From an optimization exercise on the open Yosys and OpenROAD flow, aimed at small area; shortcuts taken in it are not production practice. Only simulation tests tie the RTL to the original design; equivalence was not proved. The series may have gaps, and a smaller design here may also do less where the tests do not look. Power is estimated from default activity; no workload was simulated. The flow treats the clock pin as an ideal source, which a real chip does not have.

run_1/zoom.png
Scale bar: 10 microns. Window x 336 to 376, y 478 to 518 microns. Cells in gray, sequential cells in the stronger gray; small squares are vias.
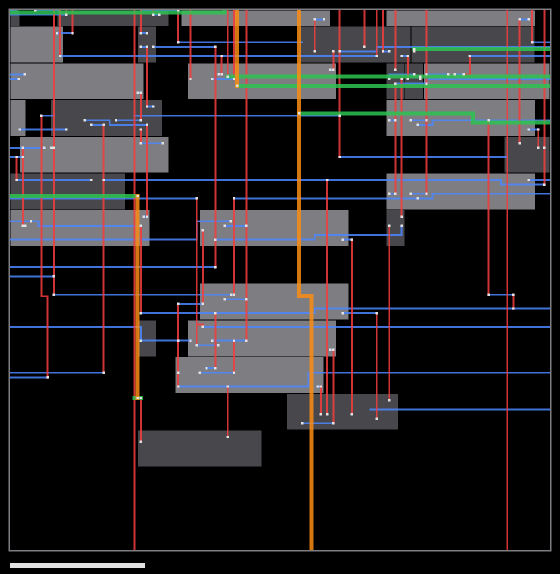
run_1/final_congestion.png
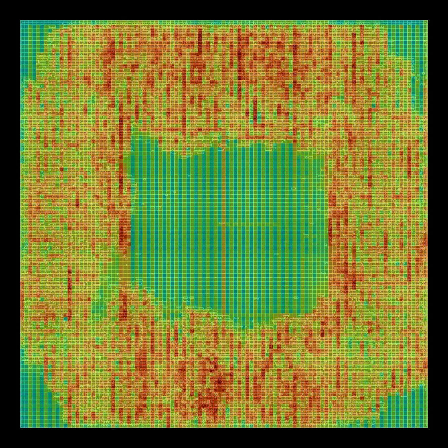
run_1/wire_density.png
Scale bar: 200 microns. 36 x 36 tiles, from dark blue (low) to red (high), scaled to the fullest tile. Values are wire area over tile area, all layers added.
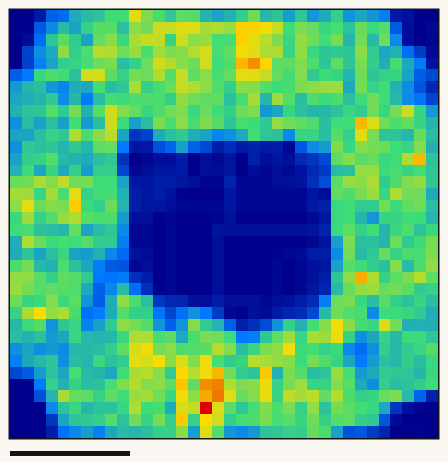
<file path="design.v">
module axi4_straddle_convertor #
(
    parameter integer AXI_TUSER_L        = 161,
    parameter integer BUFFER_SIZE        = 4
)
(
    input wire                                  ACLK,
    input wire                                  ARESETN,
    input wire [AXI_TUSER_L-1:0]               S_AXIS_TUSER,
    input wire [511:0]                         S_AXIS_TDATA,
    input wire [15:0]                          S_AXIS_TKEEP,
    input wire                                 S_AXIS_TLAST,
    input wire                                 S_AXIS_TVALID,
    output wire                                S_AXIS_TREADY,
    output wire [AXI_TUSER_L-1:0]              M_AXIS_TUSER,
    output wire [511:0]                        M_AXIS_TDATA,
    output wire [15:0]                         M_AXIS_TKEEP,
    output wire                                M_AXIS_TLAST,
    output wire                                M_AXIS_TVALID,
    input wire                                 M_AXIS_TREADY,
    output reg [1:0]                                error_invalid_state
);
reg [511:0] data0_reg [0:BUFFER_SIZE-1];
reg [15:0]  keep0_reg [0:BUFFER_SIZE-1];
reg [511:0] data1_reg [0:BUFFER_SIZE-1];
reg [15:0]  keep1_reg [0:BUFFER_SIZE-1];
reg [$clog2(BUFFER_SIZE)-1:0] write_ptr0, read_ptr0;
reg [$clog2(BUFFER_SIZE)-1:0] write_ptr1, read_ptr1;
reg [1:0] buffer0_lanes_valid;
reg [1:0] buffer1_lanes_valid;
reg illegal_sop_encountered;
reg illegal_eop_encountered;
reg buffer1_full, buffer1_empty;
reg buffer0_full, buffer0_empty;
reg [1:0] tlp_active;
reg [1:0] tlp_active_next;
reg [1:0] tlp_active_current;
reg old_tlp;
reg old_tlp_current;
reg [BUFFER_SIZE-1:0] buffer0_eop;
reg [BUFFER_SIZE-1:0] buffer1_eop;
reg reading_from_buffer0;   
reg output_is_sop;   
reg [3:0] byte_lane_tracker;
reg [3:0] byte_lane_tracker_next;
reg [3:0] byte_lane_tracker_current;
reg [3:0] is_eop_delayed;
reg [15:0] keep0_masked;
reg [15:0] keep1_masked;
reg [15:0] mask0, mask1;
wire [3:0]  is_sop;
wire [3:0]  is_eop;
wire [1:0]  is_sop0_ptr, is_sop1_ptr;
wire [3:0]  is_eop0_ptr, is_eop1_ptr;
wire discontinue;
assign is_sop = (AXI_TUSER_L == 161) ? S_AXIS_TUSER[67:64] : 4'b0001;
assign is_eop = (AXI_TUSER_L == 161) ? S_AXIS_TUSER[79:76] : 4'b0001;
assign is_sop0_ptr = (AXI_TUSER_L == 161) ? S_AXIS_TUSER[69:68] : 2'b00;
assign is_sop1_ptr = (AXI_TUSER_L == 161) ? S_AXIS_TUSER[71:70] : 2'b00;
assign is_eop0_ptr = (AXI_TUSER_L == 161) ? S_AXIS_TUSER[83:80] : 2'b00;
assign is_eop1_ptr = (AXI_TUSER_L == 161) ? S_AXIS_TUSER[87:84] : 2'b00;
assign discontinue = (AXI_TUSER_L == 161) ? S_AXIS_TUSER[96] : 1'b0;
assign S_AXIS_TREADY = !buffer0_full && !buffer1_full;
wire [$clog2(BUFFER_SIZE)-1:0] next_write_ptr0 = (write_ptr0 == BUFFER_SIZE - 1) ? 0 : write_ptr0 + 1;
wire [$clog2(BUFFER_SIZE)-1:0] next_write_ptr1 = (write_ptr1 == BUFFER_SIZE - 1) ? 0 : write_ptr1 + 1;
wire [$clog2(BUFFER_SIZE)-1:0] next_next_write_ptr0 = (next_write_ptr0 == BUFFER_SIZE - 1) ? 0 : next_write_ptr0 + 1;
wire [$clog2(BUFFER_SIZE)-1:0] next_next_write_ptr1 = (next_write_ptr1 == BUFFER_SIZE - 1) ? 0 : next_write_ptr1 + 1;
wire buffer0_would_be_full = (next_write_ptr0 == read_ptr0);
wire buffer1_would_be_full = (next_write_ptr1 == read_ptr1);
wire buffer0_next_would_be_full = (next_next_write_ptr0 == read_ptr0);
wire buffer1_next_would_be_full = (next_next_write_ptr1 == read_ptr1);
reg buffer0_lane0_filled;
reg buffer1_lane0_filled;
wire buffer0_has_data = (write_ptr0 != read_ptr0);
wire buffer1_has_data = (write_ptr1 != read_ptr1);
wire actual_read_from_buffer0 = buffer0_has_data && (!buffer1_has_data || reading_from_buffer0);
assign M_AXIS_TVALID = buffer0_has_data || buffer1_has_data;
assign M_AXIS_TDATA = actual_read_from_buffer0 ? data0_reg[read_ptr0] : data1_reg[read_ptr1];
assign M_AXIS_TKEEP = actual_read_from_buffer0 ? keep0_reg[read_ptr0] : keep1_reg[read_ptr1];
assign M_AXIS_TLAST = actual_read_from_buffer0 ? buffer0_eop[read_ptr0] : buffer1_eop[read_ptr1];
reg [3:0] output_eop_ptr;
reg [AXI_TUSER_L-1:0] output_tuser;
always @(*) begin
    output_eop_ptr = 4'b0000;
    if (M_AXIS_TKEEP[15]) output_eop_ptr = 4'd15;
    else if (M_AXIS_TKEEP[14]) output_eop_ptr = 4'd14;
    else if (M_AXIS_TKEEP[13]) output_eop_ptr = 4'd13;
    else if (M_AXIS_TKEEP[12]) output_eop_ptr = 4'd12;
    else if (M_AXIS_TKEEP[11]) output_eop_ptr = 4'd11;
    else if (M_AXIS_TKEEP[10]) output_eop_ptr = 4'd10;
    else if (M_AXIS_TKEEP[9]) output_eop_ptr = 4'd9;
    else if (M_AXIS_TKEEP[8]) output_eop_ptr = 4'd8;
    else if (M_AXIS_TKEEP[7]) output_eop_ptr = 4'd7;
    else if (M_AXIS_TKEEP[6]) output_eop_ptr = 4'd6;
    else if (M_AXIS_TKEEP[5]) output_eop_ptr = 4'd5;
    else if (M_AXIS_TKEEP[4]) output_eop_ptr = 4'd4;
    else if (M_AXIS_TKEEP[3]) output_eop_ptr = 4'd3;
    else if (M_AXIS_TKEEP[2]) output_eop_ptr = 4'd2;
    else if (M_AXIS_TKEEP[1]) output_eop_ptr = 4'd1;
    else output_eop_ptr = 4'd0;
    if (AXI_TUSER_L == 161) begin
        output_tuser = {161{1'b0}};
        output_tuser[64] = output_is_sop;   
        output_tuser[76] = M_AXIS_TLAST;    
        output_tuser[83:80] = output_eop_ptr;   
    end else begin
        output_tuser = {AXI_TUSER_L{1'b0}};
    end
end
assign M_AXIS_TUSER = output_tuser&{AXI_TUSER_L{M_AXIS_TVALID}};
always @(*) begin
    keep0_masked = S_AXIS_TKEEP;
    keep1_masked = S_AXIS_TKEEP;
    mask0 = S_AXIS_TKEEP & ((16'h1 << (is_eop0_ptr + 1)) - 1);
    mask1 = S_AXIS_TKEEP & ((16'h1 << (is_eop1_ptr + 1)) - 1);
    if (S_AXIS_TVALID && S_AXIS_TREADY) begin
        if (tlp_active_current[0] && !tlp_active_next[0]) begin
            keep0_masked = (is_eop[0]&&(!old_tlp_current)) ? mask0 : mask1;
        end
        if (tlp_active_current[1] && !tlp_active_next[1]) begin
            keep1_masked = (is_eop[1]&&old_tlp_current) ? mask0 : mask1;
        end
    end
end
always @(*) begin
    tlp_active_next            = tlp_active;
    tlp_active_current         = tlp_active;
    byte_lane_tracker_current  = byte_lane_tracker;
    byte_lane_tracker_next     = byte_lane_tracker;
    old_tlp_current            = old_tlp;
    illegal_sop_encountered    = 1'b0;
    illegal_eop_encountered    = 1'b0;
    if (S_AXIS_TVALID && S_AXIS_TREADY) begin
        casez ({is_sop[1:0],tlp_active})
            4'b11??:begin
                tlp_active_current        = 2'b11;
                byte_lane_tracker_current = 4'b1001;
                old_tlp_current           = 1'b0;
            end
            4'b0100:begin
                tlp_active_current        = 2'b01;  
                byte_lane_tracker_current = (is_sop0_ptr == 2'b00) ? 4'b0011 : 4'b0010;
                old_tlp_current           = 1'b0;
            end
            4'b0101:begin
                tlp_active_current        = 2'b11;  
                byte_lane_tracker_current = (is_sop0_ptr == 2'b00) ? 4'b0110 : 4'b1001;
                old_tlp_current           = 1'b0;
            end
            4'b0110:begin
                tlp_active_current        = 2'b11;  
                byte_lane_tracker_current = (is_sop0_ptr == 2'b00) ? 4'b1001 : 4'b0110;
                old_tlp_current           = 1'b1;
            end
            4'b00??:begin
                tlp_active_current        = tlp_active;
                byte_lane_tracker_current = byte_lane_tracker;
                old_tlp_current           = old_tlp;
            end
            default:begin
                tlp_active_current        = tlp_active;
                byte_lane_tracker_current = byte_lane_tracker;
                old_tlp_current           = old_tlp;
                illegal_sop_encountered   = 1'b1;
            end
        endcase
        casez ({is_eop[1:0],tlp_active_current})
            4'b1111:begin
                tlp_active_next           = 2'b00;
                byte_lane_tracker_next    = 4'b0000;
            end
            4'b0111:begin
                tlp_active_next           = (!old_tlp_current)? 2'b10 : 2'b01;  
                byte_lane_tracker_next    = (!old_tlp_current)? 4'b1100 : 4'b0011;
            end
            4'b0101:begin
                tlp_active_next           = 2'b00;  
                byte_lane_tracker_next    = 4'b0000;  
            end
            4'b0110:begin
                tlp_active_next           = 2'b00;  
                byte_lane_tracker_next    = 4'b0000;
            end
            4'b00??:begin
                tlp_active_next           = tlp_active_current;
                byte_lane_tracker_next    = byte_lane_tracker_current;
            end
            default:begin
                tlp_active_next           = tlp_active_current;
                byte_lane_tracker_next    = byte_lane_tracker_current;
                illegal_eop_encountered   = 1'b1;
            end
        endcase 
    end
end
always @(posedge ACLK) begin
    if (!ARESETN) begin
        write_ptr0 <= 0;
        read_ptr0  <= 0;
        write_ptr1 <= 0;
        read_ptr1  <= 0;
        buffer0_lanes_valid <= 2'b00;
        buffer1_lanes_valid <= 2'b00;
        tlp_active        <= 2'b00;
        byte_lane_tracker <= 4'b0000;
        is_eop_delayed    <= 4'b0000;
        buffer0_full      <= 0;
        buffer0_empty     <= 1;
        buffer1_full      <= 0;
        buffer1_empty     <= 1;
        old_tlp           <= 0;
        buffer0_eop <= {BUFFER_SIZE{1'b0}};
        buffer1_eop <= {BUFFER_SIZE{1'b0}};
        buffer0_lane0_filled <= 0;
        buffer1_lane0_filled <= 0;
        reading_from_buffer0 <= 1;   
        output_is_sop <= 1;   
        error_invalid_state  <= 2'b00;
    end else begin
        is_eop_delayed <= (S_AXIS_TVALID)? is_eop : 4'b1111;
        old_tlp        <= old_tlp_current;
        tlp_active        <= S_AXIS_TREADY? tlp_active_next : tlp_active_current;
        byte_lane_tracker <= S_AXIS_TREADY? byte_lane_tracker_next : byte_lane_tracker_current;
        if (S_AXIS_TVALID && S_AXIS_TREADY) begin
            error_invalid_state <= error_invalid_state |{illegal_sop_encountered, illegal_eop_encountered};
        end
        if (S_AXIS_TVALID && S_AXIS_TREADY) begin
            if (tlp_active_current[0]) begin
                case (byte_lane_tracker_current[1:0])
                    2'b01: begin  
                        if (!buffer0_lane0_filled) begin
                            buffer0_lane0_filled <= 1;
                            data0_reg[write_ptr0][255:0] <= S_AXIS_TDATA[255:0];
                            keep0_reg[write_ptr0][7:0] <= keep0_masked[7:0];
                        keep0_reg[write_ptr0][15:8] <= 8'h00;
                        end else begin
                            buffer0_lane0_filled <= 0;
                            data0_reg[write_ptr0][511:256] <= S_AXIS_TDATA[255:0];
                            keep0_reg[write_ptr0][15:8] <= keep0_masked[7:0];
                        end
                    end
                    2'b10: begin  
                        if (!buffer0_lane0_filled) begin
                            buffer0_lane0_filled <= 1;
                            data0_reg[write_ptr0][255:0] <= S_AXIS_TDATA[511:256];
                            keep0_reg[write_ptr0][7:0] <= keep0_masked[15:8];
                        keep0_reg[write_ptr0][15:8] <= 8'h00;
                        end else begin
                            buffer0_lane0_filled <= 0;
                            data0_reg[write_ptr0][511:256] <= S_AXIS_TDATA[511:256];
                            keep0_reg[write_ptr0][15:8] <= keep0_masked[15:8];
                        end
                    end
                    2'b11: begin  
                        if (!buffer0_lane0_filled) begin
                            buffer0_lane0_filled <= 0;
                            data0_reg[write_ptr0][255:0] <= S_AXIS_TDATA[255:0];
                            data0_reg[write_ptr0][511:256] <= S_AXIS_TDATA[511:256];
                            keep0_reg[write_ptr0][7:0] <= keep0_masked[7:0];
                            keep0_reg[write_ptr0][15:8] <= keep0_masked[15:8];
                        end else begin
                            buffer0_lane0_filled <= 1;
                            data0_reg[write_ptr0][511:256] <= S_AXIS_TDATA[255:0];
                            data0_reg[next_write_ptr0][255:0] <= S_AXIS_TDATA[511:256];
                            keep0_reg[write_ptr0][15:8] <= keep0_masked[7:0];
                            keep0_reg[next_write_ptr0][7:0] <= keep0_masked[15:8];
                            keep0_reg[next_write_ptr0][15:8] <= 8'h00;
                        end
                    end
                    default: begin  
                        buffer0_lane0_filled <= buffer0_lane0_filled;
                    end
                endcase
                if (tlp_active_current[0] && !tlp_active_next[0]) begin
                    if (byte_lane_tracker_current[1] && buffer0_lane0_filled && byte_lane_tracker_current[0]) begin
                        buffer0_eop[next_write_ptr0] <= 1'b1;
                    end else begin
                        buffer0_eop[write_ptr0] <= 1'b1;
                    end
                end else begin
                    buffer0_eop[write_ptr0] <= 1'b0;
                end
                if (tlp_active_current[0] && !tlp_active_next[0]) begin
                    write_ptr0 <= next_write_ptr0;
                    buffer0_lane0_filled <= 0;
                end else begin
                    casez({buffer0_lane0_filled, byte_lane_tracker_current[1:0]})
                        3'b11?: write_ptr0 <= next_write_ptr0;
                        3'b1?1: write_ptr0 <= next_write_ptr0;
                        3'b?11: write_ptr0 <= next_write_ptr0;
                        default: write_ptr0 <= write_ptr0;
                    endcase
                end
            end
            if (tlp_active_current[1]) begin
                case (byte_lane_tracker_current[3:2])
                    2'b01: begin  
                        if (!buffer1_lane0_filled) begin
                            buffer1_lane0_filled <= 1;
                            data1_reg[write_ptr1][255:0] <= S_AXIS_TDATA[255:0];
                            keep1_reg[write_ptr1][7:0] <= keep1_masked[7:0];
                        keep1_reg[write_ptr1][15:8] <= 8'h00;
                        end else begin
                            buffer1_lane0_filled <= 0;
                            data1_reg[write_ptr1][511:256] <= S_AXIS_TDATA[255:0];
                            keep1_reg[write_ptr1][15:8] <= keep1_masked[7:0];
                        end
                    end
                    2'b10: begin  
                        if (!buffer1_lane0_filled) begin
                            buffer1_lane0_filled <= 1;
                            data1_reg[write_ptr1][255:0] <= S_AXIS_TDATA[511:256];
                            keep1_reg[write_ptr1][7:0] <= keep1_masked[15:8];
                        keep1_reg[write_ptr1][15:8] <= 8'h00;
                        end else begin
                            buffer1_lane0_filled <= 0;
                            data1_reg[write_ptr1][511:256] <= S_AXIS_TDATA[511:256];
                            keep1_reg[write_ptr1][15:8] <= keep1_masked[15:8];
                        end
                    end
                    2'b11: begin  
                        if (!buffer1_lane0_filled) begin
                            buffer1_lane0_filled <= 0;
                            data1_reg[write_ptr1][255:0] <= S_AXIS_TDATA[255:0];
                            data1_reg[write_ptr1][511:256] <= S_AXIS_TDATA[511:256];
                            keep1_reg[write_ptr1][7:0] <= keep1_masked[7:0];
                            keep1_reg[write_ptr1][15:8] <= keep1_masked[15:8];
                        end else begin
                            buffer1_lane0_filled <= 1;
                            data1_reg[write_ptr1][511:256] <= S_AXIS_TDATA[255:0];
                            data1_reg[next_write_ptr1][255:0] <= S_AXIS_TDATA[511:256];
                            keep1_reg[write_ptr1][15:8] <= keep1_masked[7:0];
                            keep1_reg[next_write_ptr1][7:0] <= keep1_masked[15:8];
                            keep1_reg[next_write_ptr1][15:8] <= 8'h00;
                        end
                    end
                    default: begin  
                        buffer1_lane0_filled <= buffer1_lane0_filled;
                    end
                endcase
                if (tlp_active_current[1] && !tlp_active_next[1]) begin
                    if (byte_lane_tracker_current[3] && buffer1_lane0_filled && byte_lane_tracker_current[2]) begin
                        buffer1_eop[next_write_ptr1] <= 1'b1;
                    end else begin
                        buffer1_eop[write_ptr1] <= 1'b1;
                    end
                end else begin
                    buffer1_eop[write_ptr1] <= 1'b0;
                end
                if (tlp_active_current[1] && !tlp_active_next[1]) begin
                    write_ptr1 <= next_write_ptr1;
                    buffer1_lane0_filled <= 0;
                end else begin
                    casez({buffer1_lane0_filled, byte_lane_tracker_current[3:2]})
                        3'b11?: write_ptr1 <= next_write_ptr1;
                        3'b1?1: write_ptr1 <= next_write_ptr1;
                        3'b?11: write_ptr1 <= next_write_ptr1;
                        default: write_ptr1 <= write_ptr1;
                    endcase
                end
            end
        end
        if (M_AXIS_TVALID && M_AXIS_TREADY) begin
            if (actual_read_from_buffer0) begin
                read_ptr0 <= read_ptr0 + 1;
                if (buffer0_eop[read_ptr0] && buffer1_has_data) begin
                    reading_from_buffer0 <= 0;
                end
                if (buffer0_eop[read_ptr0]) begin
                    output_is_sop <= 1;
                end else begin
                    output_is_sop <= 0;
                end
            end else begin
                read_ptr1 <= read_ptr1 + 1;
                if (buffer1_eop[read_ptr1] && buffer0_has_data) begin
                    reading_from_buffer0 <= 1;
                end
                if (buffer1_eop[read_ptr1]) begin
                    output_is_sop <= 1;
                end else begin
                    output_is_sop <= 0;
                end
            end
        end
        buffer0_empty <= (write_ptr0 == read_ptr0) && (buffer0_lanes_valid == 2'b00);
        buffer0_full  <= buffer0_would_be_full || (buffer0_lane0_filled && buffer0_next_would_be_full);
        buffer1_empty <= (write_ptr1 == read_ptr1) && (buffer1_lanes_valid == 2'b00);
        buffer1_full  <= buffer1_would_be_full || (buffer1_lane0_filled && buffer1_next_would_be_full);
    end
end
endmodule
</file>
<file path="config.mk">
export PLATFORM = sky130hd
export DESIGN_NAME = axi4_straddle_convertor
export DESIGN_NICKNAME = axi4_straddle_convertor
export VERILOG_FILES = /design/flow/design.v
export SDC_FILE = /design/flow/constraint.sdc
export NUM_CORES = 8
export LEC_CHECK = 0
export CAP_MARGIN = 20
export CORE_MARGIN = 2
export CORE_UTILIZATION = 40
export SLEW_MARGIN = 20
</file>
<file path="constraint.sdc">
create_clock -name core_clock -period 6.0 [get_ports {ACLK}]
set_input_delay 1.2000 -clock core_clock [delete_from_list [all_inputs] [get_ports {ACLK}]]
set_output_delay 1.2000 -clock core_clock [all_outputs]
set_load 0.01 [all_outputs]
</file>
<file path="run.sh">
#!/bin/bash
# synth_recipe.tcl (not shown) runs the flow's synth.tcl, then flattens the netlist and writes it again
# the make line also repeats each setting of config.mk as NAME=value (left out here)
make -C /OpenROAD-flow-scripts/flow DESIGN_CONFIG=/design/flow/config.mk WORK_HOME=/design/flow/orfs CLKGATE_MAP_FILE= SYNTH_SCRIPT=/design/flow/synth_recipe.tcl finish
</file>
==> flow_results.xml, run 1 <==
<?xml version="1.0" encoding="UTF-8"?>
<metrics>
  <group name="sta">
    <metric name="fin_skew" unit="ns">0.0988</metric>
    <metric name="min_period_over_period" unit="%">95.7</metric>
    <metric name="finalSetupViolations" unit="">0</metric>
    <metric name="grt_setup_unrepaired" unit="">false</metric>
    <metric name="worst_tran_pin_value" unit="ns">1.13</metric>
    <metric name="clock.fmax" unit="GHz">0.174</metric>
  </group>
  <group name="clock_tree">
    <metric name="clkSinkCount" unit="">4259</metric>
    <metric name="clk-insertion-delay-late" unit="ns">1.07</metric>
    <metric name="root_buffer" unit="">sky130_fd_sc_hd__clkbuf_16</metric>
    <metric name="postCtsResizedCells" unit="">0</metric>
  </group>
  <group name="route">
    <metric name="post_drt_via_cell_ratio" unit="">5.59</metric>
    <metric name="dr_total_vias" unit="">112000</metric>
  </group>
  <group name="setup_path">
    <metric name="critical_path.endpoint_type" unit="">primary output</metric>
    <metric name="timing.critical_path.arrival" unit="ns">4.54</metric>
    <metric name="worst-path-max-fanout" unit="">38</metric>
    <metric name="crit_path_cell_trace" unit="">xor2_1 &gt; nand2b_1 &gt; and2_4 &gt; buf_12 &gt; buf_4 &gt; nand2_1 &gt; nand2_1 &gt; clkdlybuf4s50_1</metric>
    <metric name="most_used_cell_cp" unit="">sky130_fd_sc_hd__nand2_1</metric>
    <metric name="worst_path_dominant_cell_family" unit="">simple AND/OR/NAND/NOR gates</metric>
    <metric name="cpPeakStageDelay" unit="ns">0.73</metric>
    <metric name="sum_of_buffers_and_inverters_on_the_critical_path" unit="">3</metric>
  </group>
  <group name="layout">
    <metric name="final_util" unit="%">47.1</metric>
    <metric name="layout-drive-gt1-share" unit="%">33.5</metric>
  </group>
  <group name="yosys">
    <metric name="synthDistinctLibCells" unit="">86</metric>
    <metric name="yosys.area_share.simple" unit="%">5.15</metric>
    <metric name="synth_mux_area_share" unit="%">26.5</metric>
    <metric name="synthesis.yosys.warnings" unit="">1</metric>
    <metric name="synth_area" unit="sq mm">0.200</metric>
    <metric name="synth.avg_cell_area" unit="sq um">16.5</metric>
    <metric name="synthArstFlopShare" unit="%">0</metric>
    <metric name="number_of_synthesized_flops_with_an_enable_pin" unit="">4160</metric>
    <metric name="synth_seq_area_share" unit="%">63.4</metric>
    <metric name="yosys.area_share.adder" unit="%">0.150</metric>
  </group>
  <group name="global_route">
    <metric name="first_pass_grt_wire_length" unit="microns">862000</metric>
    <metric name="first_global_vias" unit="">113000</metric>
    <metric name="grt_start_max_net_pins" unit="">115</metric>
  </group>
  <group name="pwr">
    <metric name="vdd_drop_max" unit="uV">522</metric>
    <metric name="cellInternalPower" unit="mW">60.9</metric>
  </group>
  <group name="floorplan">
    <metric name="fp.dieArea" unit="sq mm">0.506</metric>
    <metric name="die_width" unit="microns">711</metric>
  </group>
  <group name="status">
    <metric name="outcome" unit="">no timing/DRC/antenna violations</metric>
  </group>
  <group name="placed_design">
    <metric name="post-dp-hpwl" unit="microns">401000</metric>
  </group>
</metrics>
Back to the opening pictures, zoom.png:
met2 -> red
met1 -> blue
met3 -> green
met4 -> orange
netlist names of flops here include = data0_reg (10), data1_reg (1)
most frequent = edfxtp_1 (11), nand2_1 (4)
sequential cells in the window = 11
cells with their middle in the window = 22

Back to the opening pictures, final_congestion.png:
total global routing track utilization: 23.4%
Most Crowded Layer GR: met2

Back to the opening pictures, wire_density.png:
densest ninth of the die = top center
fullest tile = 0.50
nearly empty tiles = 12%
mean over tiles = 0.19
tiles over half the peak = 37%
Routed wire per std cell: 30.2 microns
aggregate routed wire length: 605000 microns

-- run 1: layout make-up --
class / instances / area [sq um] / area share (%)
Antenna cell: 39 / 97.6 / 0.0416
Clock buffer: 529 / 11600 / 4.96
Clock inverter: 293 / 3010 / 1.28
Inverter: 21 / 78.8 / 0.0336
Multi-Input combinational cell: 6598 / 66400 / 28.3
Sequential cell: 4259 / 127000 / 54.1
Tap cell: 6655 / 8330 / 3.55
Timing Repair Buffer: 1632 / 18000 / 7.69
-- run 1: stage by stage --
step                worst slack, ns   TNS, ns  instances
CTS                           0.121         0      20000
finish                        0.255         0      20000
floorplan                    -0.893  -1643.60      12300
global route                 0.0861         0      20000
detailed placement            0.418         0      19200
global placement              0.397         0      19200
-- run 1: power groups by stage --
stage | clock [mW] | sequential (mW) | combinational, mW
6_report | 27.9 | 33.4 | 27.6
5_1_grt | 29.5 | 33.5 | 28.9
4_1_cts | 28.4 | 33.4 | 27.9
3_5_place_dp | 0 | 34.1 | 27.8
3_3_place_gp | 0 | 34.1 | 27.8
2_1_floorplan | 0 | 33.9 | 14.0
-- run 1: layer usage --
layer | share of wire (%) | GRT usage (%) | vias to the layer above
met5 | 0.030 | 0 | -
met4 | 3.4 | 7.46 | 32
met3 | 5.7 | 3.51 | 881
met2 | 50 | 39.6 | 3890
met1 | 41 | 30.9 | 59400
li1 | - | - | 47700
-- run 1: worst paths after layout --
path,from,endpoint,cells after the start
setup / recovery,write_ptr0[0],M_AXIS_TDATA[335],8
hold / removal,buffer1_eop[2],buffer1_eop[2],2
setup reg to reg,tlp_active[0],data0_reg[3][121],10
hold reg to reg,buffer1_eop[2],buffer1_eop[2],2
-- run 1: cell usage after synthesis (18+ instances only) --
| library cell | number | area [sq um] |
|---|---|---|
| sky130_fd_sc_hd__a21oi_1 | 80 | 400 |
| sky130_fd_sc_hd__nand3_1 | 21 | 105 |
| sky130_fd_sc_hd__o21ai_0 | 93 | 465 |
| sky130_fd_sc_hd__buf_1 | 174 | 653 |
| sky130_fd_sc_hd__nor3_1 | 18 | 90.1 |
| sky130_fd_sc_hd__buf_4 | 410 | 3080 |
| sky130_fd_sc_hd__mux2i_1 | 89 | 891 |
| sky130_fd_sc_hd__nor2_1 | 60 | 225 |
| sky130_fd_sc_hd__nand2_1 | 2396 | 8990 |
| sky130_fd_sc_hd__mux4_2 | 1058 | 23800 |
| sky130_fd_sc_hd__inv_1 | 21 | 78.8 |
| sky130_fd_sc_hd__mux2_1 | 175 | 1970 |
| sky130_fd_sc_hd__and2_1 | 31 | 194 |
| sky130_fd_sc_hd__mux2_2 | 1632 | 18400 |
| sky130_fd_sc_hd__edfxtp_1 | 4160 | 125000 |
| sky130_fd_sc_hd__ha_1 | 24 | 300 |
| sky130_fd_sc_hd__buf_2 | 149 | 746 |
| sky130_fd_sc_hd__buf_6 | 81 | 912 |
| sky130_fd_sc_hd__dfxtp_1 | 99 | 1980 |
| sky130_fd_sc_hd__clkbuf_1 | 577 | 2170 |
| sky130_fd_sc_hd__mux2_4 | 525 | 7880 |
-- run 1: placed cells by master, fill, tap and decap left out, drive strengths merged, types with 10 or more instances in the layout --
cell | netlist | layout
clkbuf | 577 | 529
a21oi | 82 | 82
diode | 0 | 39
a211oi | 12 | 12
nand2 | 2396 | 2396
nor2b | 15 | 15
buf | 814 | 548
bufinv | 0 | 44
clkdlybuf4s50 | 0 | 1084
edfxtp | 4160 | 4160
ha | 24 | 24
clkinv | 0 | 224
mux4 | 1058 | 1058
clkinvlp | 0 | 16
o22a | 12 | 12
o21ai | 96 | 96
inv | 21 | 30
dfxtp | 99 | 99
conb | 2 | 157
mux2 | 2332 | 2332
a31oi | 10 | 10
nand3 | 21 | 21
nor3 | 19 | 19
and2 | 39 | 39
nand2b | 16 | 16
nor2 | 65 | 65
mux2i | 90 | 90
a22oi | 11 | 11
-- run 1: tightest hold or removal path, delay by kind of cell, from the launching register on --
family	cells	cell delay (ns)
and+or+nand+nor	1	0.06
DFF	1	0.32
AOI/OAI and AO/OA	1	0.06
-- run 1: cells by family (layout without fill, tap and decap cells) --
group | count (synthesis) | after routing
buf+inv | 1412 | 2475
flops | 4259 | 4259
compound gates | 300 | 300
fa+ha+maj | 24 | 24
simple gates | 2624 | 2624
mux | 3480 | 3480
other cells | 2 | 196
xor+xnor | 13 | 13
==> run 2: a larger rewrite; changed files in full <==
==> design.v <==
module axi4_straddle_convertor #
(
    parameter integer AXI_TUSER_L        = 161,
    parameter integer BUFFER_SIZE        = 4
)
(
    input wire                                  ACLK,
    input wire                                  ARESETN,
    input wire [AXI_TUSER_L-1:0]               S_AXIS_TUSER,
    input wire [511:0]                         S_AXIS_TDATA,
    input wire [15:0]                          S_AXIS_TKEEP,
    input wire                                 S_AXIS_TLAST,
    input wire                                 S_AXIS_TVALID,
    output wire                                S_AXIS_TREADY,
    output wire [AXI_TUSER_L-1:0]              M_AXIS_TUSER,
    output wire [511:0]                        M_AXIS_TDATA,
    output wire [15:0]                         M_AXIS_TKEEP,
    output wire                                M_AXIS_TLAST,
    output wire                                M_AXIS_TVALID,
    input wire                                 M_AXIS_TREADY,
    output reg [1:0]                           error_invalid_state
);
wire [3:0] is_sop      = S_AXIS_TUSER[67:64];
wire [3:0] is_eop      = S_AXIS_TUSER[79:76];
wire [1:0] is_sop0_ptr = S_AXIS_TUSER[69:68];
wire [3:0] is_eop0_ptr = S_AXIS_TUSER[83:80];
wire [3:0] is_eop1_ptr = S_AXIS_TUSER[87:84];
reg [1:0] write_ptr0, read_ptr0;
reg [1:0] write_ptr1, read_ptr1;
reg       lane0_filled0, lane0_filled1;
reg       buffer0_full, buffer1_full;
reg [1:0] tlp_active;
reg [3:0] byte_lane_tracker;
reg       old_tlp;
reg [3:0] buffer0_eop, buffer1_eop;
reg       reading_from_buffer0;
reg       output_is_sop;
assign S_AXIS_TREADY = !buffer0_full && !buffer1_full;
wire s_fire = S_AXIS_TVALID && S_AXIS_TREADY;
reg [1:0] tlp_cur, tlp_nxt;
reg [3:0] blt_cur, blt_nxt;
reg       old_cur;
reg       illegal_sop, illegal_eop;
always @(*) begin
    tlp_cur = tlp_active;
    blt_cur = byte_lane_tracker;
    old_cur = old_tlp;
    illegal_sop = 1'b0;
    casez ({is_sop[1:0], tlp_active})
        4'b11??: begin tlp_cur = 2'b11; blt_cur = 4'b1001; old_cur = 1'b0; end
        4'b0100: begin tlp_cur = 2'b01; blt_cur = (is_sop0_ptr == 2'b00) ? 4'b0011 : 4'b0010; old_cur = 1'b0; end
        4'b0101: begin tlp_cur = 2'b11; blt_cur = (is_sop0_ptr == 2'b00) ? 4'b0110 : 4'b1001; old_cur = 1'b0; end
        4'b0110: begin tlp_cur = 2'b11; blt_cur = (is_sop0_ptr == 2'b00) ? 4'b1001 : 4'b0110; old_cur = 1'b1; end
        4'b00??: ;
        default: illegal_sop = 1'b1;
    endcase
    tlp_nxt = tlp_cur;
    blt_nxt = blt_cur;
    illegal_eop = 1'b0;
    casez ({is_eop[1:0], tlp_cur})
        4'b1111: begin tlp_nxt = 2'b00; blt_nxt = 4'b0000; end
        4'b0111: begin tlp_nxt = old_cur ? 2'b01 : 2'b10; blt_nxt = old_cur ? 4'b0011 : 4'b1100; end
        4'b0101: begin tlp_nxt = 2'b00; blt_nxt = 4'b0000; end
        4'b0110: begin tlp_nxt = 2'b00; blt_nxt = 4'b0000; end
        4'b00??: ;
        default: illegal_eop = 1'b1;
    endcase
end
wire [15:0] mask0 = S_AXIS_TKEEP & ((32'h1 << ({28'd0, is_eop0_ptr} + 32'd1)) - 32'd1);
wire [15:0] mask1 = S_AXIS_TKEEP & ((32'h1 << ({28'd0, is_eop1_ptr} + 32'd1)) - 32'd1);
wire end0 = tlp_cur[0] && !tlp_nxt[0];
wire end1 = tlp_cur[1] && !tlp_nxt[1];
wire [15:0] km0 = end0 ? ((is_eop[0] && !old_cur) ? mask0 : mask1) : S_AXIS_TKEEP;
wire [15:0] km1 = end1 ? ((is_eop[1] &&  old_cur) ? mask0 : mask1) : S_AXIS_TKEEP;
wire       act0 = s_fire && tlp_cur[0];
wire       act1 = s_fire && tlp_cur[1];
wire [1:0] l0 = blt_cur[1:0];
wire [1:0] l1 = blt_cur[3:2];
wire [1:0] nwp0 = write_ptr0 + 2'd1;
wire [1:0] nwp1 = write_ptr1 + 2'd1;
wire wlo0  = act0 && !lane0_filled0 && (l0 != 2'b00);
wire whi0  = act0 && ((l0 == 2'b11) || (lane0_filled0 && l0 != 2'b00));
wire wlon0 = act0 && lane0_filled0 && (l0 == 2'b11);
wire wlo1  = act1 && !lane0_filled1 && (l1 != 2'b00);
wire whi1  = act1 && ((l1 == 2'b11) || (lane0_filled1 && l1 != 2'b00));
wire wlon1 = act1 && lane0_filled1 && (l1 == 2'b11);
wire slo0 = (l0 == 2'b10) || (l0 == 2'b11 && lane0_filled0);
wire shi0 = (l0 == 2'b10) || (l0 == 2'b11 && !lane0_filled0);
wire slo1 = (l1 == 2'b10) || (l1 == 2'b11 && lane0_filled1);
wire shi1 = (l1 == 2'b10) || (l1 == 2'b11 && !lane0_filled1);
wire [255:0] din_lo0, din_hi0, din_lo1, din_hi1;
genvar b;
generate
for (b = 0; b < 256; b = b + 1) begin : g_din
    straddle_muxi u_lo0 (.s(slo0), .a(S_AXIS_TDATA[b]), .b(S_AXIS_TDATA[256+b]), .y(din_lo0[b]));
    straddle_muxi u_hi0 (.s(shi0), .a(S_AXIS_TDATA[b]), .b(S_AXIS_TDATA[256+b]), .y(din_hi0[b]));
    straddle_muxi u_lo1 (.s(slo1), .a(S_AXIS_TDATA[b]), .b(S_AXIS_TDATA[256+b]), .y(din_lo1[b]));
    straddle_muxi u_hi1 (.s(shi1), .a(S_AXIS_TDATA[b]), .b(S_AXIS_TDATA[256+b]), .y(din_hi1[b]));
end
endgenerate
wire [7:0]   kin_lo0 = slo0 ? km0[15:8] : km0[7:0];
wire [7:0]   kin_hi0 = shi0 ? km0[15:8] : km0[7:0];
wire [7:0]   kin_lo1 = slo1 ? km1[15:8] : km1[7:0];
wire [7:0]   kin_hi1 = shi1 ? km1[15:8] : km1[7:0];
reg [255:0] d0_lo [0:3];
reg [255:0] d0_hi [0:3];
reg [255:0] d1_lo [0:3];
reg [255:0] d1_hi [0:3];
reg [7:0]   k0_lo [0:3];
reg [7:0]   k0_hi [0:3];
reg [7:0]   k1_lo [0:3];
reg [7:0]   k1_hi [0:3];
genvar e;
generate
for (e = 0; e < 4; e = e + 1) begin : g_ent
    wire lo_we0 = (wlo0 && write_ptr0 == e) || (wlon0 && nwp0 == e);
    wire hi_we0 = whi0 && write_ptr0 == e;
    wire lo_we1 = (wlo1 && write_ptr1 == e) || (wlon1 && nwp1 == e);
    wire hi_we1 = whi1 && write_ptr1 == e;
    always @(posedge ACLK) begin
        if (lo_we0) begin d0_lo[e] <= din_lo0; k0_lo[e] <= kin_lo0; end
        if (hi_we0) d0_hi[e] <= din_hi0;
        if (lo_we0 || hi_we0) k0_hi[e] <= hi_we0 ? kin_hi0 : 8'h00;
        if (lo_we1) begin d1_lo[e] <= din_lo1; k1_lo[e] <= kin_lo1; end
        if (hi_we1) d1_hi[e] <= din_hi1;
        if (lo_we1 || hi_we1) k1_hi[e] <= hi_we1 ? kin_hi1 : 8'h00;
    end
end
endgenerate
wire has0 = (write_ptr0 != read_ptr0);
wire has1 = (write_ptr1 != read_ptr1);
wire rd0  = has0 && (!has1 || reading_from_buffer0);
assign M_AXIS_TVALID = has0 || has1;
wire [3:0] sel0 = {4{rd0}}  & (4'b0001 << read_ptr0);
wire [3:0] sel1 = {4{!rd0}} & (4'b0001 << read_ptr1);
wire [3:0] nsel0 = ~sel0;
wire [3:0] nsel1 = ~sel1;
wire [511:0] q0 [0:3];
wire [511:0] q1 [0:3];
genvar q;
generate
for (q = 0; q < 4; q = q + 1) begin : g_q
    assign q0[q] = {d0_hi[q], d0_lo[q]};
    assign q1[q] = {d1_hi[q], d1_lo[q]};
end
for (b = 0; b < 512; b = b + 1) begin : g_out
    straddle_out8 u_o (.ns({nsel1, nsel0}),
                       .q({q1[3][b], q1[2][b], q1[1][b], q1[0][b], q0[3][b], q0[2][b], q0[1][b], q0[0][b]}),
                       .y(M_AXIS_TDATA[b]));
end
endgenerate
reg [15:0]  tkeep;
integer i;
always @(*) begin
    tkeep = 16'd0;
    for (i = 0; i < 4; i = i + 1)
        tkeep = tkeep | ({16{sel0[i]}} & {k0_hi[i], k0_lo[i]})
                      | ({16{sel1[i]}} & {k1_hi[i], k1_lo[i]});
end
wire eop0_rd = buffer0_eop[read_ptr0];
wire eop1_rd = buffer1_eop[read_ptr1];
assign M_AXIS_TKEEP = tkeep;
assign M_AXIS_TLAST = rd0 ? eop0_rd : eop1_rd;
reg [3:0] out_eop_ptr;
integer j;
always @(*) begin
    out_eop_ptr = 4'd0;
    for (j = 1; j < 16; j = j + 1)
        if (tkeep[j]) out_eop_ptr = j[3:0];
end
assign M_AXIS_TUSER = {{(AXI_TUSER_L-84){1'b0}}, out_eop_ptr, 3'b000, M_AXIS_TLAST,
                       11'd0, output_is_sop, 64'd0};
wire m_fire = M_AXIS_TVALID && M_AXIS_TREADY;
always @(posedge ACLK) begin
    if (!ARESETN) begin
        write_ptr0 <= 2'd0;
        read_ptr0  <= 2'd0;
        write_ptr1 <= 2'd0;
        read_ptr1  <= 2'd0;
        tlp_active <= 2'b00;
        byte_lane_tracker <= 4'b0000;
        buffer0_full <= 1'b0;
        buffer1_full <= 1'b0;
        old_tlp <= 1'b0;
        buffer0_eop <= 4'b0000;
        buffer1_eop <= 4'b0000;
        lane0_filled0 <= 1'b0;
        lane0_filled1 <= 1'b0;
        reading_from_buffer0 <= 1'b1;
        output_is_sop <= 1'b1;
        error_invalid_state <= 2'b00;
    end else begin
        if (s_fire) begin
            tlp_active <= tlp_nxt;
            byte_lane_tracker <= blt_nxt;
            old_tlp <= old_cur;
            error_invalid_state <= error_invalid_state | {illegal_sop, illegal_eop};
        end
        if (act0) begin
            if (end0) begin
                if (wlon0) buffer0_eop[nwp0] <= 1'b1;
                else       buffer0_eop[write_ptr0] <= 1'b1;
            end else begin
                buffer0_eop[write_ptr0] <= 1'b0;
            end
            if (end0 || (lane0_filled0 && l0 != 2'b00) || l0 == 2'b11)
                write_ptr0 <= nwp0;
            if (end0)
                lane0_filled0 <= 1'b0;
            else if (l0 == 2'b01 || l0 == 2'b10)
                lane0_filled0 <= !lane0_filled0;
        end
        if (act1) begin
            if (end1) begin
                if (wlon1) buffer1_eop[nwp1] <= 1'b1;
                else       buffer1_eop[write_ptr1] <= 1'b1;
            end else begin
                buffer1_eop[write_ptr1] <= 1'b0;
            end
            if (end1 || (lane0_filled1 && l1 != 2'b00) || l1 == 2'b11)
                write_ptr1 <= nwp1;
            if (end1)
                lane0_filled1 <= 1'b0;
            else if (l1 == 2'b01 || l1 == 2'b10)
                lane0_filled1 <= !lane0_filled1;
        end
        if (m_fire) begin
            if (rd0) begin
                read_ptr0 <= read_ptr0 + 2'd1;
                if (eop0_rd && has1) reading_from_buffer0 <= 1'b0;
                output_is_sop <= eop0_rd;
            end else begin
                read_ptr1 <= read_ptr1 + 2'd1;
                if (eop1_rd && has0) reading_from_buffer0 <= 1'b1;
                output_is_sop <= eop1_rd;
            end
        end
        buffer0_full <= (nwp0 == read_ptr0) || (lane0_filled0 && (nwp0 + 2'd1 == read_ptr0));
        buffer1_full <= (nwp1 == read_ptr1) || (lane0_filled1 && (nwp1 + 2'd1 == read_ptr1));
    end
end
endmodule
module straddle_muxi (input wire s, input wire a, input wire b, output wire y);
assign y = ~(s ? b : a);
endmodule
module straddle_out8 (input wire [7:0] ns, input wire [7:0] q, output wire y);
assign y = ~&(ns | q);
endmodule
==> config.mk <==
export PLATFORM = sky130hd
export DESIGN_NAME = axi4_straddle_convertor
export DESIGN_NICKNAME = axi4_straddle_convertor
export VERILOG_FILES = /design/flow/design.v
export SDC_FILE = /design/flow/constraint.sdc
export NUM_CORES = 8
export LEC_CHECK = 0
export CAP_MARGIN = 20
export CORE_MARGIN = 2
export CORE_UTILIZATION = 40
export SLEW_MARGIN = 20
export SYNTH_HIERARCHICAL = 1
export SYNTH_MINIMUM_KEEP_SIZE = 0
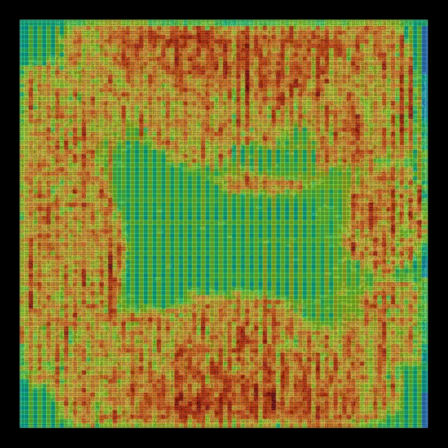
run_2/final_congestion.png
total global routing track utilization: 26.8%
global-route met3 utilization: 5.23%
GRT met2 Usage: 43.0%
share of the core filled with cells: 49.6%

==> flow_results.xml, run 2 <==
<?xml version="1.0" encoding="UTF-8"?>
<metrics>
  <group name="status">
    <metric name="outcome" unit="">no timing/DRC/antenna violations</metric>
  </group>
  <group name="pwr">
    <metric name="vdd_drop_max" unit="uV">452</metric>
  </group>
  <group name="sta">
    <metric name="grt_setup_unrepaired" unit="">false</metric>
    <metric name="finalSetupViolations" unit="">0</metric>
    <metric name="min_period_over_period" unit="%">98.1</metric>
    <metric name="worst_tran_pin_value" unit="ns">1.06</metric>
    <metric name="totalNegativeSetupSlack" unit="ns">0</metric>
    <metric name="report.final.hold_viol_count" unit="">0</metric>
  </group>
  <group name="placed_design">
    <metric name="post-dp-hpwl" unit="microns">352000</metric>
  </group>
  <group name="route">
    <metric name="finalWirelength" unit="microns">565000</metric>
    <metric name="route.detailed.wl_per_inst" unit="microns">34.4</metric>
    <metric name="post_drt_via_cell_ratio" unit="">6.15</metric>
    <metric name="highest_layer" unit="">met5</metric>
    <metric name="detail_route.wirelength.met1" unit="microns">218000</metric>
    <metric name="met3_wirelength" unit="microns">49900</metric>
  </group>
  <group name="yosys">
    <metric name="synth_largest_area_cell" unit="">sky130_fd_sc_hd__edfxtp_1</metric>
    <metric name="post-synth-top-count-cell" unit="">sky130_fd_sc_hd__edfxtp_1</metric>
    <metric name="synth.avg_cell_area" unit="sq um">18.4</metric>
    <metric name="number_of_synthesized_flops_with_an_enable_pin" unit="">4224</metric>
    <metric name="synthDistinctLibCells" unit="">82</metric>
    <metric name="synth_area" unit="sq mm">0.160</metric>
    <metric name="synthArstFlopShare" unit="%">0</metric>
    <metric name="synth_area_leaders" unit="">sky130_fd_sc_hd__edfxtp_1 79%, sky130_fd_sc_hd__o22ai_1 8.0%, sky130_fd_sc_hd__mux2i_1 6.8%</metric>
    <metric name="synth_seq_area_share" unit="%">79.5</metric>
  </group>
  <group name="floorplan">
    <metric name="die_width" unit="microns">637</metric>
  </group>
  <group name="clock_tree">
    <metric name="clkSinkCount" unit="">4255</metric>
    <metric name="root_buffer" unit="">sky130_fd_sc_hd__clkbuf_16</metric>
  </group>
  <group name="setup_path">
    <metric name="critical_path.endpoint_type" unit="">primary output</metric>
    <metric name="crit_path_cell_trace" unit="">xnor2_4 &gt; nand2_1 &gt; a21boi_4 &gt; buf_12 &gt; nand2_8 &gt; buf_16 &gt; buf_4 &gt; o22ai_1 &gt; or4_1 &gt; clkdlybuf4s50_1</metric>
    <metric name="timing.critical_path.arrival" unit="ns">4.69</metric>
  </group>
  <group name="layout">
    <metric name="layout_common_cells" unit="">4224 x sky130_fd_sc_hd__edfxtp_1, 2050 x sky130_fd_sc_hd__o22ai_1, 1081 x sky130_fd_sc_hd__mux2i_1</metric>
    <metric name="sequential_cell_area" unit="sq mm">0.127</metric>
    <metric name="multiInputGateArea" unit="sq mm">0.0321</metric>
  </group>
  <group name="global_route">
    <metric name="grt_start_max_net_pins" unit="">95</metric>
    <metric name="first_global_vias" unit="">100000</metric>
  </group>
</metrics>
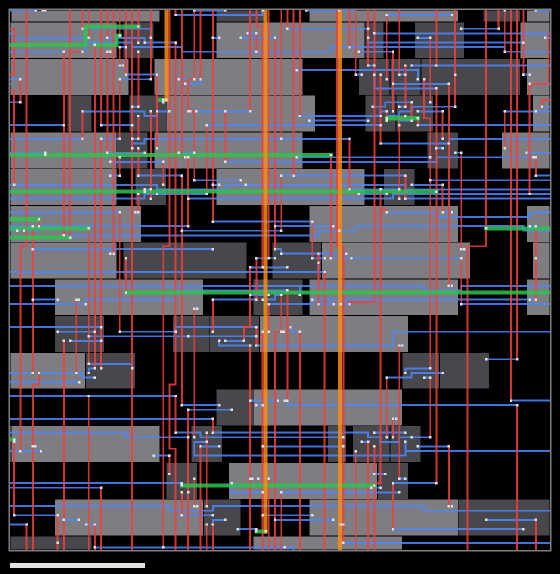
run_2/zoom.png
Scale bar: 10 microns. Window x 298 to 338, y 426 to 466 microns. Cells in gray, sequential cells in the stronger gray; small squares are vias.
met1 -> blue
met3 -> green
met4 -> orange
met2 -> red
cells with their middle in the window = 54
sequential cells in the window = 22
most frequent = edfxtp_1 (22), o22ai_1 (12), mux2i_1 (5)
netlist names of flops here include = d0_lo (8), d1_lo (6), d0_hi (4)

-- run 2: cell count changes after synthesis, moves of 175 or more --
| cell | before | now |
|---|---|---|
| sky130_fd_sc_hd__mux2_4 | 525 | 4 |
| sky130_fd_sc_hd__clkbuf_1 | 577 | 36 |
| sky130_fd_sc_hd__buf_4 | 410 | 160 |
| sky130_fd_sc_hd__mux4_2 | 1058 | 2 |
| sky130_fd_sc_hd__o22ai_1 | 2 | 2050 |
| sky130_fd_sc_hd__nand2_1 | 2396 | 73 |
| sky130_fd_sc_hd__mux2_2 | 1632 | 23 |
| sky130_fd_sc_hd__or4_1 | 0 | 512 |
| sky130_fd_sc_hd__mux2i_1 | 89 | 1081 |
| sky130_fd_sc_hd__mux2_1 | 175 | 0 |
-- run 2: modules after synthesis (local to each module, per instance) --
module	cell area [sq um]	flip-flops and latches	copies in the design
axi4_straddle_convertor	133000	4255	1
straddle_out8	32.5	0	512
straddle_muxi	10.0	0	1024
-- run 2: per-layer routing --
metal  global-route usage (%)  vias to the layer above
met5                        0                        -
met4                     12.9                       88
met3                     5.23                     1146
met2                     43.0                     5882
met1                     35.1                    52200
li1                         -                    41500
-- run 2: cell type report --
class,count,share of cell area (%)
timing repair buffer,1655,9.14
clock inverter,253,1.13
sequential,4255,64.4
tap,5265,3.33
antenna,45,0.0569
multi-input combinational,4374,16.2
inverter,44,0.123
clock buffer,522,5.62
-- run 2: timing repair --
| item | 4_1_cts | 5_1_grt |
|---|---|---|
| setup endpoints to repair | 402 | 56 |
| hold buffers | 0 | 0 |
| gates cloned | 4 | 1 |
| setup buffers | 16 | 7 |
| pin swaps | 3 | 1 |
| gates resized for setup | 15 | 7 |
-- run 2: path summary, 6_finish.rpt --
path	start	cells past startpoint	slack [ns]	end
max reg2reg	tlp_active[0]	9	2.05	d1_hi[1][146]
max	read_ptr0[1]	10	0.11	M_AXIS_TDATA[184]
min reg2reg	error_invalid_state[1]	2	0.48	error_invalid_state[1]
min	error_invalid_state[1]	2	0.48	error_invalid_state[1]
-- run 2: cell families (layout without fill, tap and decap cells) --
kind of cell	after synthesis	count (layout)	share of synthesized area, %
DFF	4255	4255	79.5
muxes	1111	1111	6.99
and+or+nand+nor	786	790	3.19
adders and majority gates	32	32	0.250
other	2	202	0.00469
AOI/OAI and AO/OA	2273	2274	8.97
buffers and inverters	251	2474	0.990
xor gates and xnor gates	10	10	0.0640
-- run 2: per-stage QoR --
stage / util, % / setup slack [ns] / power (mW) / cell area, sq um / cells
4_1_cts: 49.5 / -0.00895 / 85.1 / 198000 / 16400
3_3_place_gp: 46.1 / 0.620 / 59.2 / 184000 / 15600
3_5_place_dp: 46.1 / 0.686 / 59.3 / 184000 / 15600
6_report: 49.6 / 0.115 / 84.9 / 198000 / 16400
2_1_floorplan: - / -1.67 / 45.0 / 161000 / 8875
5_1_grt: 49.6 / 0.0171 / 87.0 / 198000 / 16400
-- run 2: report_power, final --
group          internal (mW)  switching [mW]  leakage, nW
sequential              34.6           0.212         38.4
combinational           9.37            15.0         19.7
clock                   14.5            11.2         6.53
-- run 2: critical path: cells and delay by family, from the launching register on --
kind | cells | cell delay, ns
compound gates | 2 | 0.32
xor+xnor | 1 | 0.21
flops | 1 | 0.57
buf+inv | 4 | 1.49
simple gates | 3 | 1.02
==> run 2 -> run 3 <==
--- a/design.v
+++ b/design.v
@@ -68,4 +68,10 @@
 end
-wire [15:0] mask0 = S_AXIS_TKEEP & ((32'h1 << ({28'd0, is_eop0_ptr} + 32'd1)) - 32'd1);
-wire [15:0] mask1 = S_AXIS_TKEEP & ((32'h1 << ({28'd0, is_eop1_ptr} + 32'd1)) - 32'd1);
+reg [15:0] mask0, mask1;
+integer m;
+always @(*) begin
+    for (m = 0; m < 16; m = m + 1) begin
+        mask0[m] = S_AXIS_TKEEP[m] && (m <= is_eop0_ptr);
+        mask1[m] = S_AXIS_TKEEP[m] && (m <= is_eop1_ptr);
+    end
+end
 wire end0 = tlp_cur[0] && !tlp_nxt[0];
@@ -100,6 +106,6 @@
 endgenerate
-wire [7:0]   kin_lo0 = slo0 ? km0[15:8] : km0[7:0];
-wire [7:0]   kin_hi0 = shi0 ? km0[15:8] : km0[7:0];
-wire [7:0]   kin_lo1 = slo1 ? km1[15:8] : km1[7:0];
-wire [7:0]   kin_hi1 = shi1 ? km1[15:8] : km1[7:0];
+wire [7:0]   kin_lo0 = ~(slo0 ? km0[15:8] : km0[7:0]);
+wire [7:0]   kin_hi0 = ~(shi0 ? km0[15:8] : km0[7:0]);
+wire [7:0]   kin_lo1 = ~(slo1 ? km1[15:8] : km1[7:0]);
+wire [7:0]   kin_hi1 = ~(shi1 ? km1[15:8] : km1[7:0]);
 reg [255:0] d0_lo [0:3];
@@ -122,6 +128,6 @@
         if (hi_we0) d0_hi[e] <= din_hi0;
-        if (lo_we0 || hi_we0) k0_hi[e] <= hi_we0 ? kin_hi0 : 8'h00;
+        if (lo_we0 || hi_we0) k0_hi[e] <= hi_we0 ? kin_hi0 : 8'hff;
         if (lo_we1) begin d1_lo[e] <= din_lo1; k1_lo[e] <= kin_lo1; end
         if (hi_we1) d1_hi[e] <= din_hi1;
-        if (lo_we1 || hi_we1) k1_hi[e] <= hi_we1 ? kin_hi1 : 8'h00;
+        if (lo_we1 || hi_we1) k1_hi[e] <= hi_we1 ? kin_hi1 : 8'hff;
     end
@@ -133,6 +139,7 @@
 assign M_AXIS_TVALID = has0 || has1;
-wire [3:0] sel0 = {4{rd0}}  & (4'b0001 << read_ptr0);
-wire [3:0] sel1 = {4{!rd0}} & (4'b0001 << read_ptr1);
-wire [3:0] nsel0 = ~sel0;
-wire [3:0] nsel1 = ~sel1;
+reg  [7:0] nsel_q;
+wire [3:0] nsel0 = nsel_q[3:0];
+wire [3:0] nsel1 = nsel_q[7:4];
+wire [3:0] sel0  = ~nsel0;
+wire [3:0] sel1  = ~nsel1;
 wire [511:0] q0 [0:3];
@@ -151,14 +158,22 @@
 endgenerate
-reg [15:0]  tkeep;
-integer i;
-always @(*) begin
-    tkeep = 16'd0;
-    for (i = 0; i < 4; i = i + 1)
-        tkeep = tkeep | ({16{sel0[i]}} & {k0_hi[i], k0_lo[i]})
-                      | ({16{sel1[i]}} & {k1_hi[i], k1_lo[i]});
-end
-wire eop0_rd = buffer0_eop[read_ptr0];
-wire eop1_rd = buffer1_eop[read_ptr1];
+wire [15:0] tkeep;
+generate
+for (b = 0; b < 16; b = b + 1) begin : g_kout
+    if (b < 8) begin : g_l
+        straddle_out8 u_o (.ns({nsel1, nsel0}),
+                           .q({k1_lo[3][b], k1_lo[2][b], k1_lo[1][b], k1_lo[0][b],
+                               k0_lo[3][b], k0_lo[2][b], k0_lo[1][b], k0_lo[0][b]}),
+                           .y(tkeep[b]));
+    end else begin : g_h
+        straddle_out8 u_o (.ns({nsel1, nsel0}),
+                           .q({k1_hi[3][b-8], k1_hi[2][b-8], k1_hi[1][b-8], k1_hi[0][b-8],
+                               k0_hi[3][b-8], k0_hi[2][b-8], k0_hi[1][b-8], k0_hi[0][b-8]}),
+                           .y(tkeep[b]));
+    end
+end
+endgenerate
+wire tlast;
+straddle_out8 u_tlast (.ns({nsel1, nsel0}), .q(~{buffer1_eop, buffer0_eop}), .y(tlast));
 assign M_AXIS_TKEEP = tkeep;
-assign M_AXIS_TLAST = rd0 ? eop0_rd : eop1_rd;
+assign M_AXIS_TLAST = tlast;
 reg [3:0] out_eop_ptr;
@@ -173,2 +188,26 @@
 wire m_fire = M_AXIS_TVALID && M_AXIS_TREADY;
+wire eop0_rd = buffer0_eop[read_ptr0];
+wire eop1_rd = buffer1_eop[read_ptr1];
+wire adv0 = act0 && (end0 || (lane0_filled0 && l0 != 2'b00) || l0 == 2'b11);
+wire adv1 = act1 && (end1 || (lane0_filled1 && l1 != 2'b00) || l1 == 2'b11);
+wire [1:0] write_ptr0_n = adv0 ? nwp0 : write_ptr0;
+wire [1:0] write_ptr1_n = adv1 ? nwp1 : write_ptr1;
+wire [1:0] read_ptr0_n  = (m_fire &&  rd0) ? read_ptr0 + 2'd1 : read_ptr0;
+wire [1:0] read_ptr1_n  = (m_fire && !rd0) ? read_ptr1 + 2'd1 : read_ptr1;
+reg        rfb0_n;
+always @(*) begin
+    rfb0_n = reading_from_buffer0;
+    if (m_fire) begin
+        if (rd0) begin
+            if (eop0_rd && has1) rfb0_n = 1'b0;
+        end else begin
+            if (eop1_rd && has0) rfb0_n = 1'b1;
+        end
+    end
+end
+wire has0_n = (write_ptr0_n != read_ptr0_n);
+wire has1_n = (write_ptr1_n != read_ptr1_n);
+wire rd0_n  = has0_n && (!has1_n || rfb0_n);
+wire [7:0] nsel_n = ~{{4{!rd0_n}} & (4'b0001 << read_ptr1_n),
+                      {4{ rd0_n}} & (4'b0001 << read_ptr0_n)};
 always @(posedge ACLK) begin
@@ -191,2 +230,3 @@
         error_invalid_state <= 2'b00;
+        nsel_q <= 8'b1110_1111;
     end else begin
@@ -205,4 +245,2 @@
             end
-            if (end0 || (lane0_filled0 && l0 != 2'b00) || l0 == 2'b11)
-                write_ptr0 <= nwp0;
             if (end0)
@@ -219,4 +257,2 @@
             end
-            if (end1 || (lane0_filled1 && l1 != 2'b00) || l1 == 2'b11)
-                write_ptr1 <= nwp1;
             if (end1)
@@ -226,13 +262,10 @@
         end
-        if (m_fire) begin
-            if (rd0) begin
-                read_ptr0 <= read_ptr0 + 2'd1;
-                if (eop0_rd && has1) reading_from_buffer0 <= 1'b0;
-                output_is_sop <= eop0_rd;
-            end else begin
-                read_ptr1 <= read_ptr1 + 2'd1;
-                if (eop1_rd && has0) reading_from_buffer0 <= 1'b1;
-                output_is_sop <= eop1_rd;
-            end
-        end
+        write_ptr0 <= write_ptr0_n;
+        write_ptr1 <= write_ptr1_n;
+        read_ptr0  <= read_ptr0_n;
+        read_ptr1  <= read_ptr1_n;
+        reading_from_buffer0 <= rfb0_n;
+        nsel_q <= nsel_n;
+        if (m_fire)
+            output_is_sop <= rd0 ? eop0_rd : eop1_rd;
         buffer0_full <= (nwp0 == read_ptr0) || (lane0_filled0 && (nwp0 + 2'd1 == read_ptr0));
==> flow/run.sh (new file) <==
#!/bin/bash
# Standard synthesis and layout; the only change is the cell used to buffer the ports
# (buf_1 instead of the resizer's default pick).
set -euo pipefail
bash standard.sh synth > synth.log 2>&1
bash standard.sh "BUFFER_PORTS_ARGS=-buffer_cell sky130_fd_sc_hd__buf_1" finish > layout.log 2>&1
==> standard.sh (new file) <==
#!/bin/bash
# synth_recipe.tcl (not shown) runs the flow's synth.tcl, then flattens the netlist and writes it again
# the make line also repeats each setting of config.mk as NAME=value (left out here)
make -C /OpenROAD-flow-scripts/flow DESIGN_CONFIG=/design/flow/config.mk WORK_HOME=/design/flow/orfs CLKGATE_MAP_FILE= SYNTH_SCRIPT=/design/flow/synth_recipe.tcl "${@:-finish}"
--- a/config.mk
+++ b/config.mk
@@ -7,6 +7,9 @@
 export LEC_CHECK = 0
-export CAP_MARGIN = 20
+export CAP_MARGIN = 40
 export CORE_MARGIN = 2
-export CORE_UTILIZATION = 40
-export SLEW_MARGIN = 20
+export CORE_UTILIZATION = 70
+export CTS_BUF_LIST = sky130_fd_sc_hd__clkbuf_16
+export CTS_CLUSTER_DIAMETER = 60
+export CTS_CLUSTER_SIZE = 30
+export SLEW_MARGIN = 40
 export SYNTH_HIERARCHICAL = 1
removed: run.sh
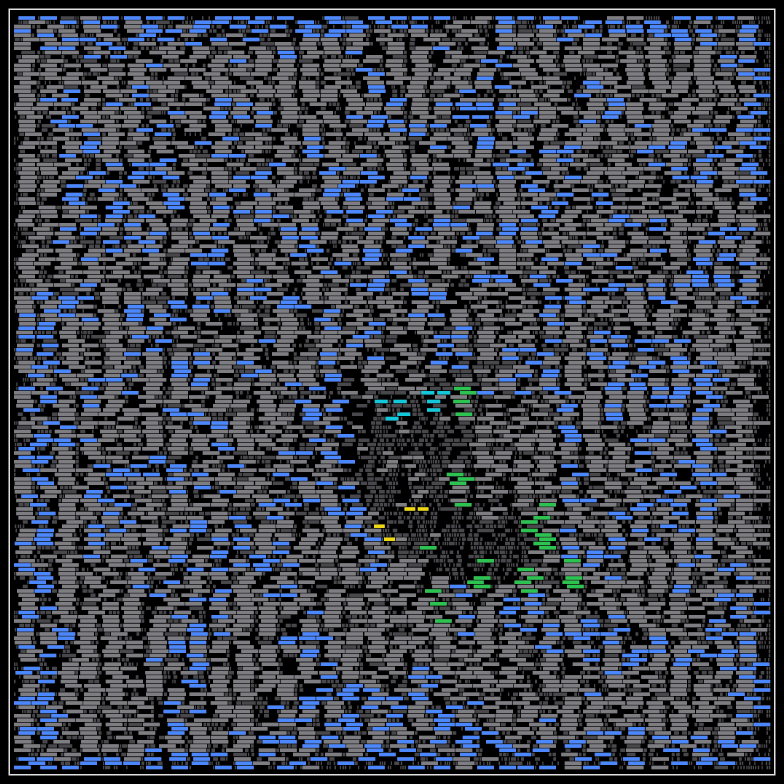
run_3/registers.png
Other sequential cells in the stronger gray, the rest of the logic in the fainter gray.
k1_lo -> green  # placed flops 32
d0_lo -> blue  # placed flops 1024, where all over the die
byte_lane_tracker -> yellow  # placed flops 4
nsel_q -> cyan  # placed flops 8, where center

==> flow_results.xml, run 3 <==
<?xml version="1.0" encoding="UTF-8"?>
<metrics>
  <group name="sta">
    <metric name="grt_setup_unrepaired" unit="">false</metric>
    <metric name="report.final.hold_viol_count" unit="">0</metric>
    <metric name="totalNegativeSetupSlack" unit="ns">0</metric>
    <metric name="finalSetupViolations" unit="">0</metric>
    <metric name="post-route-worst-setup-slack" unit="ns">0.535</metric>
    <metric name="min_period_over_period" unit="%">91.1</metric>
    <metric name="worst_tran_pin_value" unit="ns">1.11</metric>
  </group>
  <group name="layout">
    <metric name="layout_common_cells" unit="">4224 x sky130_fd_sc_hd__edfxtp_1, 2117 x sky130_fd_sc_hd__o22ai_1, 1084 x sky130_fd_sc_hd__buf_1</metric>
    <metric name="finalNonFillerCells" unit="">13500</metric>
  </group>
  <group name="route">
    <metric name="detail_route.wirelength.met1" unit="microns">163000</metric>
    <metric name="finalWirelength" unit="microns">491000</metric>
    <metric name="post_drt_via_cell_ratio" unit="">7.41</metric>
    <metric name="highest_layer" unit="">met5</metric>
    <metric name="met3_wirelength" unit="microns">70900</metric>
    <metric name="route.detailed.wl_per_inst" unit="microns">36.4</metric>
  </group>
  <group name="floorplan">
    <metric name="die_width" unit="microns">482</metric>
  </group>
  <group name="yosys">
    <metric name="synth.avg_cell_area" unit="sq um">18.3</metric>
    <metric name="synth_largest_area_cell" unit="">sky130_fd_sc_hd__edfxtp_1</metric>
    <metric name="synthDistinctLibCells" unit="">70</metric>
    <metric name="synth_area_leaders" unit="">sky130_fd_sc_hd__edfxtp_1 79%, sky130_fd_sc_hd__o22ai_1 8.3%, sky130_fd_sc_hd__mux2i_1 6.6%</metric>
    <metric name="xor_xnor_cell_area_share_of_the_yosys_netlist" unit="%">0.109</metric>
    <metric name="synth_mux_area_share" unit="%">6.70</metric>
    <metric name="synthArstFlopShare" unit="%">0</metric>
    <metric name="number_of_synthesized_flops_with_an_enable_pin" unit="">4224</metric>
    <metric name="yosys.area_share.adder" unit="%">0.172</metric>
    <metric name="synth_area" unit="sq mm">0.160</metric>
    <metric name="post-synth-top-count-cell" unit="">sky130_fd_sc_hd__edfxtp_1</metric>
    <metric name="yosys.area_share.simple" unit="%">3.33</metric>
  </group>
  <group name="clock_tree">
    <metric name="post_cts_hold_buffer_count" unit="">0</metric>
    <metric name="root_buffer" unit="">sky130_fd_sc_hd__clkbuf_16</metric>
    <metric name="clkSinkCount" unit="">4263</metric>
    <metric name="postCtsResizedCells" unit="">0</metric>
  </group>
  <group name="placed_design">
    <metric name="worst_slack_at_placement" unit="ns">0.943</metric>
    <metric name="post-dp-hpwl" unit="microns">279000</metric>
    <metric name="dpl_cell_area" unit="sq mm">0.171</metric>
  </group>
  <group name="status">
    <metric name="outcome" unit="">no timing/DRC/antenna violations</metric>
  </group>
  <group name="setup_path">
    <metric name="reg2reg_setup_slack" unit="ns">1.81</metric>
    <metric name="timing.critical_path.arrival" unit="ns">4.27</metric>
  </group>
  <group name="global_route">
    <metric name="grt_start_max_net_pins" unit="">133</metric>
    <metric name="first_global_vias" unit="">96300</metric>
  </group>
  <group name="pwr">
    <metric name="vdd_drop_max" unit="uV">364</metric>
    <metric name="total_power" unit="mW">67.0</metric>
  </group>
</metrics>
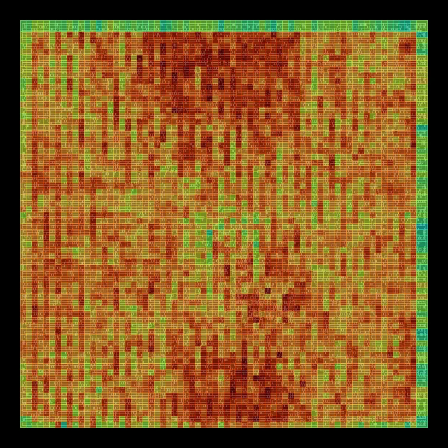
run_3/final_congestion.png
GRT met2 Usage: 62.2%
share of the core filled with cells: 78.3%
total global routing track utilization: 41.6%

==> run 3: worst paths after layout <==
path	startpoint	to	cells after the start
setup / recovery	nsel_q[7]	M_AXIS_TDATA[405]	5
hold / removal	error_invalid_state[0]	error_invalid_state[0]	1
setup reg to reg	tlp_active[0]	k1_hi[0][1]	11
hold reg to reg	error_invalid_state[0]	error_invalid_state[0]	1
==> run 3: per-layer routing <==
layer  GRT usage [%]  vias to the layer above
met5               0                        -
met4            24.0                      130
met3            13.1                     1235
li1                -                    40400
met1            54.7                    50200
met2            62.2                     8099
==> run 3: power by group <==
part | switching [mW] | leakage (nW) | internal, mW
Clock | 9.75 | 3.44 | 7.20
Sequential | 0.401 | 38.4 | 35.0
Combinational | 10.6 | 14.3 | 4.03
==> run 3: cells by family (layout without fill, tap and decap cells) <==
kind of cell | Yosys count | in the layout
other | 1 | 291
AOI/OAI and AO/OA | 2312 | 2312
buffers and inverters | 236 | 1699
xor gates and xnor gates | 19 | 19
DFF | 4263 | 4263
muxes | 1068 | 1068
adders and majority gates | 22 | 22
and+or+nand+nor | 815 | 815
==> run 3: cell type report <==
type | instances | area [sq um] | share of cell area (%)
sequential | 4263 | 128000 | 71.6
multi-input combinational | 4391 | 31900 | 17.9
timing repair buffer | 1298 | 7210 | 4.04
clock buffer | 208 | 5200 | 2.92
tap | 3009 | 3760 | 2.11
clock inverter | 159 | 1900 | 1.07
antenna | 136 | 340 | 0.191
inverter | 34 | 185 | 0.104
==> run 3: Yosys stat by module (local to each module, per instance) <==
module | area (sq um) | flops+latches | times used | cells inside
straddle_out8 | 32.5 | 0 | 529 | 5
straddle_muxi | 10.0 | 0 | 1024 | 1
axi4_straddle_convertor | 133000 | 4263 | 1 | 5067
==> run 3: worst max-delay path, delay by kind of cell (launching register included) <==
kind / cells / cell delay (ns)
flops: 1 / 0.81
simple gates: 1 / 0.66
buf+inv: 3 / 1.58
compound gates: 1 / 0.14
==> run 3 -> run 4 <==
--- a/design.v
+++ b/design.v
@@ -32,3 +32,3 @@
 reg [1:0] tlp_active;
-reg [3:0] byte_lane_tracker;
+reg       lane_x;
 reg       old_tlp;
@@ -40,8 +40,9 @@
 reg [1:0] tlp_cur, tlp_nxt;
-reg [3:0] blt_cur, blt_nxt;
+reg       x_cur, x_nxt;
 reg       old_cur;
 reg       illegal_sop, illegal_eop;
+wire      sp0z = (is_sop0_ptr == 2'b00);
 always @(*) begin
     tlp_cur = tlp_active;
-    blt_cur = byte_lane_tracker;
+    x_cur   = lane_x;
     old_cur = old_tlp;
@@ -49,6 +50,6 @@
     casez ({is_sop[1:0], tlp_active})
-        4'b11??: begin tlp_cur = 2'b11; blt_cur = 4'b1001; old_cur = 1'b0; end
-        4'b0100: begin tlp_cur = 2'b01; blt_cur = (is_sop0_ptr == 2'b00) ? 4'b0011 : 4'b0010; old_cur = 1'b0; end
-        4'b0101: begin tlp_cur = 2'b11; blt_cur = (is_sop0_ptr == 2'b00) ? 4'b0110 : 4'b1001; old_cur = 1'b0; end
-        4'b0110: begin tlp_cur = 2'b11; blt_cur = (is_sop0_ptr == 2'b00) ? 4'b1001 : 4'b0110; old_cur = 1'b1; end
+        4'b11??: begin tlp_cur = 2'b11; x_cur = 1'b0;  old_cur = 1'b0; end
+        4'b0100: begin tlp_cur = 2'b01; x_cur = !sp0z; old_cur = 1'b0; end
+        4'b0101: begin tlp_cur = 2'b11; x_cur = sp0z;  old_cur = 1'b0; end
+        4'b0110: begin tlp_cur = 2'b11; x_cur = !sp0z; old_cur = 1'b1; end
         4'b00??: ;
@@ -57,9 +58,9 @@
     tlp_nxt = tlp_cur;
-    blt_nxt = blt_cur;
+    x_nxt   = x_cur;
     illegal_eop = 1'b0;
     casez ({is_eop[1:0], tlp_cur})
-        4'b1111: begin tlp_nxt = 2'b00; blt_nxt = 4'b0000; end
-        4'b0111: begin tlp_nxt = old_cur ? 2'b01 : 2'b10; blt_nxt = old_cur ? 4'b0011 : 4'b1100; end
-        4'b0101: begin tlp_nxt = 2'b00; blt_nxt = 4'b0000; end
-        4'b0110: begin tlp_nxt = 2'b00; blt_nxt = 4'b0000; end
+        4'b1111: begin tlp_nxt = 2'b00; x_nxt = 1'b0; end
+        4'b0111: begin tlp_nxt = old_cur ? 2'b01 : 2'b10; x_nxt = 1'b0; end
+        4'b0101: begin tlp_nxt = 2'b00; x_nxt = 1'b0; end
+        4'b0110: begin tlp_nxt = 2'b00; x_nxt = 1'b0; end
         4'b00??: ;
@@ -82,4 +83,4 @@
 wire       act1 = s_fire && tlp_cur[1];
-wire [1:0] l0 = blt_cur[1:0];
-wire [1:0] l1 = blt_cur[3:2];
+wire [1:0] l0 = !tlp_cur[0] ? 2'b00 : x_cur ? 2'b10 : tlp_cur[1] ? 2'b01 : 2'b11;
+wire [1:0] l1 = !tlp_cur[1] ? 2'b00 : !tlp_cur[0] ? 2'b11 : x_cur ? 2'b01 : 2'b10;
 wire [1:0] nwp0 = write_ptr0 + 2'd1;
@@ -219,3 +220,3 @@
         tlp_active <= 2'b00;
-        byte_lane_tracker <= 4'b0000;
+        lane_x <= 1'b0;
         buffer0_full <= 1'b0;
@@ -234,3 +235,3 @@
             tlp_active <= tlp_nxt;
-            byte_lane_tracker <= blt_nxt;
+            lane_x <= x_nxt;
             old_tlp <= old_cur;
==> flow/run.sh (replaced) <==
#!/bin/bash
# Standard synthesis and layout, with two changes: the ports are buffered with buf_1
# (instead of the resizer's default pick), and the clock tree is built without dummy loads.
set -euo pipefail
CTS="-sink_clustering_enable -repair_clock_nets -buf_list sky130_fd_sc_hd__clkbuf_16"
CTS="$CTS -sink_clustering_size 30 -sink_clustering_max_diameter 60 -dont_use_dummy_load"
bash standard.sh synth > synth.log 2>&1
bash standard.sh "BUFFER_PORTS_ARGS=-buffer_cell sky130_fd_sc_hd__buf_1" "CTS_ARGS=$CTS" finish > layout.log 2>&1
==> flow_results.xml, run 4 <==
<?xml version="1.0" encoding="UTF-8"?>
<metrics>
  <group name="status">
    <metric name="outcome" unit="">no timing/DRC/antenna violations</metric>
  </group>
  <group name="clock_tree">
    <metric name="root_buffer" unit="">sky130_fd_sc_hd__clkbuf_16</metric>
    <metric name="postCtsResizedCells" unit="">0</metric>
    <metric name="clkSinkCount" unit="">4260</metric>
    <metric name="post_cts_hold_buffer_count" unit="">0</metric>
  </group>
  <group name="sta">
    <metric name="finalSetupViolations" unit="">0</metric>
    <metric name="grt_setup_unrepaired" unit="">false</metric>
    <metric name="totalNegativeSetupSlack" unit="ns">0</metric>
    <metric name="min_period_over_period" unit="%">85.9</metric>
    <metric name="report.final.hold_viol_count" unit="">0</metric>
    <metric name="slew_headroom" unit="%">33.3</metric>
    <metric name="post-route-worst-setup-slack" unit="ns">0.847</metric>
  </group>
  <group name="global_route">
    <metric name="remaining_global_route_overflow" unit="">0</metric>
    <metric name="grt_use_total" unit="%">41.4</metric>
    <metric name="grt_start_max_net_pins" unit="">116</metric>
    <metric name="first_global_vias" unit="">96200</metric>
  </group>
  <group name="yosys">
    <metric name="synth_largest_area_cell" unit="">sky130_fd_sc_hd__edfxtp_1</metric>
    <metric name="synthArstFlopShare" unit="%">0</metric>
    <metric name="synthDistinctLibCells" unit="">80</metric>
    <metric name="synth_area" unit="sq mm">0.160</metric>
    <metric name="number_of_synthesized_flops_with_an_enable_pin" unit="">4224</metric>
    <metric name="synth_area_leaders" unit="">sky130_fd_sc_hd__edfxtp_1 79%, sky130_fd_sc_hd__o22ai_1 8.3%, sky130_fd_sc_hd__mux2i_1 6.6%</metric>
    <metric name="synth.avg_cell_area" unit="sq um">18.4</metric>
    <metric name="post-synth-top-count-cell" unit="">sky130_fd_sc_hd__edfxtp_1</metric>
  </group>
  <group name="pwr">
    <metric name="vdd_drop_max" unit="uV">333</metric>
  </group>
  <group name="floorplan">
    <metric name="die_width" unit="microns">482</metric>
  </group>
  <group name="setup_path">
    <metric name="worstSetupEndpoint" unit="">M_AXIS_TUSER[80]</metric>
    <metric name="sum_of_buffers_and_inverters_on_the_critical_path" unit="">2</metric>
    <metric name="critical_path.reg2reg.startpoint" unit="">tlp_active[0]</metric>
    <metric name="timing.critical_path.arrival" unit="ns">3.95</metric>
    <metric name="reg2reg_setup_slack" unit="ns">1.76</metric>
    <metric name="worstRegToRegCells" unit="">9</metric>
    <metric name="most_used_cell_cp" unit="">sky130_fd_sc_hd__a21oi_1</metric>
    <metric name="cell_depth_of_the_worst_setup_path" unit="">10</metric>
    <metric name="timing.critical_path.from" unit="">nsel_q[4]</metric>
    <metric name="r2r-end" unit="">d0_hi[1][108]</metric>
    <metric name="worst_path_dominant_cell_family" unit="">compound AO/OA/AOI/OAI gates</metric>
    <metric name="worst-path-max-fanout" unit="">33</metric>
  </group>
  <group name="layout">
    <metric name="multiInputGateArea" unit="sq mm">0.0318</metric>
    <metric name="layout_common_cells" unit="">4224 x sky130_fd_sc_hd__edfxtp_1, 2121 x sky130_fd_sc_hd__o22ai_1, 1084 x sky130_fd_sc_hd__buf_1</metric>
    <metric name="sequential_cell_area" unit="sq mm">0.128</metric>
  </group>
  <group name="placed_design">
    <metric name="worst_slack_at_placement" unit="ns">0.987</metric>
    <metric name="dpl_cell_area" unit="sq mm">0.171</metric>
    <metric name="post-dp-hpwl" unit="microns">284000</metric>
  </group>
  <group name="route">
    <metric name="post_drt_via_cell_ratio" unit="">7.45</metric>
    <metric name="route.detailed.wl_per_inst" unit="microns">36.7</metric>
  </group>
</metrics>
run 4: cell count changes after synthesis, moves of 8 or more:
cell | previous run | this run
sky130_fd_sc_hd__a21oi_1 | 43 | 55
sky130_fd_sc_hd__nand2b_1 | 20 | 2
sky130_fd_sc_hd__nand3_1 | 17 | 26
sky130_fd_sc_hd__nand2_1 | 100 | 117
sky130_fd_sc_hd__a22o_1 | 1 | 9
sky130_fd_sc_hd__a32oi_1 | 8 | 0
sky130_fd_sc_hd__nor2_1 | 65 | 54
sky130_fd_sc_hd__clkbuf_1 | 32 | 22
run 4: per-stage QoR:
stage / power, mW / util, %
floorplan: 40.2 / -
finish: 58.8 / 77.5
detailed placement: 44.7 / 75.2
global route: 60.1 / 77.5
CTS: 58.4 / 77.4
global placement: 44.5 / 75.1
run 4: metal layers:
metal | up-vias | global-route usage, % | share of wire [%]
met1 | 49900 | 54.9 | 33
met2 | 7999 | 62.2 | 46
met4 | 116 | 23.4 | 5.9
met3 | 1164 | 12.3 | 14
li1 | 40100 | - | -
met5 | - | 0 | 0.15
run 4: final cells by class:
class                      instances  area share (%)
multi-input combinational       4381            18.0
tap                             3009            2.13
timing repair buffer            1305            4.33
sequential                      4260            72.3
antenna                          128           0.182
clock buffer                     202            2.87
inverter                          38           0.121
run 4: kinds of logic (layout without fill, tap and decap cells):
group,after synthesis,count (layout),synth area share [%]
AND/OR/NAND/NOR,820,820,3.33
adder cells (fa/ha/maj),18,18,0.141
XOR/XNOR,17,17,0.0930
multiplexers,1068,1068,6.75
buffers and inverters,238,1545,0.952
flip-flops,4260,4260,79.6
other,1,283,0.00234
AO/OA/AOI/OAI,2303,2303,9.08
run 4: worst min path at each step:
| stage | endpoint | slack (ns) | start | cells past startpoint |
|---|---|---|---|---|
| floorplan | output_is_sop | 0.45 | output_is_sop | 2 |
| global placement | error_invalid_state[0] | 0.45 | error_invalid_state[0] | 1 |
| detailed placement | error_invalid_state[1] | 0.46 | error_invalid_state[1] | 1 |
| CTS | error_invalid_state[1] | 0.48 | error_invalid_state[1] | 1 |
| global route | error_invalid_state[1] | 0.49 | error_invalid_state[1] | 1 |
| finish | error_invalid_state[1] | 0.48 | error_invalid_state[1] | 1 |
run 4: worst reg2reg max path, delay by kind of cell, from the launching register on:
family	cells	cell delay [ns]
buffers and inverters	2	1.27
AOI/OAI and AO/OA	4	0.87
DFF	1	0.54
muxes	1	0.48
and+or+nand+nor	1	0.46
adders and majority gates	1	0.43
run 4: power breakdown:
| part | switching [mW] | internal (mW) |
|---|---|---|
| clock | 8.40 | 5.98 |
| combinational | 7.38 | 2.75 |
| sequential | 0.316 | 34.0 |
run 4: Yosys stat by module, one instance, submodules excluded:
module,times used,flops+latches,cell area (sq um),cells
straddle_out8,529,0,32.5,5
axi4_straddle_convertor,1,4260,133000,5056
straddle_muxi,1024,0,10.0,1
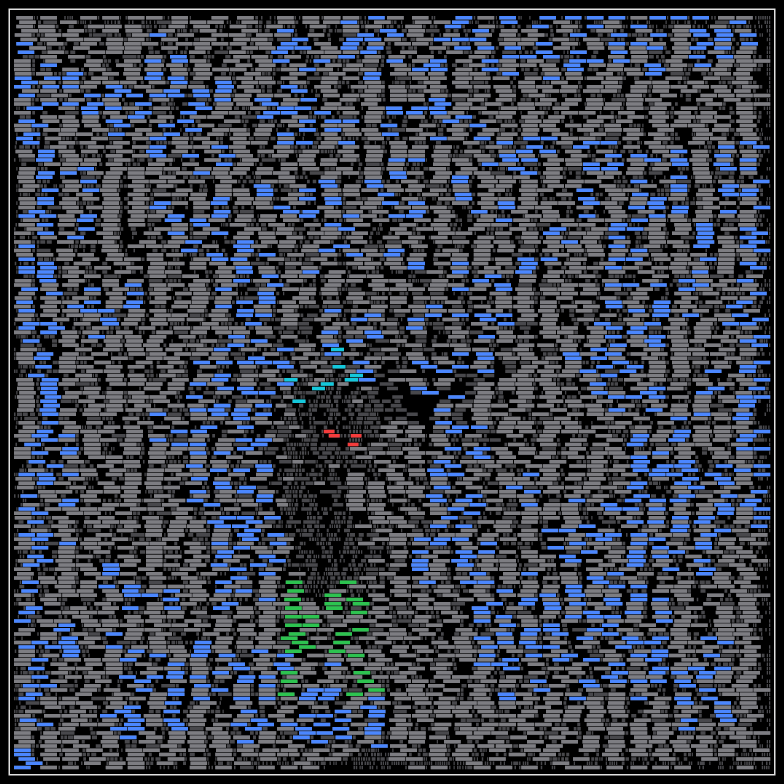
run_4/registers.png
Other sequential cells in the stronger gray, the rest of the logic in the fainter gray.
k1_lo -> green  # placed flops 32, where bottom center
d0_lo -> blue  # placed flops 1024, where all over the die
buffer0_eop -> red  # placed flops 4, where center
nsel_q -> cyan  # placed flops 8, where center
not colored = 3192

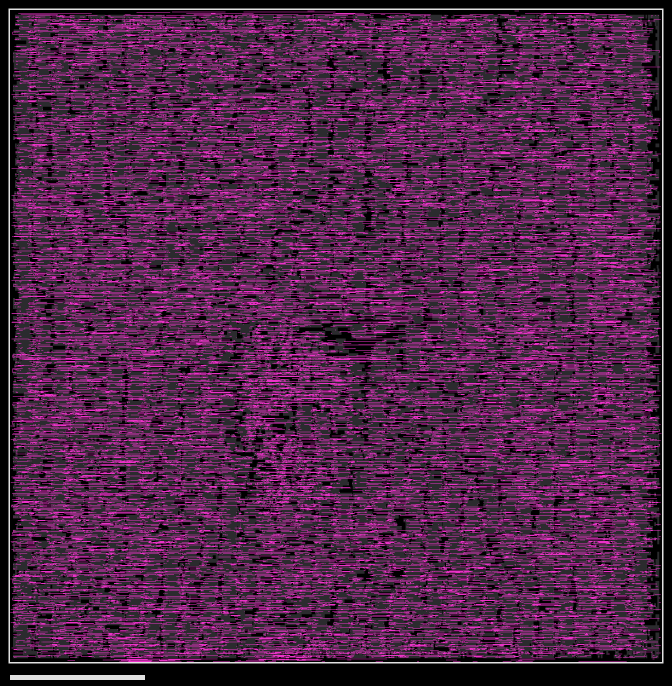
run_4/met1.png
Scale bar: 100 microns.
share of all routed wire = 33%
wire length on this layer = 164 mm
main direction = horizontal
longest straight run = 83.7 microns
global routing usage on met1: 54.9%
routed vias: 99200
aggregate routed wire length: 489000 microns

==> run 4 -> run 5 <==
--- a/design.v
+++ b/design.v
@@ -69,14 +69,11 @@
 end
-reg [15:0] mask0, mask1;
-integer m;
-always @(*) begin
-    for (m = 0; m < 16; m = m + 1) begin
-        mask0[m] = S_AXIS_TKEEP[m] && (m <= is_eop0_ptr);
-        mask1[m] = S_AXIS_TKEEP[m] && (m <= is_eop1_ptr);
-    end
-end
 wire end0 = tlp_cur[0] && !tlp_nxt[0];
 wire end1 = tlp_cur[1] && !tlp_nxt[1];
-wire [15:0] km0 = end0 ? ((is_eop[0] && !old_cur) ? mask0 : mask1) : S_AXIS_TKEEP;
-wire [15:0] km1 = end1 ? ((is_eop[1] &&  old_cur) ? mask0 : mask1) : S_AXIS_TKEEP;
+wire [3:0] eptr0 = (is_eop[0] && !old_cur) ? is_eop0_ptr : is_eop1_ptr;
+wire [3:0] eptr1 = (is_eop[1] &&  old_cur) ? is_eop0_ptr : is_eop1_ptr;
+function [7:0] half_mask(input h, input [3:0] e);
+    integer k;
+    for (k = 0; k < 8; k = k + 1)
+        half_mask[k] = h ? (e[3] && k <= e[2:0]) : (e[3] || k <= e[2:0]);
+endfunction
 wire       act0 = s_fire && tlp_cur[0];
@@ -107,6 +104,10 @@
 endgenerate
-wire [7:0]   kin_lo0 = ~(slo0 ? km0[15:8] : km0[7:0]);
-wire [7:0]   kin_hi0 = ~(shi0 ? km0[15:8] : km0[7:0]);
-wire [7:0]   kin_lo1 = ~(slo1 ? km1[15:8] : km1[7:0]);
-wire [7:0]   kin_hi1 = ~(shi1 ? km1[15:8] : km1[7:0]);
+wire [7:0] klo0 = slo0 ? S_AXIS_TKEEP[15:8] : S_AXIS_TKEEP[7:0];
+wire [7:0] khi0 = shi0 ? S_AXIS_TKEEP[15:8] : S_AXIS_TKEEP[7:0];
+wire [7:0] klo1 = slo1 ? S_AXIS_TKEEP[15:8] : S_AXIS_TKEEP[7:0];
+wire [7:0] khi1 = shi1 ? S_AXIS_TKEEP[15:8] : S_AXIS_TKEEP[7:0];
+wire [7:0] kin_lo0 = ~(klo0 & (end0 ? half_mask(slo0, eptr0) : 8'hff));
+wire [7:0] kin_hi0 = ~(khi0 & (end0 ? half_mask(shi0, eptr0) : 8'hff));
+wire [7:0] kin_lo1 = ~(klo1 & (end1 ? half_mask(slo1, eptr1) : 8'hff));
+wire [7:0] kin_hi1 = ~(khi1 & (end1 ? half_mask(shi1, eptr1) : 8'hff));
 reg [255:0] d0_lo [0:3];
==> flow_results.xml, run 5 <==
<?xml version="1.0" encoding="UTF-8"?>
<metrics>
  <group name="yosys">
    <metric name="post-synth-top-count-cell" unit="">sky130_fd_sc_hd__edfxtp_1</metric>
    <metric name="yosys.area_share.simple" unit="%">3.18</metric>
    <metric name="post_synthesis_compound_gate_area_fraction" unit="%">8.94</metric>
    <metric name="synth_mux_area_share" unit="%">6.64</metric>
    <metric name="xor_xnor_cell_area_share_of_the_yosys_netlist" unit="%">0.102</metric>
    <metric name="synth_area" unit="sq mm">0.160</metric>
    <metric name="synthDistinctLibCells" unit="">69</metric>
    <metric name="number_of_synthesized_flops_with_an_enable_pin" unit="">4224</metric>
    <metric name="synth.avg_cell_area" unit="sq um">18.5</metric>
    <metric name="synth_top_family_by_area" unit="">compound AO/OA/AOI/OAI gates</metric>
    <metric name="synthesis.instances" unit="">8651</metric>
    <metric name="synth_area_leaders" unit="">sky130_fd_sc_hd__edfxtp_1 79%, sky130_fd_sc_hd__o22ai_1 8.3%, sky130_fd_sc_hd__mux2i_1 6.5%</metric>
    <metric name="synthArstFlopShare" unit="%">0</metric>
    <metric name="yosys.area_share.adder" unit="%">0.320</metric>
    <metric name="synth_largest_area_cell" unit="">sky130_fd_sc_hd__edfxtp_1</metric>
  </group>
  <group name="pwr">
    <metric name="p_sw_share" unit="%">27.2</metric>
    <metric name="total_switching_power" unit="mW">15.9</metric>
    <metric name="vdd_drop_max" unit="uV">356</metric>
    <metric name="power.share.sequential" unit="%">58.4</metric>
    <metric name="pwr-share-clk" unit="%">24.6</metric>
    <metric name="cellInternalPower" unit="mW">42.7</metric>
    <metric name="combPwrFrac" unit="%">17.0</metric>
  </group>
  <group name="global_route">
    <metric name="grt-busiest-layer" unit="">met2</metric>
    <metric name="first_global_vias" unit="">96200</metric>
    <metric name="grt_use_met1" unit="%">54.6</metric>
    <metric name="remaining_global_route_overflow" unit="">0</metric>
    <metric name="grt.met3_usage" unit="%">13.2</metric>
    <metric name="grt_start_max_net_pins" unit="">131</metric>
    <metric name="groute.layer.met2.usage" unit="%">61.8</metric>
  </group>
  <group name="clock_tree">
    <metric name="root_buffer" unit="">sky130_fd_sc_hd__clkbuf_16</metric>
    <metric name="clkSinkCount" unit="">4260</metric>
    <metric name="post_cts_hold_buffer_count" unit="">0</metric>
    <metric name="postCtsSetupRepairBufs" unit="">0</metric>
    <metric name="postCtsResizedCells" unit="">0</metric>
  </group>
  <group name="sta">
    <metric name="finalSetupViolations" unit="">0</metric>
    <metric name="slew_headroom" unit="%">37.6</metric>
    <metric name="min_period_over_period" unit="%">85.6</metric>
    <metric name="worst_tran_pin_value" unit="ns">0.936</metric>
    <metric name="grt_setup_unrepaired" unit="">false</metric>
    <metric name="hold_slack" unit="ns">0.459</metric>
    <metric name="report.final.hold_viol_count" unit="">0</metric>
    <metric name="totalNegativeSetupSlack" unit="ns">0</metric>
  </group>
  <group name="status">
    <metric name="outcome" unit="">no timing/DRC/antenna violations</metric>
  </group>
  <group name="setup_path">
    <metric name="worstRegToRegCells" unit="">10</metric>
    <metric name="cpPeakStageDelay" unit="ns">0.74</metric>
    <metric name="timing.critical_path.arrival" unit="ns">3.94</metric>
    <metric name="worst-path-max-fanout" unit="">38</metric>
  </group>
  <group name="route">
    <metric name="post_drt_via_cell_ratio" unit="">7.48</metric>
  </group>
  <group name="layout">
    <metric name="areaGrowthSynthToFinish" unit="%">10.0</metric>
    <metric name="layout_common_cells" unit="">4224 x sky130_fd_sc_hd__edfxtp_1, 2116 x sky130_fd_sc_hd__o22ai_1, 1084 x sky130_fd_sc_hd__buf_1</metric>
    <metric name="final_util" unit="%">77.4</metric>
  </group>
  <group name="placed_design">
    <metric name="dpl_cell_area" unit="sq mm">0.170</metric>
    <metric name="post-dp-hpwl" unit="microns">277000</metric>
  </group>
  <group name="floorplan">
    <metric name="die_width" unit="microns">482</metric>
    <metric name="fp.dieArea" unit="sq mm">0.232</metric>
  </group>
  <group name="min_path">
    <metric name="whs_path_depth" unit="">2</metric>
  </group>
</metrics>
run 5: final cells by class:
cell class	instances	area, sq um
Sequential cell	4260	128000
Fill cell	12800	51300
Multi-Input combinational cell	4311	31400
Timing Repair Buffer	1301	7320
Clock buffer	203	5080
Tap cell	3009	3760
Antenna cell	144	360
Inverter	48	195
run 5: power by group through the flow:
stage	clock, mW	sequential [mW]	combinational [mW]
2_1_floorplan	0	35.5	4.99
3_3_place_gp	0	35.0	9.33
3_5_place_dp	0	34.9	9.63
4_1_cts	14.4	34.2	9.68
5_1_grt	15.3	34.3	10.3
6_report	14.4	34.2	9.99
run 5: kinds of logic after synthesis:
family                     after synthesis
other                                    1
buffers and inverters                  234
AOI/OAI and AO/OA                     2264
DFF                                   4260
xor gates and xnor gates                17
and+or+nand+nor                        773
muxes                                 1056
adders and majority gates               46
run 5: modules after synthesis (local to each module, per instance):
module	copies in the design	area (sq um)	cells
straddle_muxi	1024	10.0	1
straddle_out8	529	32.5	5
axi4_straddle_convertor	1	132000	4982
run 5: metal layers:
metal / routed length, microns / part of all wire, %
met1: 161000 / 33
met3: 72900 / 15
met2: 225000 / 46
met5: 801 / 0.16
met4: 31000 / 6.3
run 5: through the flow:
| stage | worst slack [ns] | total power, mW |
|---|---|---|
| 2_1_floorplan | -3.11 | 40.5 |
| 3_3_place_gp | 0.975 | 44.3 |
| 3_5_place_dp | 0.893 | 44.5 |
| 4_1_cts | 0.922 | 58.3 |
| 5_1_grt | 0.852 | 59.9 |
| 6_report | 0.865 | 58.6 |
run 5: worst paths after layout:
check                           slack [ns]                endpoint                   start
worst max register to register        1.80           d0_lo[2][129]           tlp_active[0]
worst min-delay path                  0.46  error_invalid_state[0]  error_invalid_state[0]
worst min register to register        0.46  error_invalid_state[0]  error_invalid_state[0]
worst max-delay path                  0.86        M_AXIS_TUSER[82]               nsel_q[3]
run 5: worst max-delay path, delay by kind of cell, from the launching register on:
family | cells | cell delay (ns)
compound gates | 1 | 0.16
buf+inv | 2 | 0.82
flops | 1 | 0.72
simple gates | 3 | 1.35
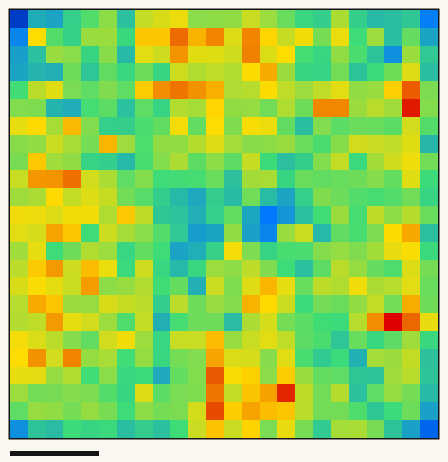
run_5/wire_density.png
Scale bar: 100 microns. 24 x 24 tiles, from dark blue (low) to red (high), scaled to the fullest tile. Values are wire area over tile area, all layers added.
tiles over half the peak = 77%
mean over tiles = 0.39
fullest tile = 0.64
aggregate routed wire length: 491000 microns
total global routing track utilization: 41.6%
Routed wire per std cell: 37.0 microns
routed vias: 99300

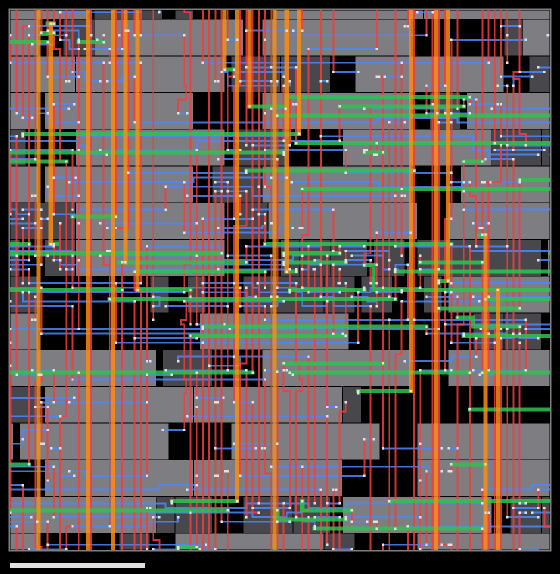
run_5/zoom.png
Scale bar: 10 microns. Window x 221 to 261, y 317 to 357 microns. Cells in gray, sequential cells in the stronger gray; small squares are vias.
met2 -> red
met3 -> green
met1 -> blue
met4 -> orange
sequential cells in the window = 31
cells with their middle in the window = 66
netlist names of flops here include = d1_hi (11), d0_hi (9), d0_lo (6)
most frequent = edfxtp_1 (31), o22ai_1 (13)

run_5/met1.png
Scale bar: 100 microns.
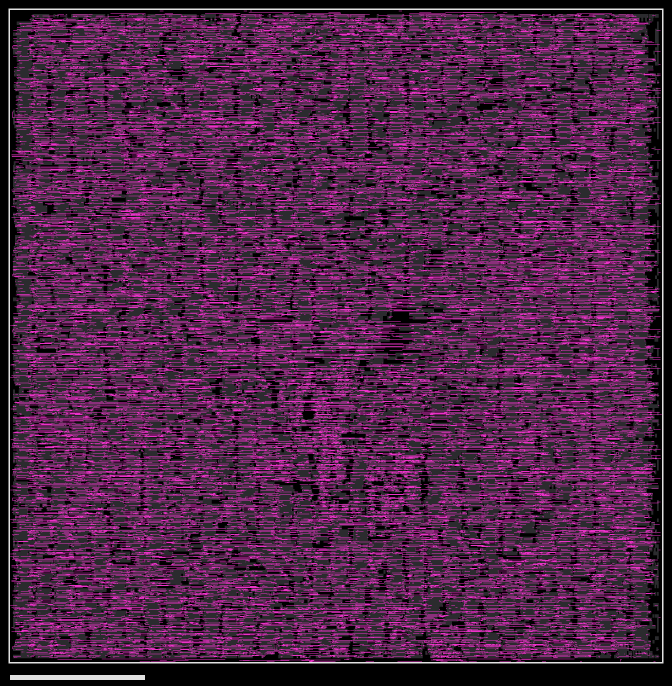

==> run 5 -> run 6 <==
--- a/flow/run.sh
+++ b/flow/run.sh
@@ -5,3 +5,3 @@
 CTS="-sink_clustering_enable -repair_clock_nets -buf_list sky130_fd_sc_hd__clkbuf_16"
-CTS="$CTS -sink_clustering_size 30 -sink_clustering_max_diameter 60 -dont_use_dummy_load"
+CTS="$CTS -sink_clustering_size 30 -sink_clustering_max_diameter 80 -dont_use_dummy_load"
 bash standard.sh synth > synth.log 2>&1
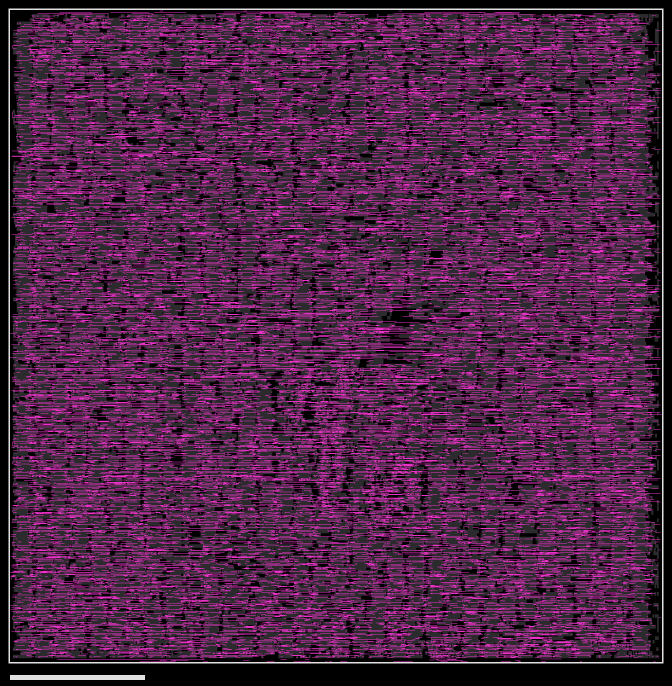
run_6/met1.png
Scale bar: 100 microns.
longest straight run = 108 microns
nets with wire on the layer = 9801
main direction = horizontal

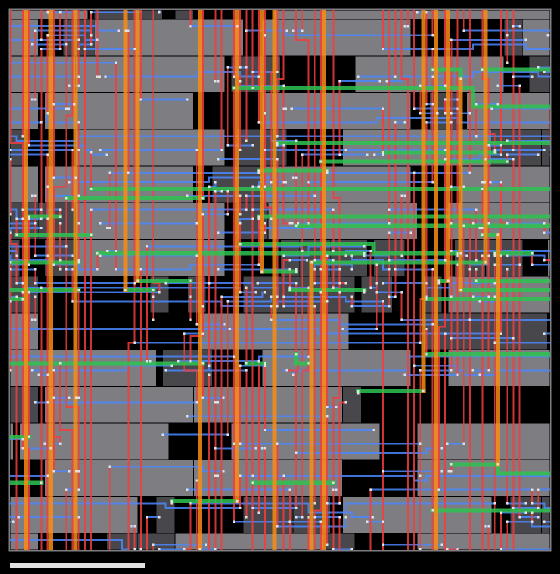
run_6/zoom.png
Scale bar: 10 microns. Window x 221 to 261, y 317 to 357 microns. Cells in gray, sequential cells in the stronger gray; small squares are vias.
met4 -> orange
met3 -> green
met1 -> blue
met2 -> red
most frequent = edfxtp_1 (31), o22ai_1 (13), buf_1 (8)
netlist names of flops here include = d1_hi (11), d0_hi (9), d0_lo (6)
sequential cells in the window = 31
cells with their middle in the window = 64

==> flow_results.xml, run 6 <==
<?xml version="1.0" encoding="UTF-8"?>
<metrics>
  <group name="yosys">
    <metric name="synth_area_leaders" unit="">sky130_fd_sc_hd__edfxtp_1 79%, sky130_fd_sc_hd__o22ai_1 8.3%, sky130_fd_sc_hd__mux2i_1 6.5%</metric>
    <metric name="synthesis.instances" unit="">8651</metric>
    <metric name="synthArstFlopShare" unit="%">0</metric>
    <metric name="synth_largest_area_cell" unit="">sky130_fd_sc_hd__edfxtp_1</metric>
    <metric name="number_of_synthesized_flops_with_an_enable_pin" unit="">4224</metric>
    <metric name="synth_area" unit="sq mm">0.160</metric>
    <metric name="post-synth-top-count-cell" unit="">sky130_fd_sc_hd__edfxtp_1</metric>
    <metric name="synth.avg_cell_area" unit="sq um">18.5</metric>
    <metric name="synthDistinctLibCells" unit="">69</metric>
  </group>
  <group name="global_route">
    <metric name="first_global_vias" unit="">96000</metric>
    <metric name="grt_start_max_net_pins" unit="">131</metric>
    <metric name="first_pass_grt_wire_length" unit="microns">685000</metric>
    <metric name="grt_use_total" unit="%">41.5</metric>
    <metric name="remaining_global_route_overflow" unit="">0</metric>
  </group>
  <group name="setup_path">
    <metric name="worst_path_dominant_cell_family" unit="">simple AND/OR/NAND/NOR gates</metric>
    <metric name="timing.critical_path.from" unit="">nsel_q[3]</metric>
    <metric name="critical_path.reg2reg.startpoint" unit="">tlp_active[0]</metric>
    <metric name="timing.critical_path.arrival" unit="ns">3.92</metric>
    <metric name="sum_of_buffers_and_inverters_on_the_critical_path" unit="">2</metric>
    <metric name="cpPeakStageDelay" unit="ns">0.77</metric>
    <metric name="required_time_reported_for_the_critical_path_endpoint" unit="ns">4.80</metric>
  </group>
  <group name="pwr">
    <metric name="cellInternalPower" unit="mW">41.7</metric>
    <metric name="total_switching_power" unit="mW">15.7</metric>
    <metric name="power.leakage" unit="nW">53.9</metric>
    <metric name="vdd_drop_max" unit="uV">399</metric>
    <metric name="p_sw_share" unit="%">27.3</metric>
    <metric name="combPwrFrac" unit="%">17.4</metric>
    <metric name="pwr-share-clk" unit="%">22.9</metric>
    <metric name="power.share.sequential" unit="%">59.7</metric>
  </group>
  <group name="route">
    <metric name="route.detailed.wl_per_inst" unit="microns">36.9</metric>
    <metric name="dr_total_vias" unit="">98700</metric>
    <metric name="finalWirelength" unit="microns">489000</metric>
    <metric name="post_drt_via_cell_ratio" unit="">7.46</metric>
  </group>
  <group name="clock_tree">
    <metric name="root_buffer" unit="">sky130_fd_sc_hd__clkbuf_16</metric>
    <metric name="postCtsSetupRepairBufs" unit="">0</metric>
    <metric name="clkSinkCount" unit="">4260</metric>
    <metric name="clock_tree.htree_level_count" unit="">4</metric>
    <metric name="postCtsResizedCells" unit="">0</metric>
    <metric name="post_cts_hold_buffer_count" unit="">0</metric>
  </group>
  <group name="sta">
    <metric name="totalNegativeSetupSlack" unit="ns">0</metric>
    <metric name="worst_tran_pin_value" unit="ns">0.960</metric>
    <metric name="hold_slack" unit="ns">0.463</metric>
    <metric name="report.final.hold_viol_count" unit="">0</metric>
    <metric name="min_period_over_period" unit="%">85.3</metric>
    <metric name="grt_setup_unrepaired" unit="">false</metric>
    <metric name="slew_headroom" unit="%">36.0</metric>
    <metric name="finalSetupViolations" unit="">0</metric>
  </group>
  <group name="layout">
    <metric name="nNetsFinal" unit="">10800</metric>
    <metric name="fillCellCount" unit="">12900</metric>
    <metric name="final_common_cell" unit="">sky130_fd_sc_hd__edfxtp_1</metric>
    <metric name="finalNonFillerCells" unit="">13200</metric>
    <metric name="final_util" unit="%">77.0</metric>
    <metric name="layout_common_cells" unit="">4224 x sky130_fd_sc_hd__edfxtp_1, 2116 x sky130_fd_sc_hd__o22ai_1, 1084 x sky130_fd_sc_hd__buf_1</metric>
    <metric name="areaGrowthSynthToFinish" unit="%">9.42</metric>
  </group>
  <group name="status">
    <metric name="outcome" unit="">no timing/DRC/antenna violations</metric>
  </group>
  <group name="floorplan">
    <metric name="fp.dieArea" unit="sq mm">0.232</metric>
    <metric name="die_width" unit="microns">482</metric>
  </group>
  <group name="placed_design">
    <metric name="post-dp-hpwl" unit="microns">277000</metric>
  </group>
  <group name="min_path">
    <metric name="hold_start" unit="">error_invalid_state[0]</metric>
  </group>
</metrics>
-- run 6: cell counts after synthesis --
Identical to the previous run, type by type.
-- run 6: modules after synthesis, one instance, submodules excluded --
| module | flops+latches | cells | times used |
|---|---|---|---|
| straddle_out8 | 0 | 5 | 529 |
| axi4_straddle_convertor | 4260 | 4982 | 1 |
| straddle_muxi | 0 | 1 | 1024 |
-- run 6: worst register-to-register path: cells and delay by family (launching register included) --
family,cells,cell delay [ns]
flops,1,0.64
buf+inv,3,1.42
mux,1,0.43
simple gates,1,0.55
compound gates,4,0.63
fa+ha+maj,1,0.38
-- run 6: routing by layer --
layer  share of wire (%)  global-route usage (%)
met3                  15                    13.4
met1                  33                    54.2
met2                  46                    61.7
met4                 6.1                    25.2
met5                0.18                       0
-- run 6: final timing paths --
| check | slack [ns] | endpoint | cells after the start |
|---|---|---|---|
| worst max-delay path | 0.88 | M_AXIS_TUSER[82] | 6 |
| worst min-delay path | 0.46 | error_invalid_state[0] | 2 |
| worst max register to register | 1.75 | d0_lo[2][89] | 10 |
| worst min register to register | 0.46 | error_invalid_state[0] | 2 |
-- run 6: cell type report --
| cell class | count | area, sq um | area share, % |
|---|---|---|---|
| inverters | 48 | 195 | 0.112 |
| clock buffers | 165 | 4130 | 2.36 |
| repair buffers | 1300 | 7300 | 4.18 |
| diodes | 142 | 355 | 0.203 |
| flip-flops and latches | 4260 | 128000 | 73.0 |
| well taps | 3009 | 3760 | 2.15 |
| multi-input cells | 4311 | 31400 | 18.0 |
-- run 6: cells by family after synthesis --
family,after synthesis,share of synthesized area (%)
compound gates,2264,8.94
xor+xnor,17,0.102
fa+ha+maj,46,0.320
buf+inv,234,0.953
flops,4260,79.9
mux,1056,6.64
other cells,1,0.00235
simple gates,773,3.18
-- run 6: metrics by stage --
stage | instance area [sq um] | setup slack (ns) | total power [mW]
final | 175000 | 0.885 | 57.3
after global routing | 175000 | 0.888 | 58.6
after CTS | 174000 | 0.952 | 57.0
after detailed placement | 170000 | 0.893 | 44.5
after global placement | 170000 | 0.975 | 44.3
after floorplan | 160000 | -3.11 | 40.5
-- run 6: power by group through the flow --
stage | combinational [mW] | sequential, mW | clock (mW)
2_1_floorplan | 4.99 | 35.5 | 0
3_3_place_gp | 9.33 | 35.0 | 0
3_5_place_dp | 9.63 | 34.9 | 0
4_1_cts | 9.67 | 34.2 | 13.1
5_1_grt | 10.3 | 34.3 | 14.0
6_report | 9.97 | 34.2 | 13.1
==> run 6 -> run 7 <==
--- a/design.v
+++ b/design.v
@@ -120,3 +120,3 @@
 reg [7:0]   k1_hi [0:3];
-genvar e;
+genvar e, k;
 generate
@@ -127,9 +127,29 @@
     wire hi_we1 = whi1 && write_ptr1 == e;
+    wire kh_we0 = lo_we0 || hi_we0;
+    wire kh_we1 = lo_we1 || hi_we1;
+    wire [7:0] kh_d0 = hi_we0 ? kin_hi0 : 8'hff;
+    wire [7:0] kh_d1 = hi_we1 ? kin_hi1 : 8'hff;
+    wire [255:0] n_d0_lo, n_d0_hi, n_d1_lo, n_d1_hi;
+    wire [7:0]   n_k0_lo, n_k0_hi, n_k1_lo, n_k1_hi;
+    for (k = 0; k < 256; k = k + 1) begin : g_d
+        straddle_hold u_0l (.q(d0_lo[e][k]), .we(lo_we0), .nwe(!lo_we0), .d(din_lo0[k]), .y(n_d0_lo[k]));
+        straddle_hold u_0h (.q(d0_hi[e][k]), .we(hi_we0), .nwe(!hi_we0), .d(din_hi0[k]), .y(n_d0_hi[k]));
+        straddle_hold u_1l (.q(d1_lo[e][k]), .we(lo_we1), .nwe(!lo_we1), .d(din_lo1[k]), .y(n_d1_lo[k]));
+        straddle_hold u_1h (.q(d1_hi[e][k]), .we(hi_we1), .nwe(!hi_we1), .d(din_hi1[k]), .y(n_d1_hi[k]));
+    end
+    for (k = 0; k < 8; k = k + 1) begin : g_k
+        straddle_hold u_0l (.q(k0_lo[e][k]), .we(lo_we0), .nwe(!lo_we0), .d(kin_lo0[k]), .y(n_k0_lo[k]));
+        straddle_hold u_0h (.q(k0_hi[e][k]), .we(kh_we0), .nwe(!kh_we0), .d(kh_d0[k]),   .y(n_k0_hi[k]));
+        straddle_hold u_1l (.q(k1_lo[e][k]), .we(lo_we1), .nwe(!lo_we1), .d(kin_lo1[k]), .y(n_k1_lo[k]));
+        straddle_hold u_1h (.q(k1_hi[e][k]), .we(kh_we1), .nwe(!kh_we1), .d(kh_d1[k]),   .y(n_k1_hi[k]));
+    end
     always @(posedge ACLK) begin
-        if (lo_we0) begin d0_lo[e] <= din_lo0; k0_lo[e] <= kin_lo0; end
-        if (hi_we0) d0_hi[e] <= din_hi0;
-        if (lo_we0 || hi_we0) k0_hi[e] <= hi_we0 ? kin_hi0 : 8'hff;
-        if (lo_we1) begin d1_lo[e] <= din_lo1; k1_lo[e] <= kin_lo1; end
-        if (hi_we1) d1_hi[e] <= din_hi1;
-        if (lo_we1 || hi_we1) k1_hi[e] <= hi_we1 ? kin_hi1 : 8'hff;
+        d0_lo[e] <= n_d0_lo;
+        d0_hi[e] <= n_d0_hi;
+        d1_lo[e] <= n_d1_lo;
+        d1_hi[e] <= n_d1_hi;
+        k0_lo[e] <= n_k0_lo;
+        k0_hi[e] <= n_k0_hi;
+        k1_lo[e] <= n_k1_lo;
+        k1_hi[e] <= n_k1_hi;
     end
@@ -277,2 +297,5 @@
 endmodule
+module straddle_hold (input wire q, input wire we, input wire nwe, input wire d, output wire y);
+assign y = (q | we) & (d | nwe);
+endmodule
 module straddle_muxi (input wire s, input wire a, input wire b, output wire y);
--- a/flow/run.sh
+++ b/flow/run.sh
@@ -5,3 +5,3 @@
 CTS="-sink_clustering_enable -repair_clock_nets -buf_list sky130_fd_sc_hd__clkbuf_16"
-CTS="$CTS -sink_clustering_size 30 -sink_clustering_max_diameter 80 -dont_use_dummy_load"
+CTS="$CTS -sink_clustering_size 26 -sink_clustering_max_diameter 80 -dont_use_dummy_load"
 bash standard.sh synth > synth.log 2>&1
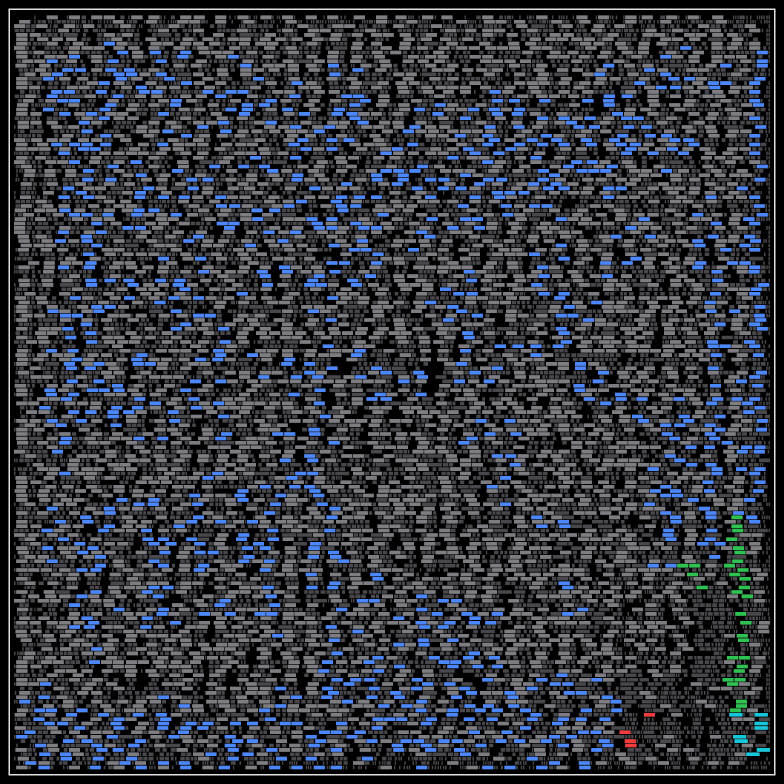
run_7/registers.png
Other sequential cells in the stronger gray, the rest of the logic in the fainter gray.
buffer0_eop -> red  # placed flops 4, where lower right
d0_lo -> blue  # placed flops 1024, where all over the die
nsel_q -> cyan  # placed flops 8, where lower right
k1_lo -> green  # placed flops 32, where lower right
not colored = 3192
fraction of area in registers: 49.8%
sequential power: 43.4 mW
total area of sequential cells: 0.0853 sq mm
share of the core filled with cells: 78.0%

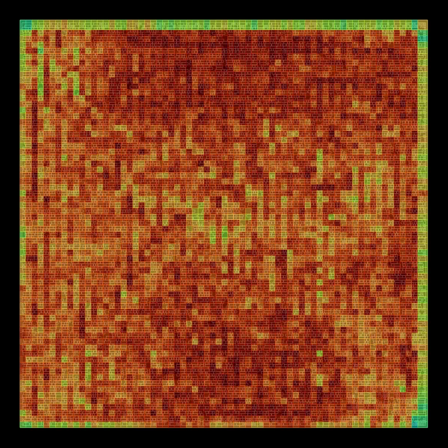
run_7/final_congestion.png
Routed wire per std cell: 37.7 microns
GRT met2 Usage: 79.5%
global routing usage on met1: 64.2%

==> flow_results.xml, run 7 <==
<?xml version="1.0" encoding="UTF-8"?>
<metrics>
  <group name="clock_tree">
    <metric name="clkSinkCount" unit="">4260</metric>
    <metric name="postCtsResizedCells" unit="">0</metric>
    <metric name="postCtsSetupRepairBufs" unit="">0</metric>
    <metric name="clock_tree.htree_level_count" unit="">4</metric>
    <metric name="post_cts_hold_buffer_count" unit="">0</metric>
  </group>
  <group name="route">
    <metric name="dr_total_vias" unit="">146000</metric>
    <metric name="post_drt_via_cell_ratio" unit="">8.40</metric>
    <metric name="finalWirelength" unit="microns">656000</metric>
  </group>
  <group name="sta">
    <metric name="grt_setup_unrepaired" unit="">false</metric>
    <metric name="hold_slack" unit="ns">0.478</metric>
    <metric name="report.final.hold_viol_count" unit="">0</metric>
    <metric name="slew_headroom" unit="%">28.2</metric>
    <metric name="totalNegativeSetupSlack" unit="ns">0</metric>
    <metric name="finalSetupViolations" unit="">0</metric>
  </group>
  <group name="placed_design">
    <metric name="post-dp-hpwl" unit="microns">374000</metric>
    <metric name="dpl_cell_area" unit="sq mm">0.166</metric>
  </group>
  <group name="yosys">
    <metric name="synthArstFlopShare" unit="%">0</metric>
    <metric name="number_of_synthesized_flops_with_an_enable_pin" unit="">0</metric>
    <metric name="synthDistinctLibCells" unit="">73</metric>
    <metric name="synth_largest_area_cell" unit="">sky130_fd_sc_hd__dfxtp_1</metric>
    <metric name="synth.avg_cell_area" unit="sq um">12.0</metric>
    <metric name="synth_area_leaders" unit="">sky130_fd_sc_hd__dfxtp_1 55%, sky130_fd_sc_hd__o22a_1 24%, sky130_fd_sc_hd__o22ai_1 8.6%</metric>
  </group>
  <group name="pwr">
    <metric name="pwr-share-clk" unit="%">15.9</metric>
    <metric name="total_power" unit="mW">89.6</metric>
    <metric name="combPwrFrac" unit="%">35.6</metric>
    <metric name="p_sw_share" unit="%">36.8</metric>
    <metric name="vdd_drop_max" unit="uV">440</metric>
    <metric name="cellInternalPower" unit="mW">56.6</metric>
  </group>
  <group name="global_route">
    <metric name="first_pass_grt_wire_length" unit="microns">943000</metric>
    <metric name="first_global_vias" unit="">143000</metric>
    <metric name="grt_use_total" unit="%">55.8</metric>
    <metric name="grt_start_max_net_pins" unit="">119</metric>
    <metric name="remaining_global_route_overflow" unit="">0</metric>
  </group>
  <group name="layout">
    <metric name="finalNonFillerCells" unit="">17400</metric>
    <metric name="layout_common_cells" unit="">4252 x sky130_fd_sc_hd__dfxtp_1, 4224 x sky130_fd_sc_hd__o22a_1, 2116 x sky130_fd_sc_hd__o22ai_1</metric>
    <metric name="final_common_cell" unit="">sky130_fd_sc_hd__dfxtp_1</metric>
  </group>
  <group name="setup_path">
    <metric name="required_time_reported_for_the_critical_path_endpoint" unit="ns">4.80</metric>
    <metric name="reg2reg_setup_slack" unit="ns">1.56</metric>
    <metric name="timing.critical_path.arrival" unit="ns">3.87</metric>
  </group>
  <group name="status">
    <metric name="outcome" unit="">no timing/DRC/antenna violations</metric>
  </group>
  <group name="floorplan">
    <metric name="die_width" unit="microns">474</metric>
  </group>
</metrics>
## run 7: kinds of logic (layout without fill, tap and decap cells)
group | after synthesis | count (layout) | share of synthesized area [%]
muxes | 1061 | 1061 | 6.90
other | 1 | 261 | 0.00243
and+or+nand+nor | 784 | 784 | 3.33
DFF | 4260 | 4260 | 55.2
AOI/OAI and AO/OA | 6476 | 6476 | 33.2
xor gates and xnor gates | 16 | 16 | 0.0907
adders and majority gates | 46 | 46 | 0.330
buffers and inverters | 242 | 1625 | 0.978
## run 7: per-stage QoR
stage | utilization, % | worst slack, ns
finish | 78.0 | 0.928
global route | 78.0 | 1.04
CTS | 77.8 | 1.22
detailed placement | 75.7 | 1.02
global placement | 75.6 | 1.11
floorplan | - | -2.96
## run 7: layout make-up
class / instances / area, sq um
diodes: 106 / 265
clock buffers: 184 / 4600
fillers: 14400 / 48300
inverters: 56 / 399
multi-input cells: 8538 / 68500
flip-flops and latches: 4260 / 85300
well taps: 2871 / 3590
repair buffers: 1385 / 8550
## run 7: worst paths after layout
kind,end,depth (start not counted),start
setup / recovery,M_AXIS_TDATA[400],6,nsel_q[6]
hold / removal,d1_lo[1][168],1,d1_lo[1][168]
setup reg to reg,d0_hi[0][71],13,tlp_active[0]
hold reg to reg,d1_lo[1][168],1,d1_lo[1][168]
## run 7: power groups by stage
stage	Combinational [mW]	Clock (mW)	Sequential [mW]
final	31.9	14.2	43.4
after global routing	32.3	15.0	44.4
after CTS	29.5	14.0	43.2
after detailed placement	29.4	0	43.8
after global placement	28.3	0	43.1
after floorplan	18.4	0	43.1
## run 7: Yosys stat by module, one instance, submodules excluded
module                   area [sq um]  times used
axi4_straddle_convertor         90000           1
straddle_hold                    8.76        4224
straddle_muxi                    10.0        1024
straddle_out8                    32.5         529
## run 7: worst max-delay path: cells and delay by family, from the launching register on
| family | cells | cell delay, ns |
|---|---|---|
| buf+inv | 4 | 1.32 |
| simple gates | 1 | 0.91 |
| flops | 1 | 0.55 |
| compound gates | 1 | 0.15 |
## run 7: routing by layer
| layer | up-vias | part of all wire (%) | global-route usage (%) |
|---|---|---|---|
| li1 | 57200 | - | - |
| met1 | 70400 | 32 | 64.2 |
| met2 | 14100 | 40 | 79.5 |
| met3 | 4366 | 17 | 24.2 |
| met4 | 146 | 10 | 47.5 |
| met5 | - | 0.21 | 1.41 |
==> run 7 -> run 8 <==
==> flow/run.sh (replaced) <==
#!/bin/bash
# Standard synthesis and layout, with three changes: the ports are buffered with buf_1
# (instead of the resizer's default pick), the clock tree is built without dummy loads,
# and the layout's repair does not use the largest buffers and inverters (the platform's
# own don't-use list is kept and extended).
set -euo pipefail
CTS="-sink_clustering_enable -repair_clock_nets -buf_list sky130_fd_sc_hd__clkbuf_16"
CTS="$CTS -sink_clustering_size 26 -sink_clustering_max_diameter 80 -dont_use_dummy_load"
DU="sky130_fd_sc_hd__probe_p_8 sky130_fd_sc_hd__probec_p_8 sky130_fd_sc_hd__lpflow_bleeder_1 sky130_fd_sc_hd__lpflow_clkbufkapwr_1 sky130_fd_sc_hd__lpflow_clkbufkapwr_16 sky130_fd_sc_hd__lpflow_clkbufkapwr_2 sky130_fd_sc_hd__lpflow_clkbufkapwr_4 sky130_fd_sc_hd__lpflow_clkbufkapwr_8 sky130_fd_sc_hd__lpflow_clkinvkapwr_1 sky130_fd_sc_hd__lpflow_clkinvkapwr_16 sky130_fd_sc_hd__lpflow_clkinvkapwr_2 sky130_fd_sc_hd__lpflow_clkinvkapwr_4 sky130_fd_sc_hd__lpflow_clkinvkapwr_8 sky130_fd_sc_hd__lpflow_decapkapwr_12 sky130_fd_sc_hd__lpflow_decapkapwr_3 sky130_fd_sc_hd__lpflow_decapkapwr_4 sky130_fd_sc_hd__lpflow_decapkapwr_6 sky130_fd_sc_hd__lpflow_decapkapwr_8 sky130_fd_sc_hd__lpflow_inputiso0n_1 sky130_fd_sc_hd__lpflow_inputiso0p_1 sky130_fd_sc_hd__lpflow_inputiso1n_1 sky130_fd_sc_hd__lpflow_inputiso1p_1 sky130_fd_sc_hd__lpflow_inputisolatch_1 sky130_fd_sc_hd__lpflow_isobufsrc_1 sky130_fd_sc_hd__lpflow_isobufsrc_16 sky130_fd_sc_hd__lpflow_isobufsrc_2 sky130_fd_sc_hd__lpflow_isobufsrc_4 sky130_fd_sc_hd__lpflow_isobufsrc_8 sky130_fd_sc_hd__lpflow_isobufsrckapwr_16 sky130_fd_sc_hd__lpflow_lsbuf_lh_hl_isowell_tap_1 sky130_fd_sc_hd__lpflow_lsbuf_lh_hl_isowell_tap_2 sky130_fd_sc_hd__lpflow_lsbuf_lh_hl_isowell_tap_4 sky130_fd_sc_hd__lpflow_lsbuf_lh_isowell_4 sky130_fd_sc_hd__lpflow_lsbuf_lh_isowell_tap_1 sky130_fd_sc_hd__lpflow_lsbuf_lh_isowell_tap_2 sky130_fd_sc_hd__lpflow_lsbuf_lh_isowell_tap_4"
DU="$DU sky130_fd_sc_hd__buf_8 sky130_fd_sc_hd__buf_12 sky130_fd_sc_hd__buf_16"
DU="$DU sky130_fd_sc_hd__bufbuf_8 sky130_fd_sc_hd__bufbuf_16 sky130_fd_sc_hd__bufinv_8 sky130_fd_sc_hd__bufinv_16"
DU="$DU sky130_fd_sc_hd__inv_12 sky130_fd_sc_hd__inv_16"
bash standard.sh synth > synth.log 2>&1
bash standard.sh "BUFFER_PORTS_ARGS=-buffer_cell sky130_fd_sc_hd__buf_1" "CTS_ARGS=$CTS" "DONT_USE_CELLS=$DU" finish > layout.log 2>&1
==> flow_results.xml, run 8 <==
<?xml version="1.0" encoding="UTF-8"?>
<metrics>
  <group name="setup_path">
    <metric name="worst-path-max-fanout" unit="">27</metric>
    <metric name="sum_of_buffers_and_inverters_on_the_critical_path" unit="">4</metric>
    <metric name="worst_path_dominant_cell_family" unit="">buffers and inverters</metric>
    <metric name="required_time_reported_for_the_critical_path_endpoint" unit="ns">4.80</metric>
    <metric name="reg2reg_setup_slack" unit="ns">1.59</metric>
    <metric name="timing.critical_path.arrival" unit="ns">4.15</metric>
  </group>
  <group name="yosys">
    <metric name="post-synth-top-count-cell" unit="">sky130_fd_sc_hd__dfxtp_1</metric>
    <metric name="synthDistinctLibCells" unit="">73</metric>
    <metric name="ys_seq_elements" unit="">4260</metric>
    <metric name="synth_largest_area_cell" unit="">sky130_fd_sc_hd__dfxtp_1</metric>
    <metric name="synthesis.yosys.warnings" unit="">23</metric>
    <metric name="synthArstFlopShare" unit="%">0</metric>
    <metric name="synth_area_leaders" unit="">sky130_fd_sc_hd__dfxtp_1 55%, sky130_fd_sc_hd__o22a_1 24%, sky130_fd_sc_hd__o22ai_1 8.6%</metric>
    <metric name="synth_seq_area_share" unit="%">55.2</metric>
    <metric name="synth_area" unit="sq mm">0.154</metric>
    <metric name="synth.avg_cell_area" unit="sq um">12.0</metric>
    <metric name="number_of_synthesized_flops_with_an_enable_pin" unit="">0</metric>
  </group>
  <group name="global_route">
    <metric name="grt_start_max_net_pins" unit="">95</metric>
    <metric name="remaining_global_route_overflow" unit="">0</metric>
    <metric name="grt_use_total" unit="%">54.9</metric>
    <metric name="first_pass_grt_wire_length" unit="microns">928000</metric>
    <metric name="first_global_vias" unit="">142000</metric>
  </group>
  <group name="placed_design">
    <metric name="post-dp-hpwl" unit="microns">407000</metric>
    <metric name="placement.io_buffers" unit="">1084</metric>
    <metric name="worst_slack_at_placement" unit="ns">0.791</metric>
  </group>
  <group name="sta">
    <metric name="hold_slack" unit="ns">0.471</metric>
    <metric name="slew_headroom" unit="%">33.1</metric>
    <metric name="finalSetupViolations" unit="">0</metric>
    <metric name="report.final.hold_viol_count" unit="">0</metric>
    <metric name="post-route-worst-setup-slack" unit="ns">0.645</metric>
    <metric name="grt_setup_unrepaired" unit="">false</metric>
    <metric name="totalNegativeSetupSlack" unit="ns">0</metric>
  </group>
  <group name="clock_tree">
    <metric name="post_cts_hold_buffer_count" unit="">0</metric>
    <metric name="postCtsSetupRepairBufs" unit="">0</metric>
    <metric name="cts.path.max_buffers" unit="">3</metric>
    <metric name="postCtsResizedCells" unit="">0</metric>
    <metric name="clock_tree.htree_level_count" unit="">4</metric>
    <metric name="clkSinkCount" unit="">4260</metric>
  </group>
  <group name="route">
    <metric name="dr_total_vias" unit="">146000</metric>
    <metric name="ant_nets" unit="">0</metric>
    <metric name="route.detailed.wl_per_inst" unit="microns">36.6</metric>
    <metric name="finalWirelength" unit="microns">646000</metric>
    <metric name="post_drt_via_cell_ratio" unit="">8.27</metric>
  </group>
  <group name="pwr">
    <metric name="vdd_drop_max" unit="uV">399</metric>
    <metric name="total_power" unit="mW">89.1</metric>
    <metric name="power.leakage" unit="nW">63.3</metric>
  </group>
  <group name="flow_run">
    <metric name="maxCapViolations" unit="">0</metric>
  </group>
  <group name="floorplan">
    <metric name="floorplan.io_pins" unit="">1388</metric>
    <metric name="die_width" unit="microns">474</metric>
    <metric name="chipHeight" unit="microns">474</metric>
  </group>
  <group name="status">
    <metric name="outcome" unit="">no timing/DRC/antenna violations</metric>
  </group>
  <group name="layout">
    <metric name="fillCellCount" unit="">14400</metric>
    <metric name="final_common_cell" unit="">sky130_fd_sc_hd__dfxtp_1</metric>
    <metric name="layout_common_cells" unit="">4252 x sky130_fd_sc_hd__dfxtp_1, 4224 x sky130_fd_sc_hd__o22a_1, 2116 x sky130_fd_sc_hd__o22ai_1</metric>
  </group>
</metrics>
## run 8: report_power, final
group | switching [mW] | total, mW | internal, mW
clock network | 8.69 | 14.2 | 5.50
registers | 5.44 | 43.4 | 38.0
logic | 18.5 | 31.5 | 13.0
## run 8: kinds of logic after synthesis
group	synth area share, %
AOI/OAI and AO/OA	33.2
xor gates and xnor gates	0.0907
adders and majority gates	0.330
buffers and inverters	0.978
DFF	55.2
muxes	6.90
other	0.00243
and+or+nand+nor	3.33
## run 8: final timing paths
check | from | endpoint | depth (start not counted)
setup / recovery | nsel_q[6] | M_AXIS_TDATA[482] | 6
hold / removal | error_invalid_state[1] | error_invalid_state[1] | 1
setup reg to reg | tlp_active[0] | d0_lo[3][231] | 11
hold reg to reg | error_invalid_state[1] | error_invalid_state[1] | 1
## run 8: cell type report
class	instances	area [sq um]	area share [%]
flip-flops and latches	4260	85300	50.0
multi-input cells	8538	68500	40.2
repair buffers	1675	7970	4.67
clock buffers	184	4600	2.70
well taps	2871	3590	2.11
inverters	56	384	0.225
diodes	79	198	0.116
## run 8: per-layer routing
layer  track usage [%]  vias to the layer above  wire length [microns]
met1              64.0                    70200                 210000
met3              22.4                     4021                 107000
met4              48.5                       82                  67600
met5             0.649                        -                    692
met2              77.3                    14000                 261000
li1                  -                    57800                      -
## run 8: worst register-to-register path, stage by stage, from the launching register on
cell                      delay, ns
sky130_fd_sc_hd__dfxtp_1       0.49
sky130_fd_sc_hd__or4b_4        0.52
sky130_fd_sc_hd__a21oi_4       0.19
sky130_fd_sc_hd__a21oi_1       0.08
sky130_fd_sc_hd__a21oi_1       0.20
sky130_fd_sc_hd__ha_2          0.26
sky130_fd_sc_hd__and2_1        0.38
sky130_fd_sc_hd__nor2_2        0.21
sky130_fd_sc_hd__inv_8         0.49
sky130_fd_sc_hd__buf_2         0.85
sky130_fd_sc_hd__mux2i_1       0.53
sky130_fd_sc_hd__o22a_1        0.20
## run 8: metrics by stage
| stage | util (%) | cells | area [sq um] |
|---|---|---|---|
| after global placement | 75.4 | 17400 | 165000 |
| after global routing | 77.7 | 17600 | 170000 |
| after floorplan | - | 13000 | 155000 |
| final | 77.7 | 17700 | 171000 |
| after detailed placement | 75.5 | 17400 | 166000 |
| after CTS | 77.6 | 17600 | 170000 |
## run 8: per-module statistics from Yosys, one instance, submodules excluded
module / copies in the design / flops+latches
straddle_muxi: 1024 / 0
straddle_hold: 4224 / 0
axi4_straddle_convertor: 1 / 4260
straddle_out8: 529 / 0
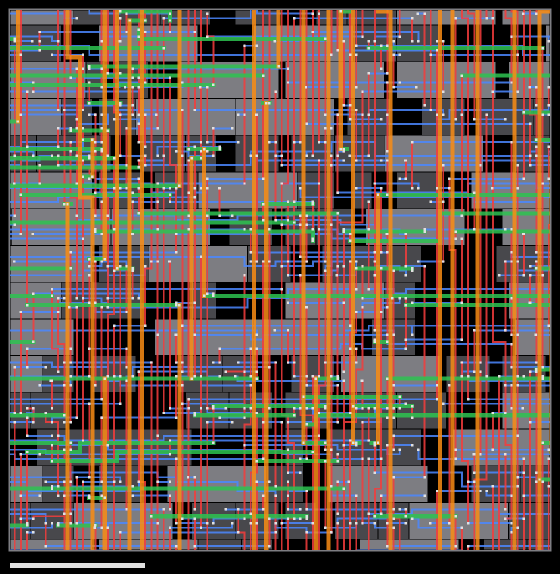
run_8/zoom.png
Scale bar: 10 microns. Window x 217 to 257, y 312 to 352 microns. Cells in gray, sequential cells in the stronger gray; small squares are vias.
met4 -> orange
met2 -> red
met1 -> blue
met3 -> green
sequential cells in the window = 29
cells with their middle in the window = 97
netlist names of flops here include = d0_lo (16), d1_lo (13)
most frequent = o22a_1 (34), dfxtp_1 (29), o22ai_1 (15)

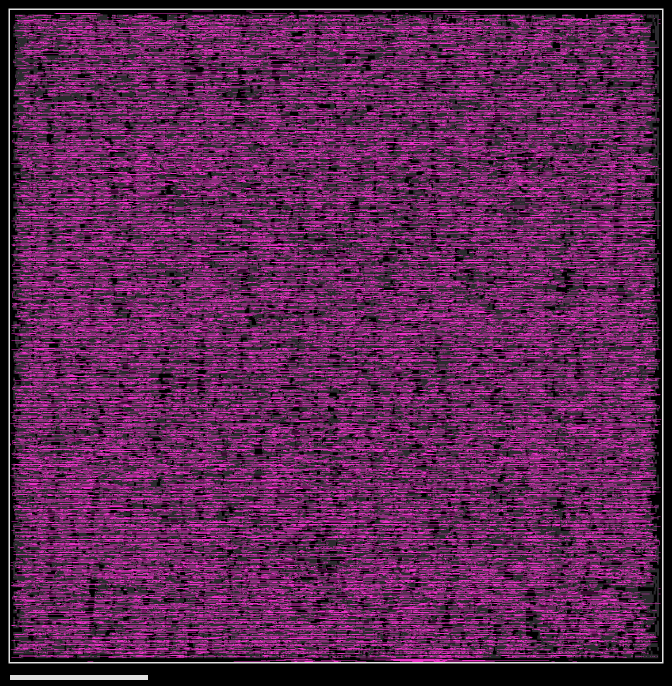
run_8/met1.png
Scale bar: 100 microns.
main direction = horizontal
share of all routed wire = 33%

static timing again, ports no longer ideal:
The flow's constraints put no driver on any port. The routed layouts listed below were extracted and timed again, unchanged, in two steps.
Step 1, drivers: a clkbuf_16 drives ACLK and a buf_2 each remaining input, both assumed.
Step 2, shift: input delay + t, output delay - t, t = (earliest + latest rising clock arrival at the registers) / 2. This alone moves slack from input paths to output paths.
a / b / c = no drivers / after step 1 / after step 2; a / b = the first two.
run	shift t [ns]	setup slack, ns	hold WS [ns]	worst setup path at the end	cell pins on the clock port's net
run 1	1.128	0.255 / 0.130 / 0.298	0.477 / 0.477 / 0.477	input to register	1
run 2	1.069	0.115 / 0.014 / 0.662	0.484 / 0.484 / 0.484	input to register	1
run 3	1.014	0.535 / 0.423 / 0.704	0.499 / 0.499 / 0.499	input to register	1
run 4	0.969	0.847 / 0.743 / 0.762	0.480 / 0.480 / 0.480	input to register	1
run 5	0.975	0.865 / 0.767 / 0.838	0.459 / 0.459 / 0.459	input to register	1
run 6	0.964	0.885 / 0.778 / 0.812	0.463 / 0.463 / 0.463	input to register	1
run 7	0.972	0.928 / 0.818 / 0.592	0.478 / 0.478 / 0.478	input to register	1
run 8	0.986	0.645 / 0.540 / 0.731	0.471 / 0.471 / 0.471	input to register	1
After both steps every run listed still meets setup and hold. For run 7, which loses most, drivers alone change the setup slack by -0.110 ns; drivers and shift together by -0.336 ns.
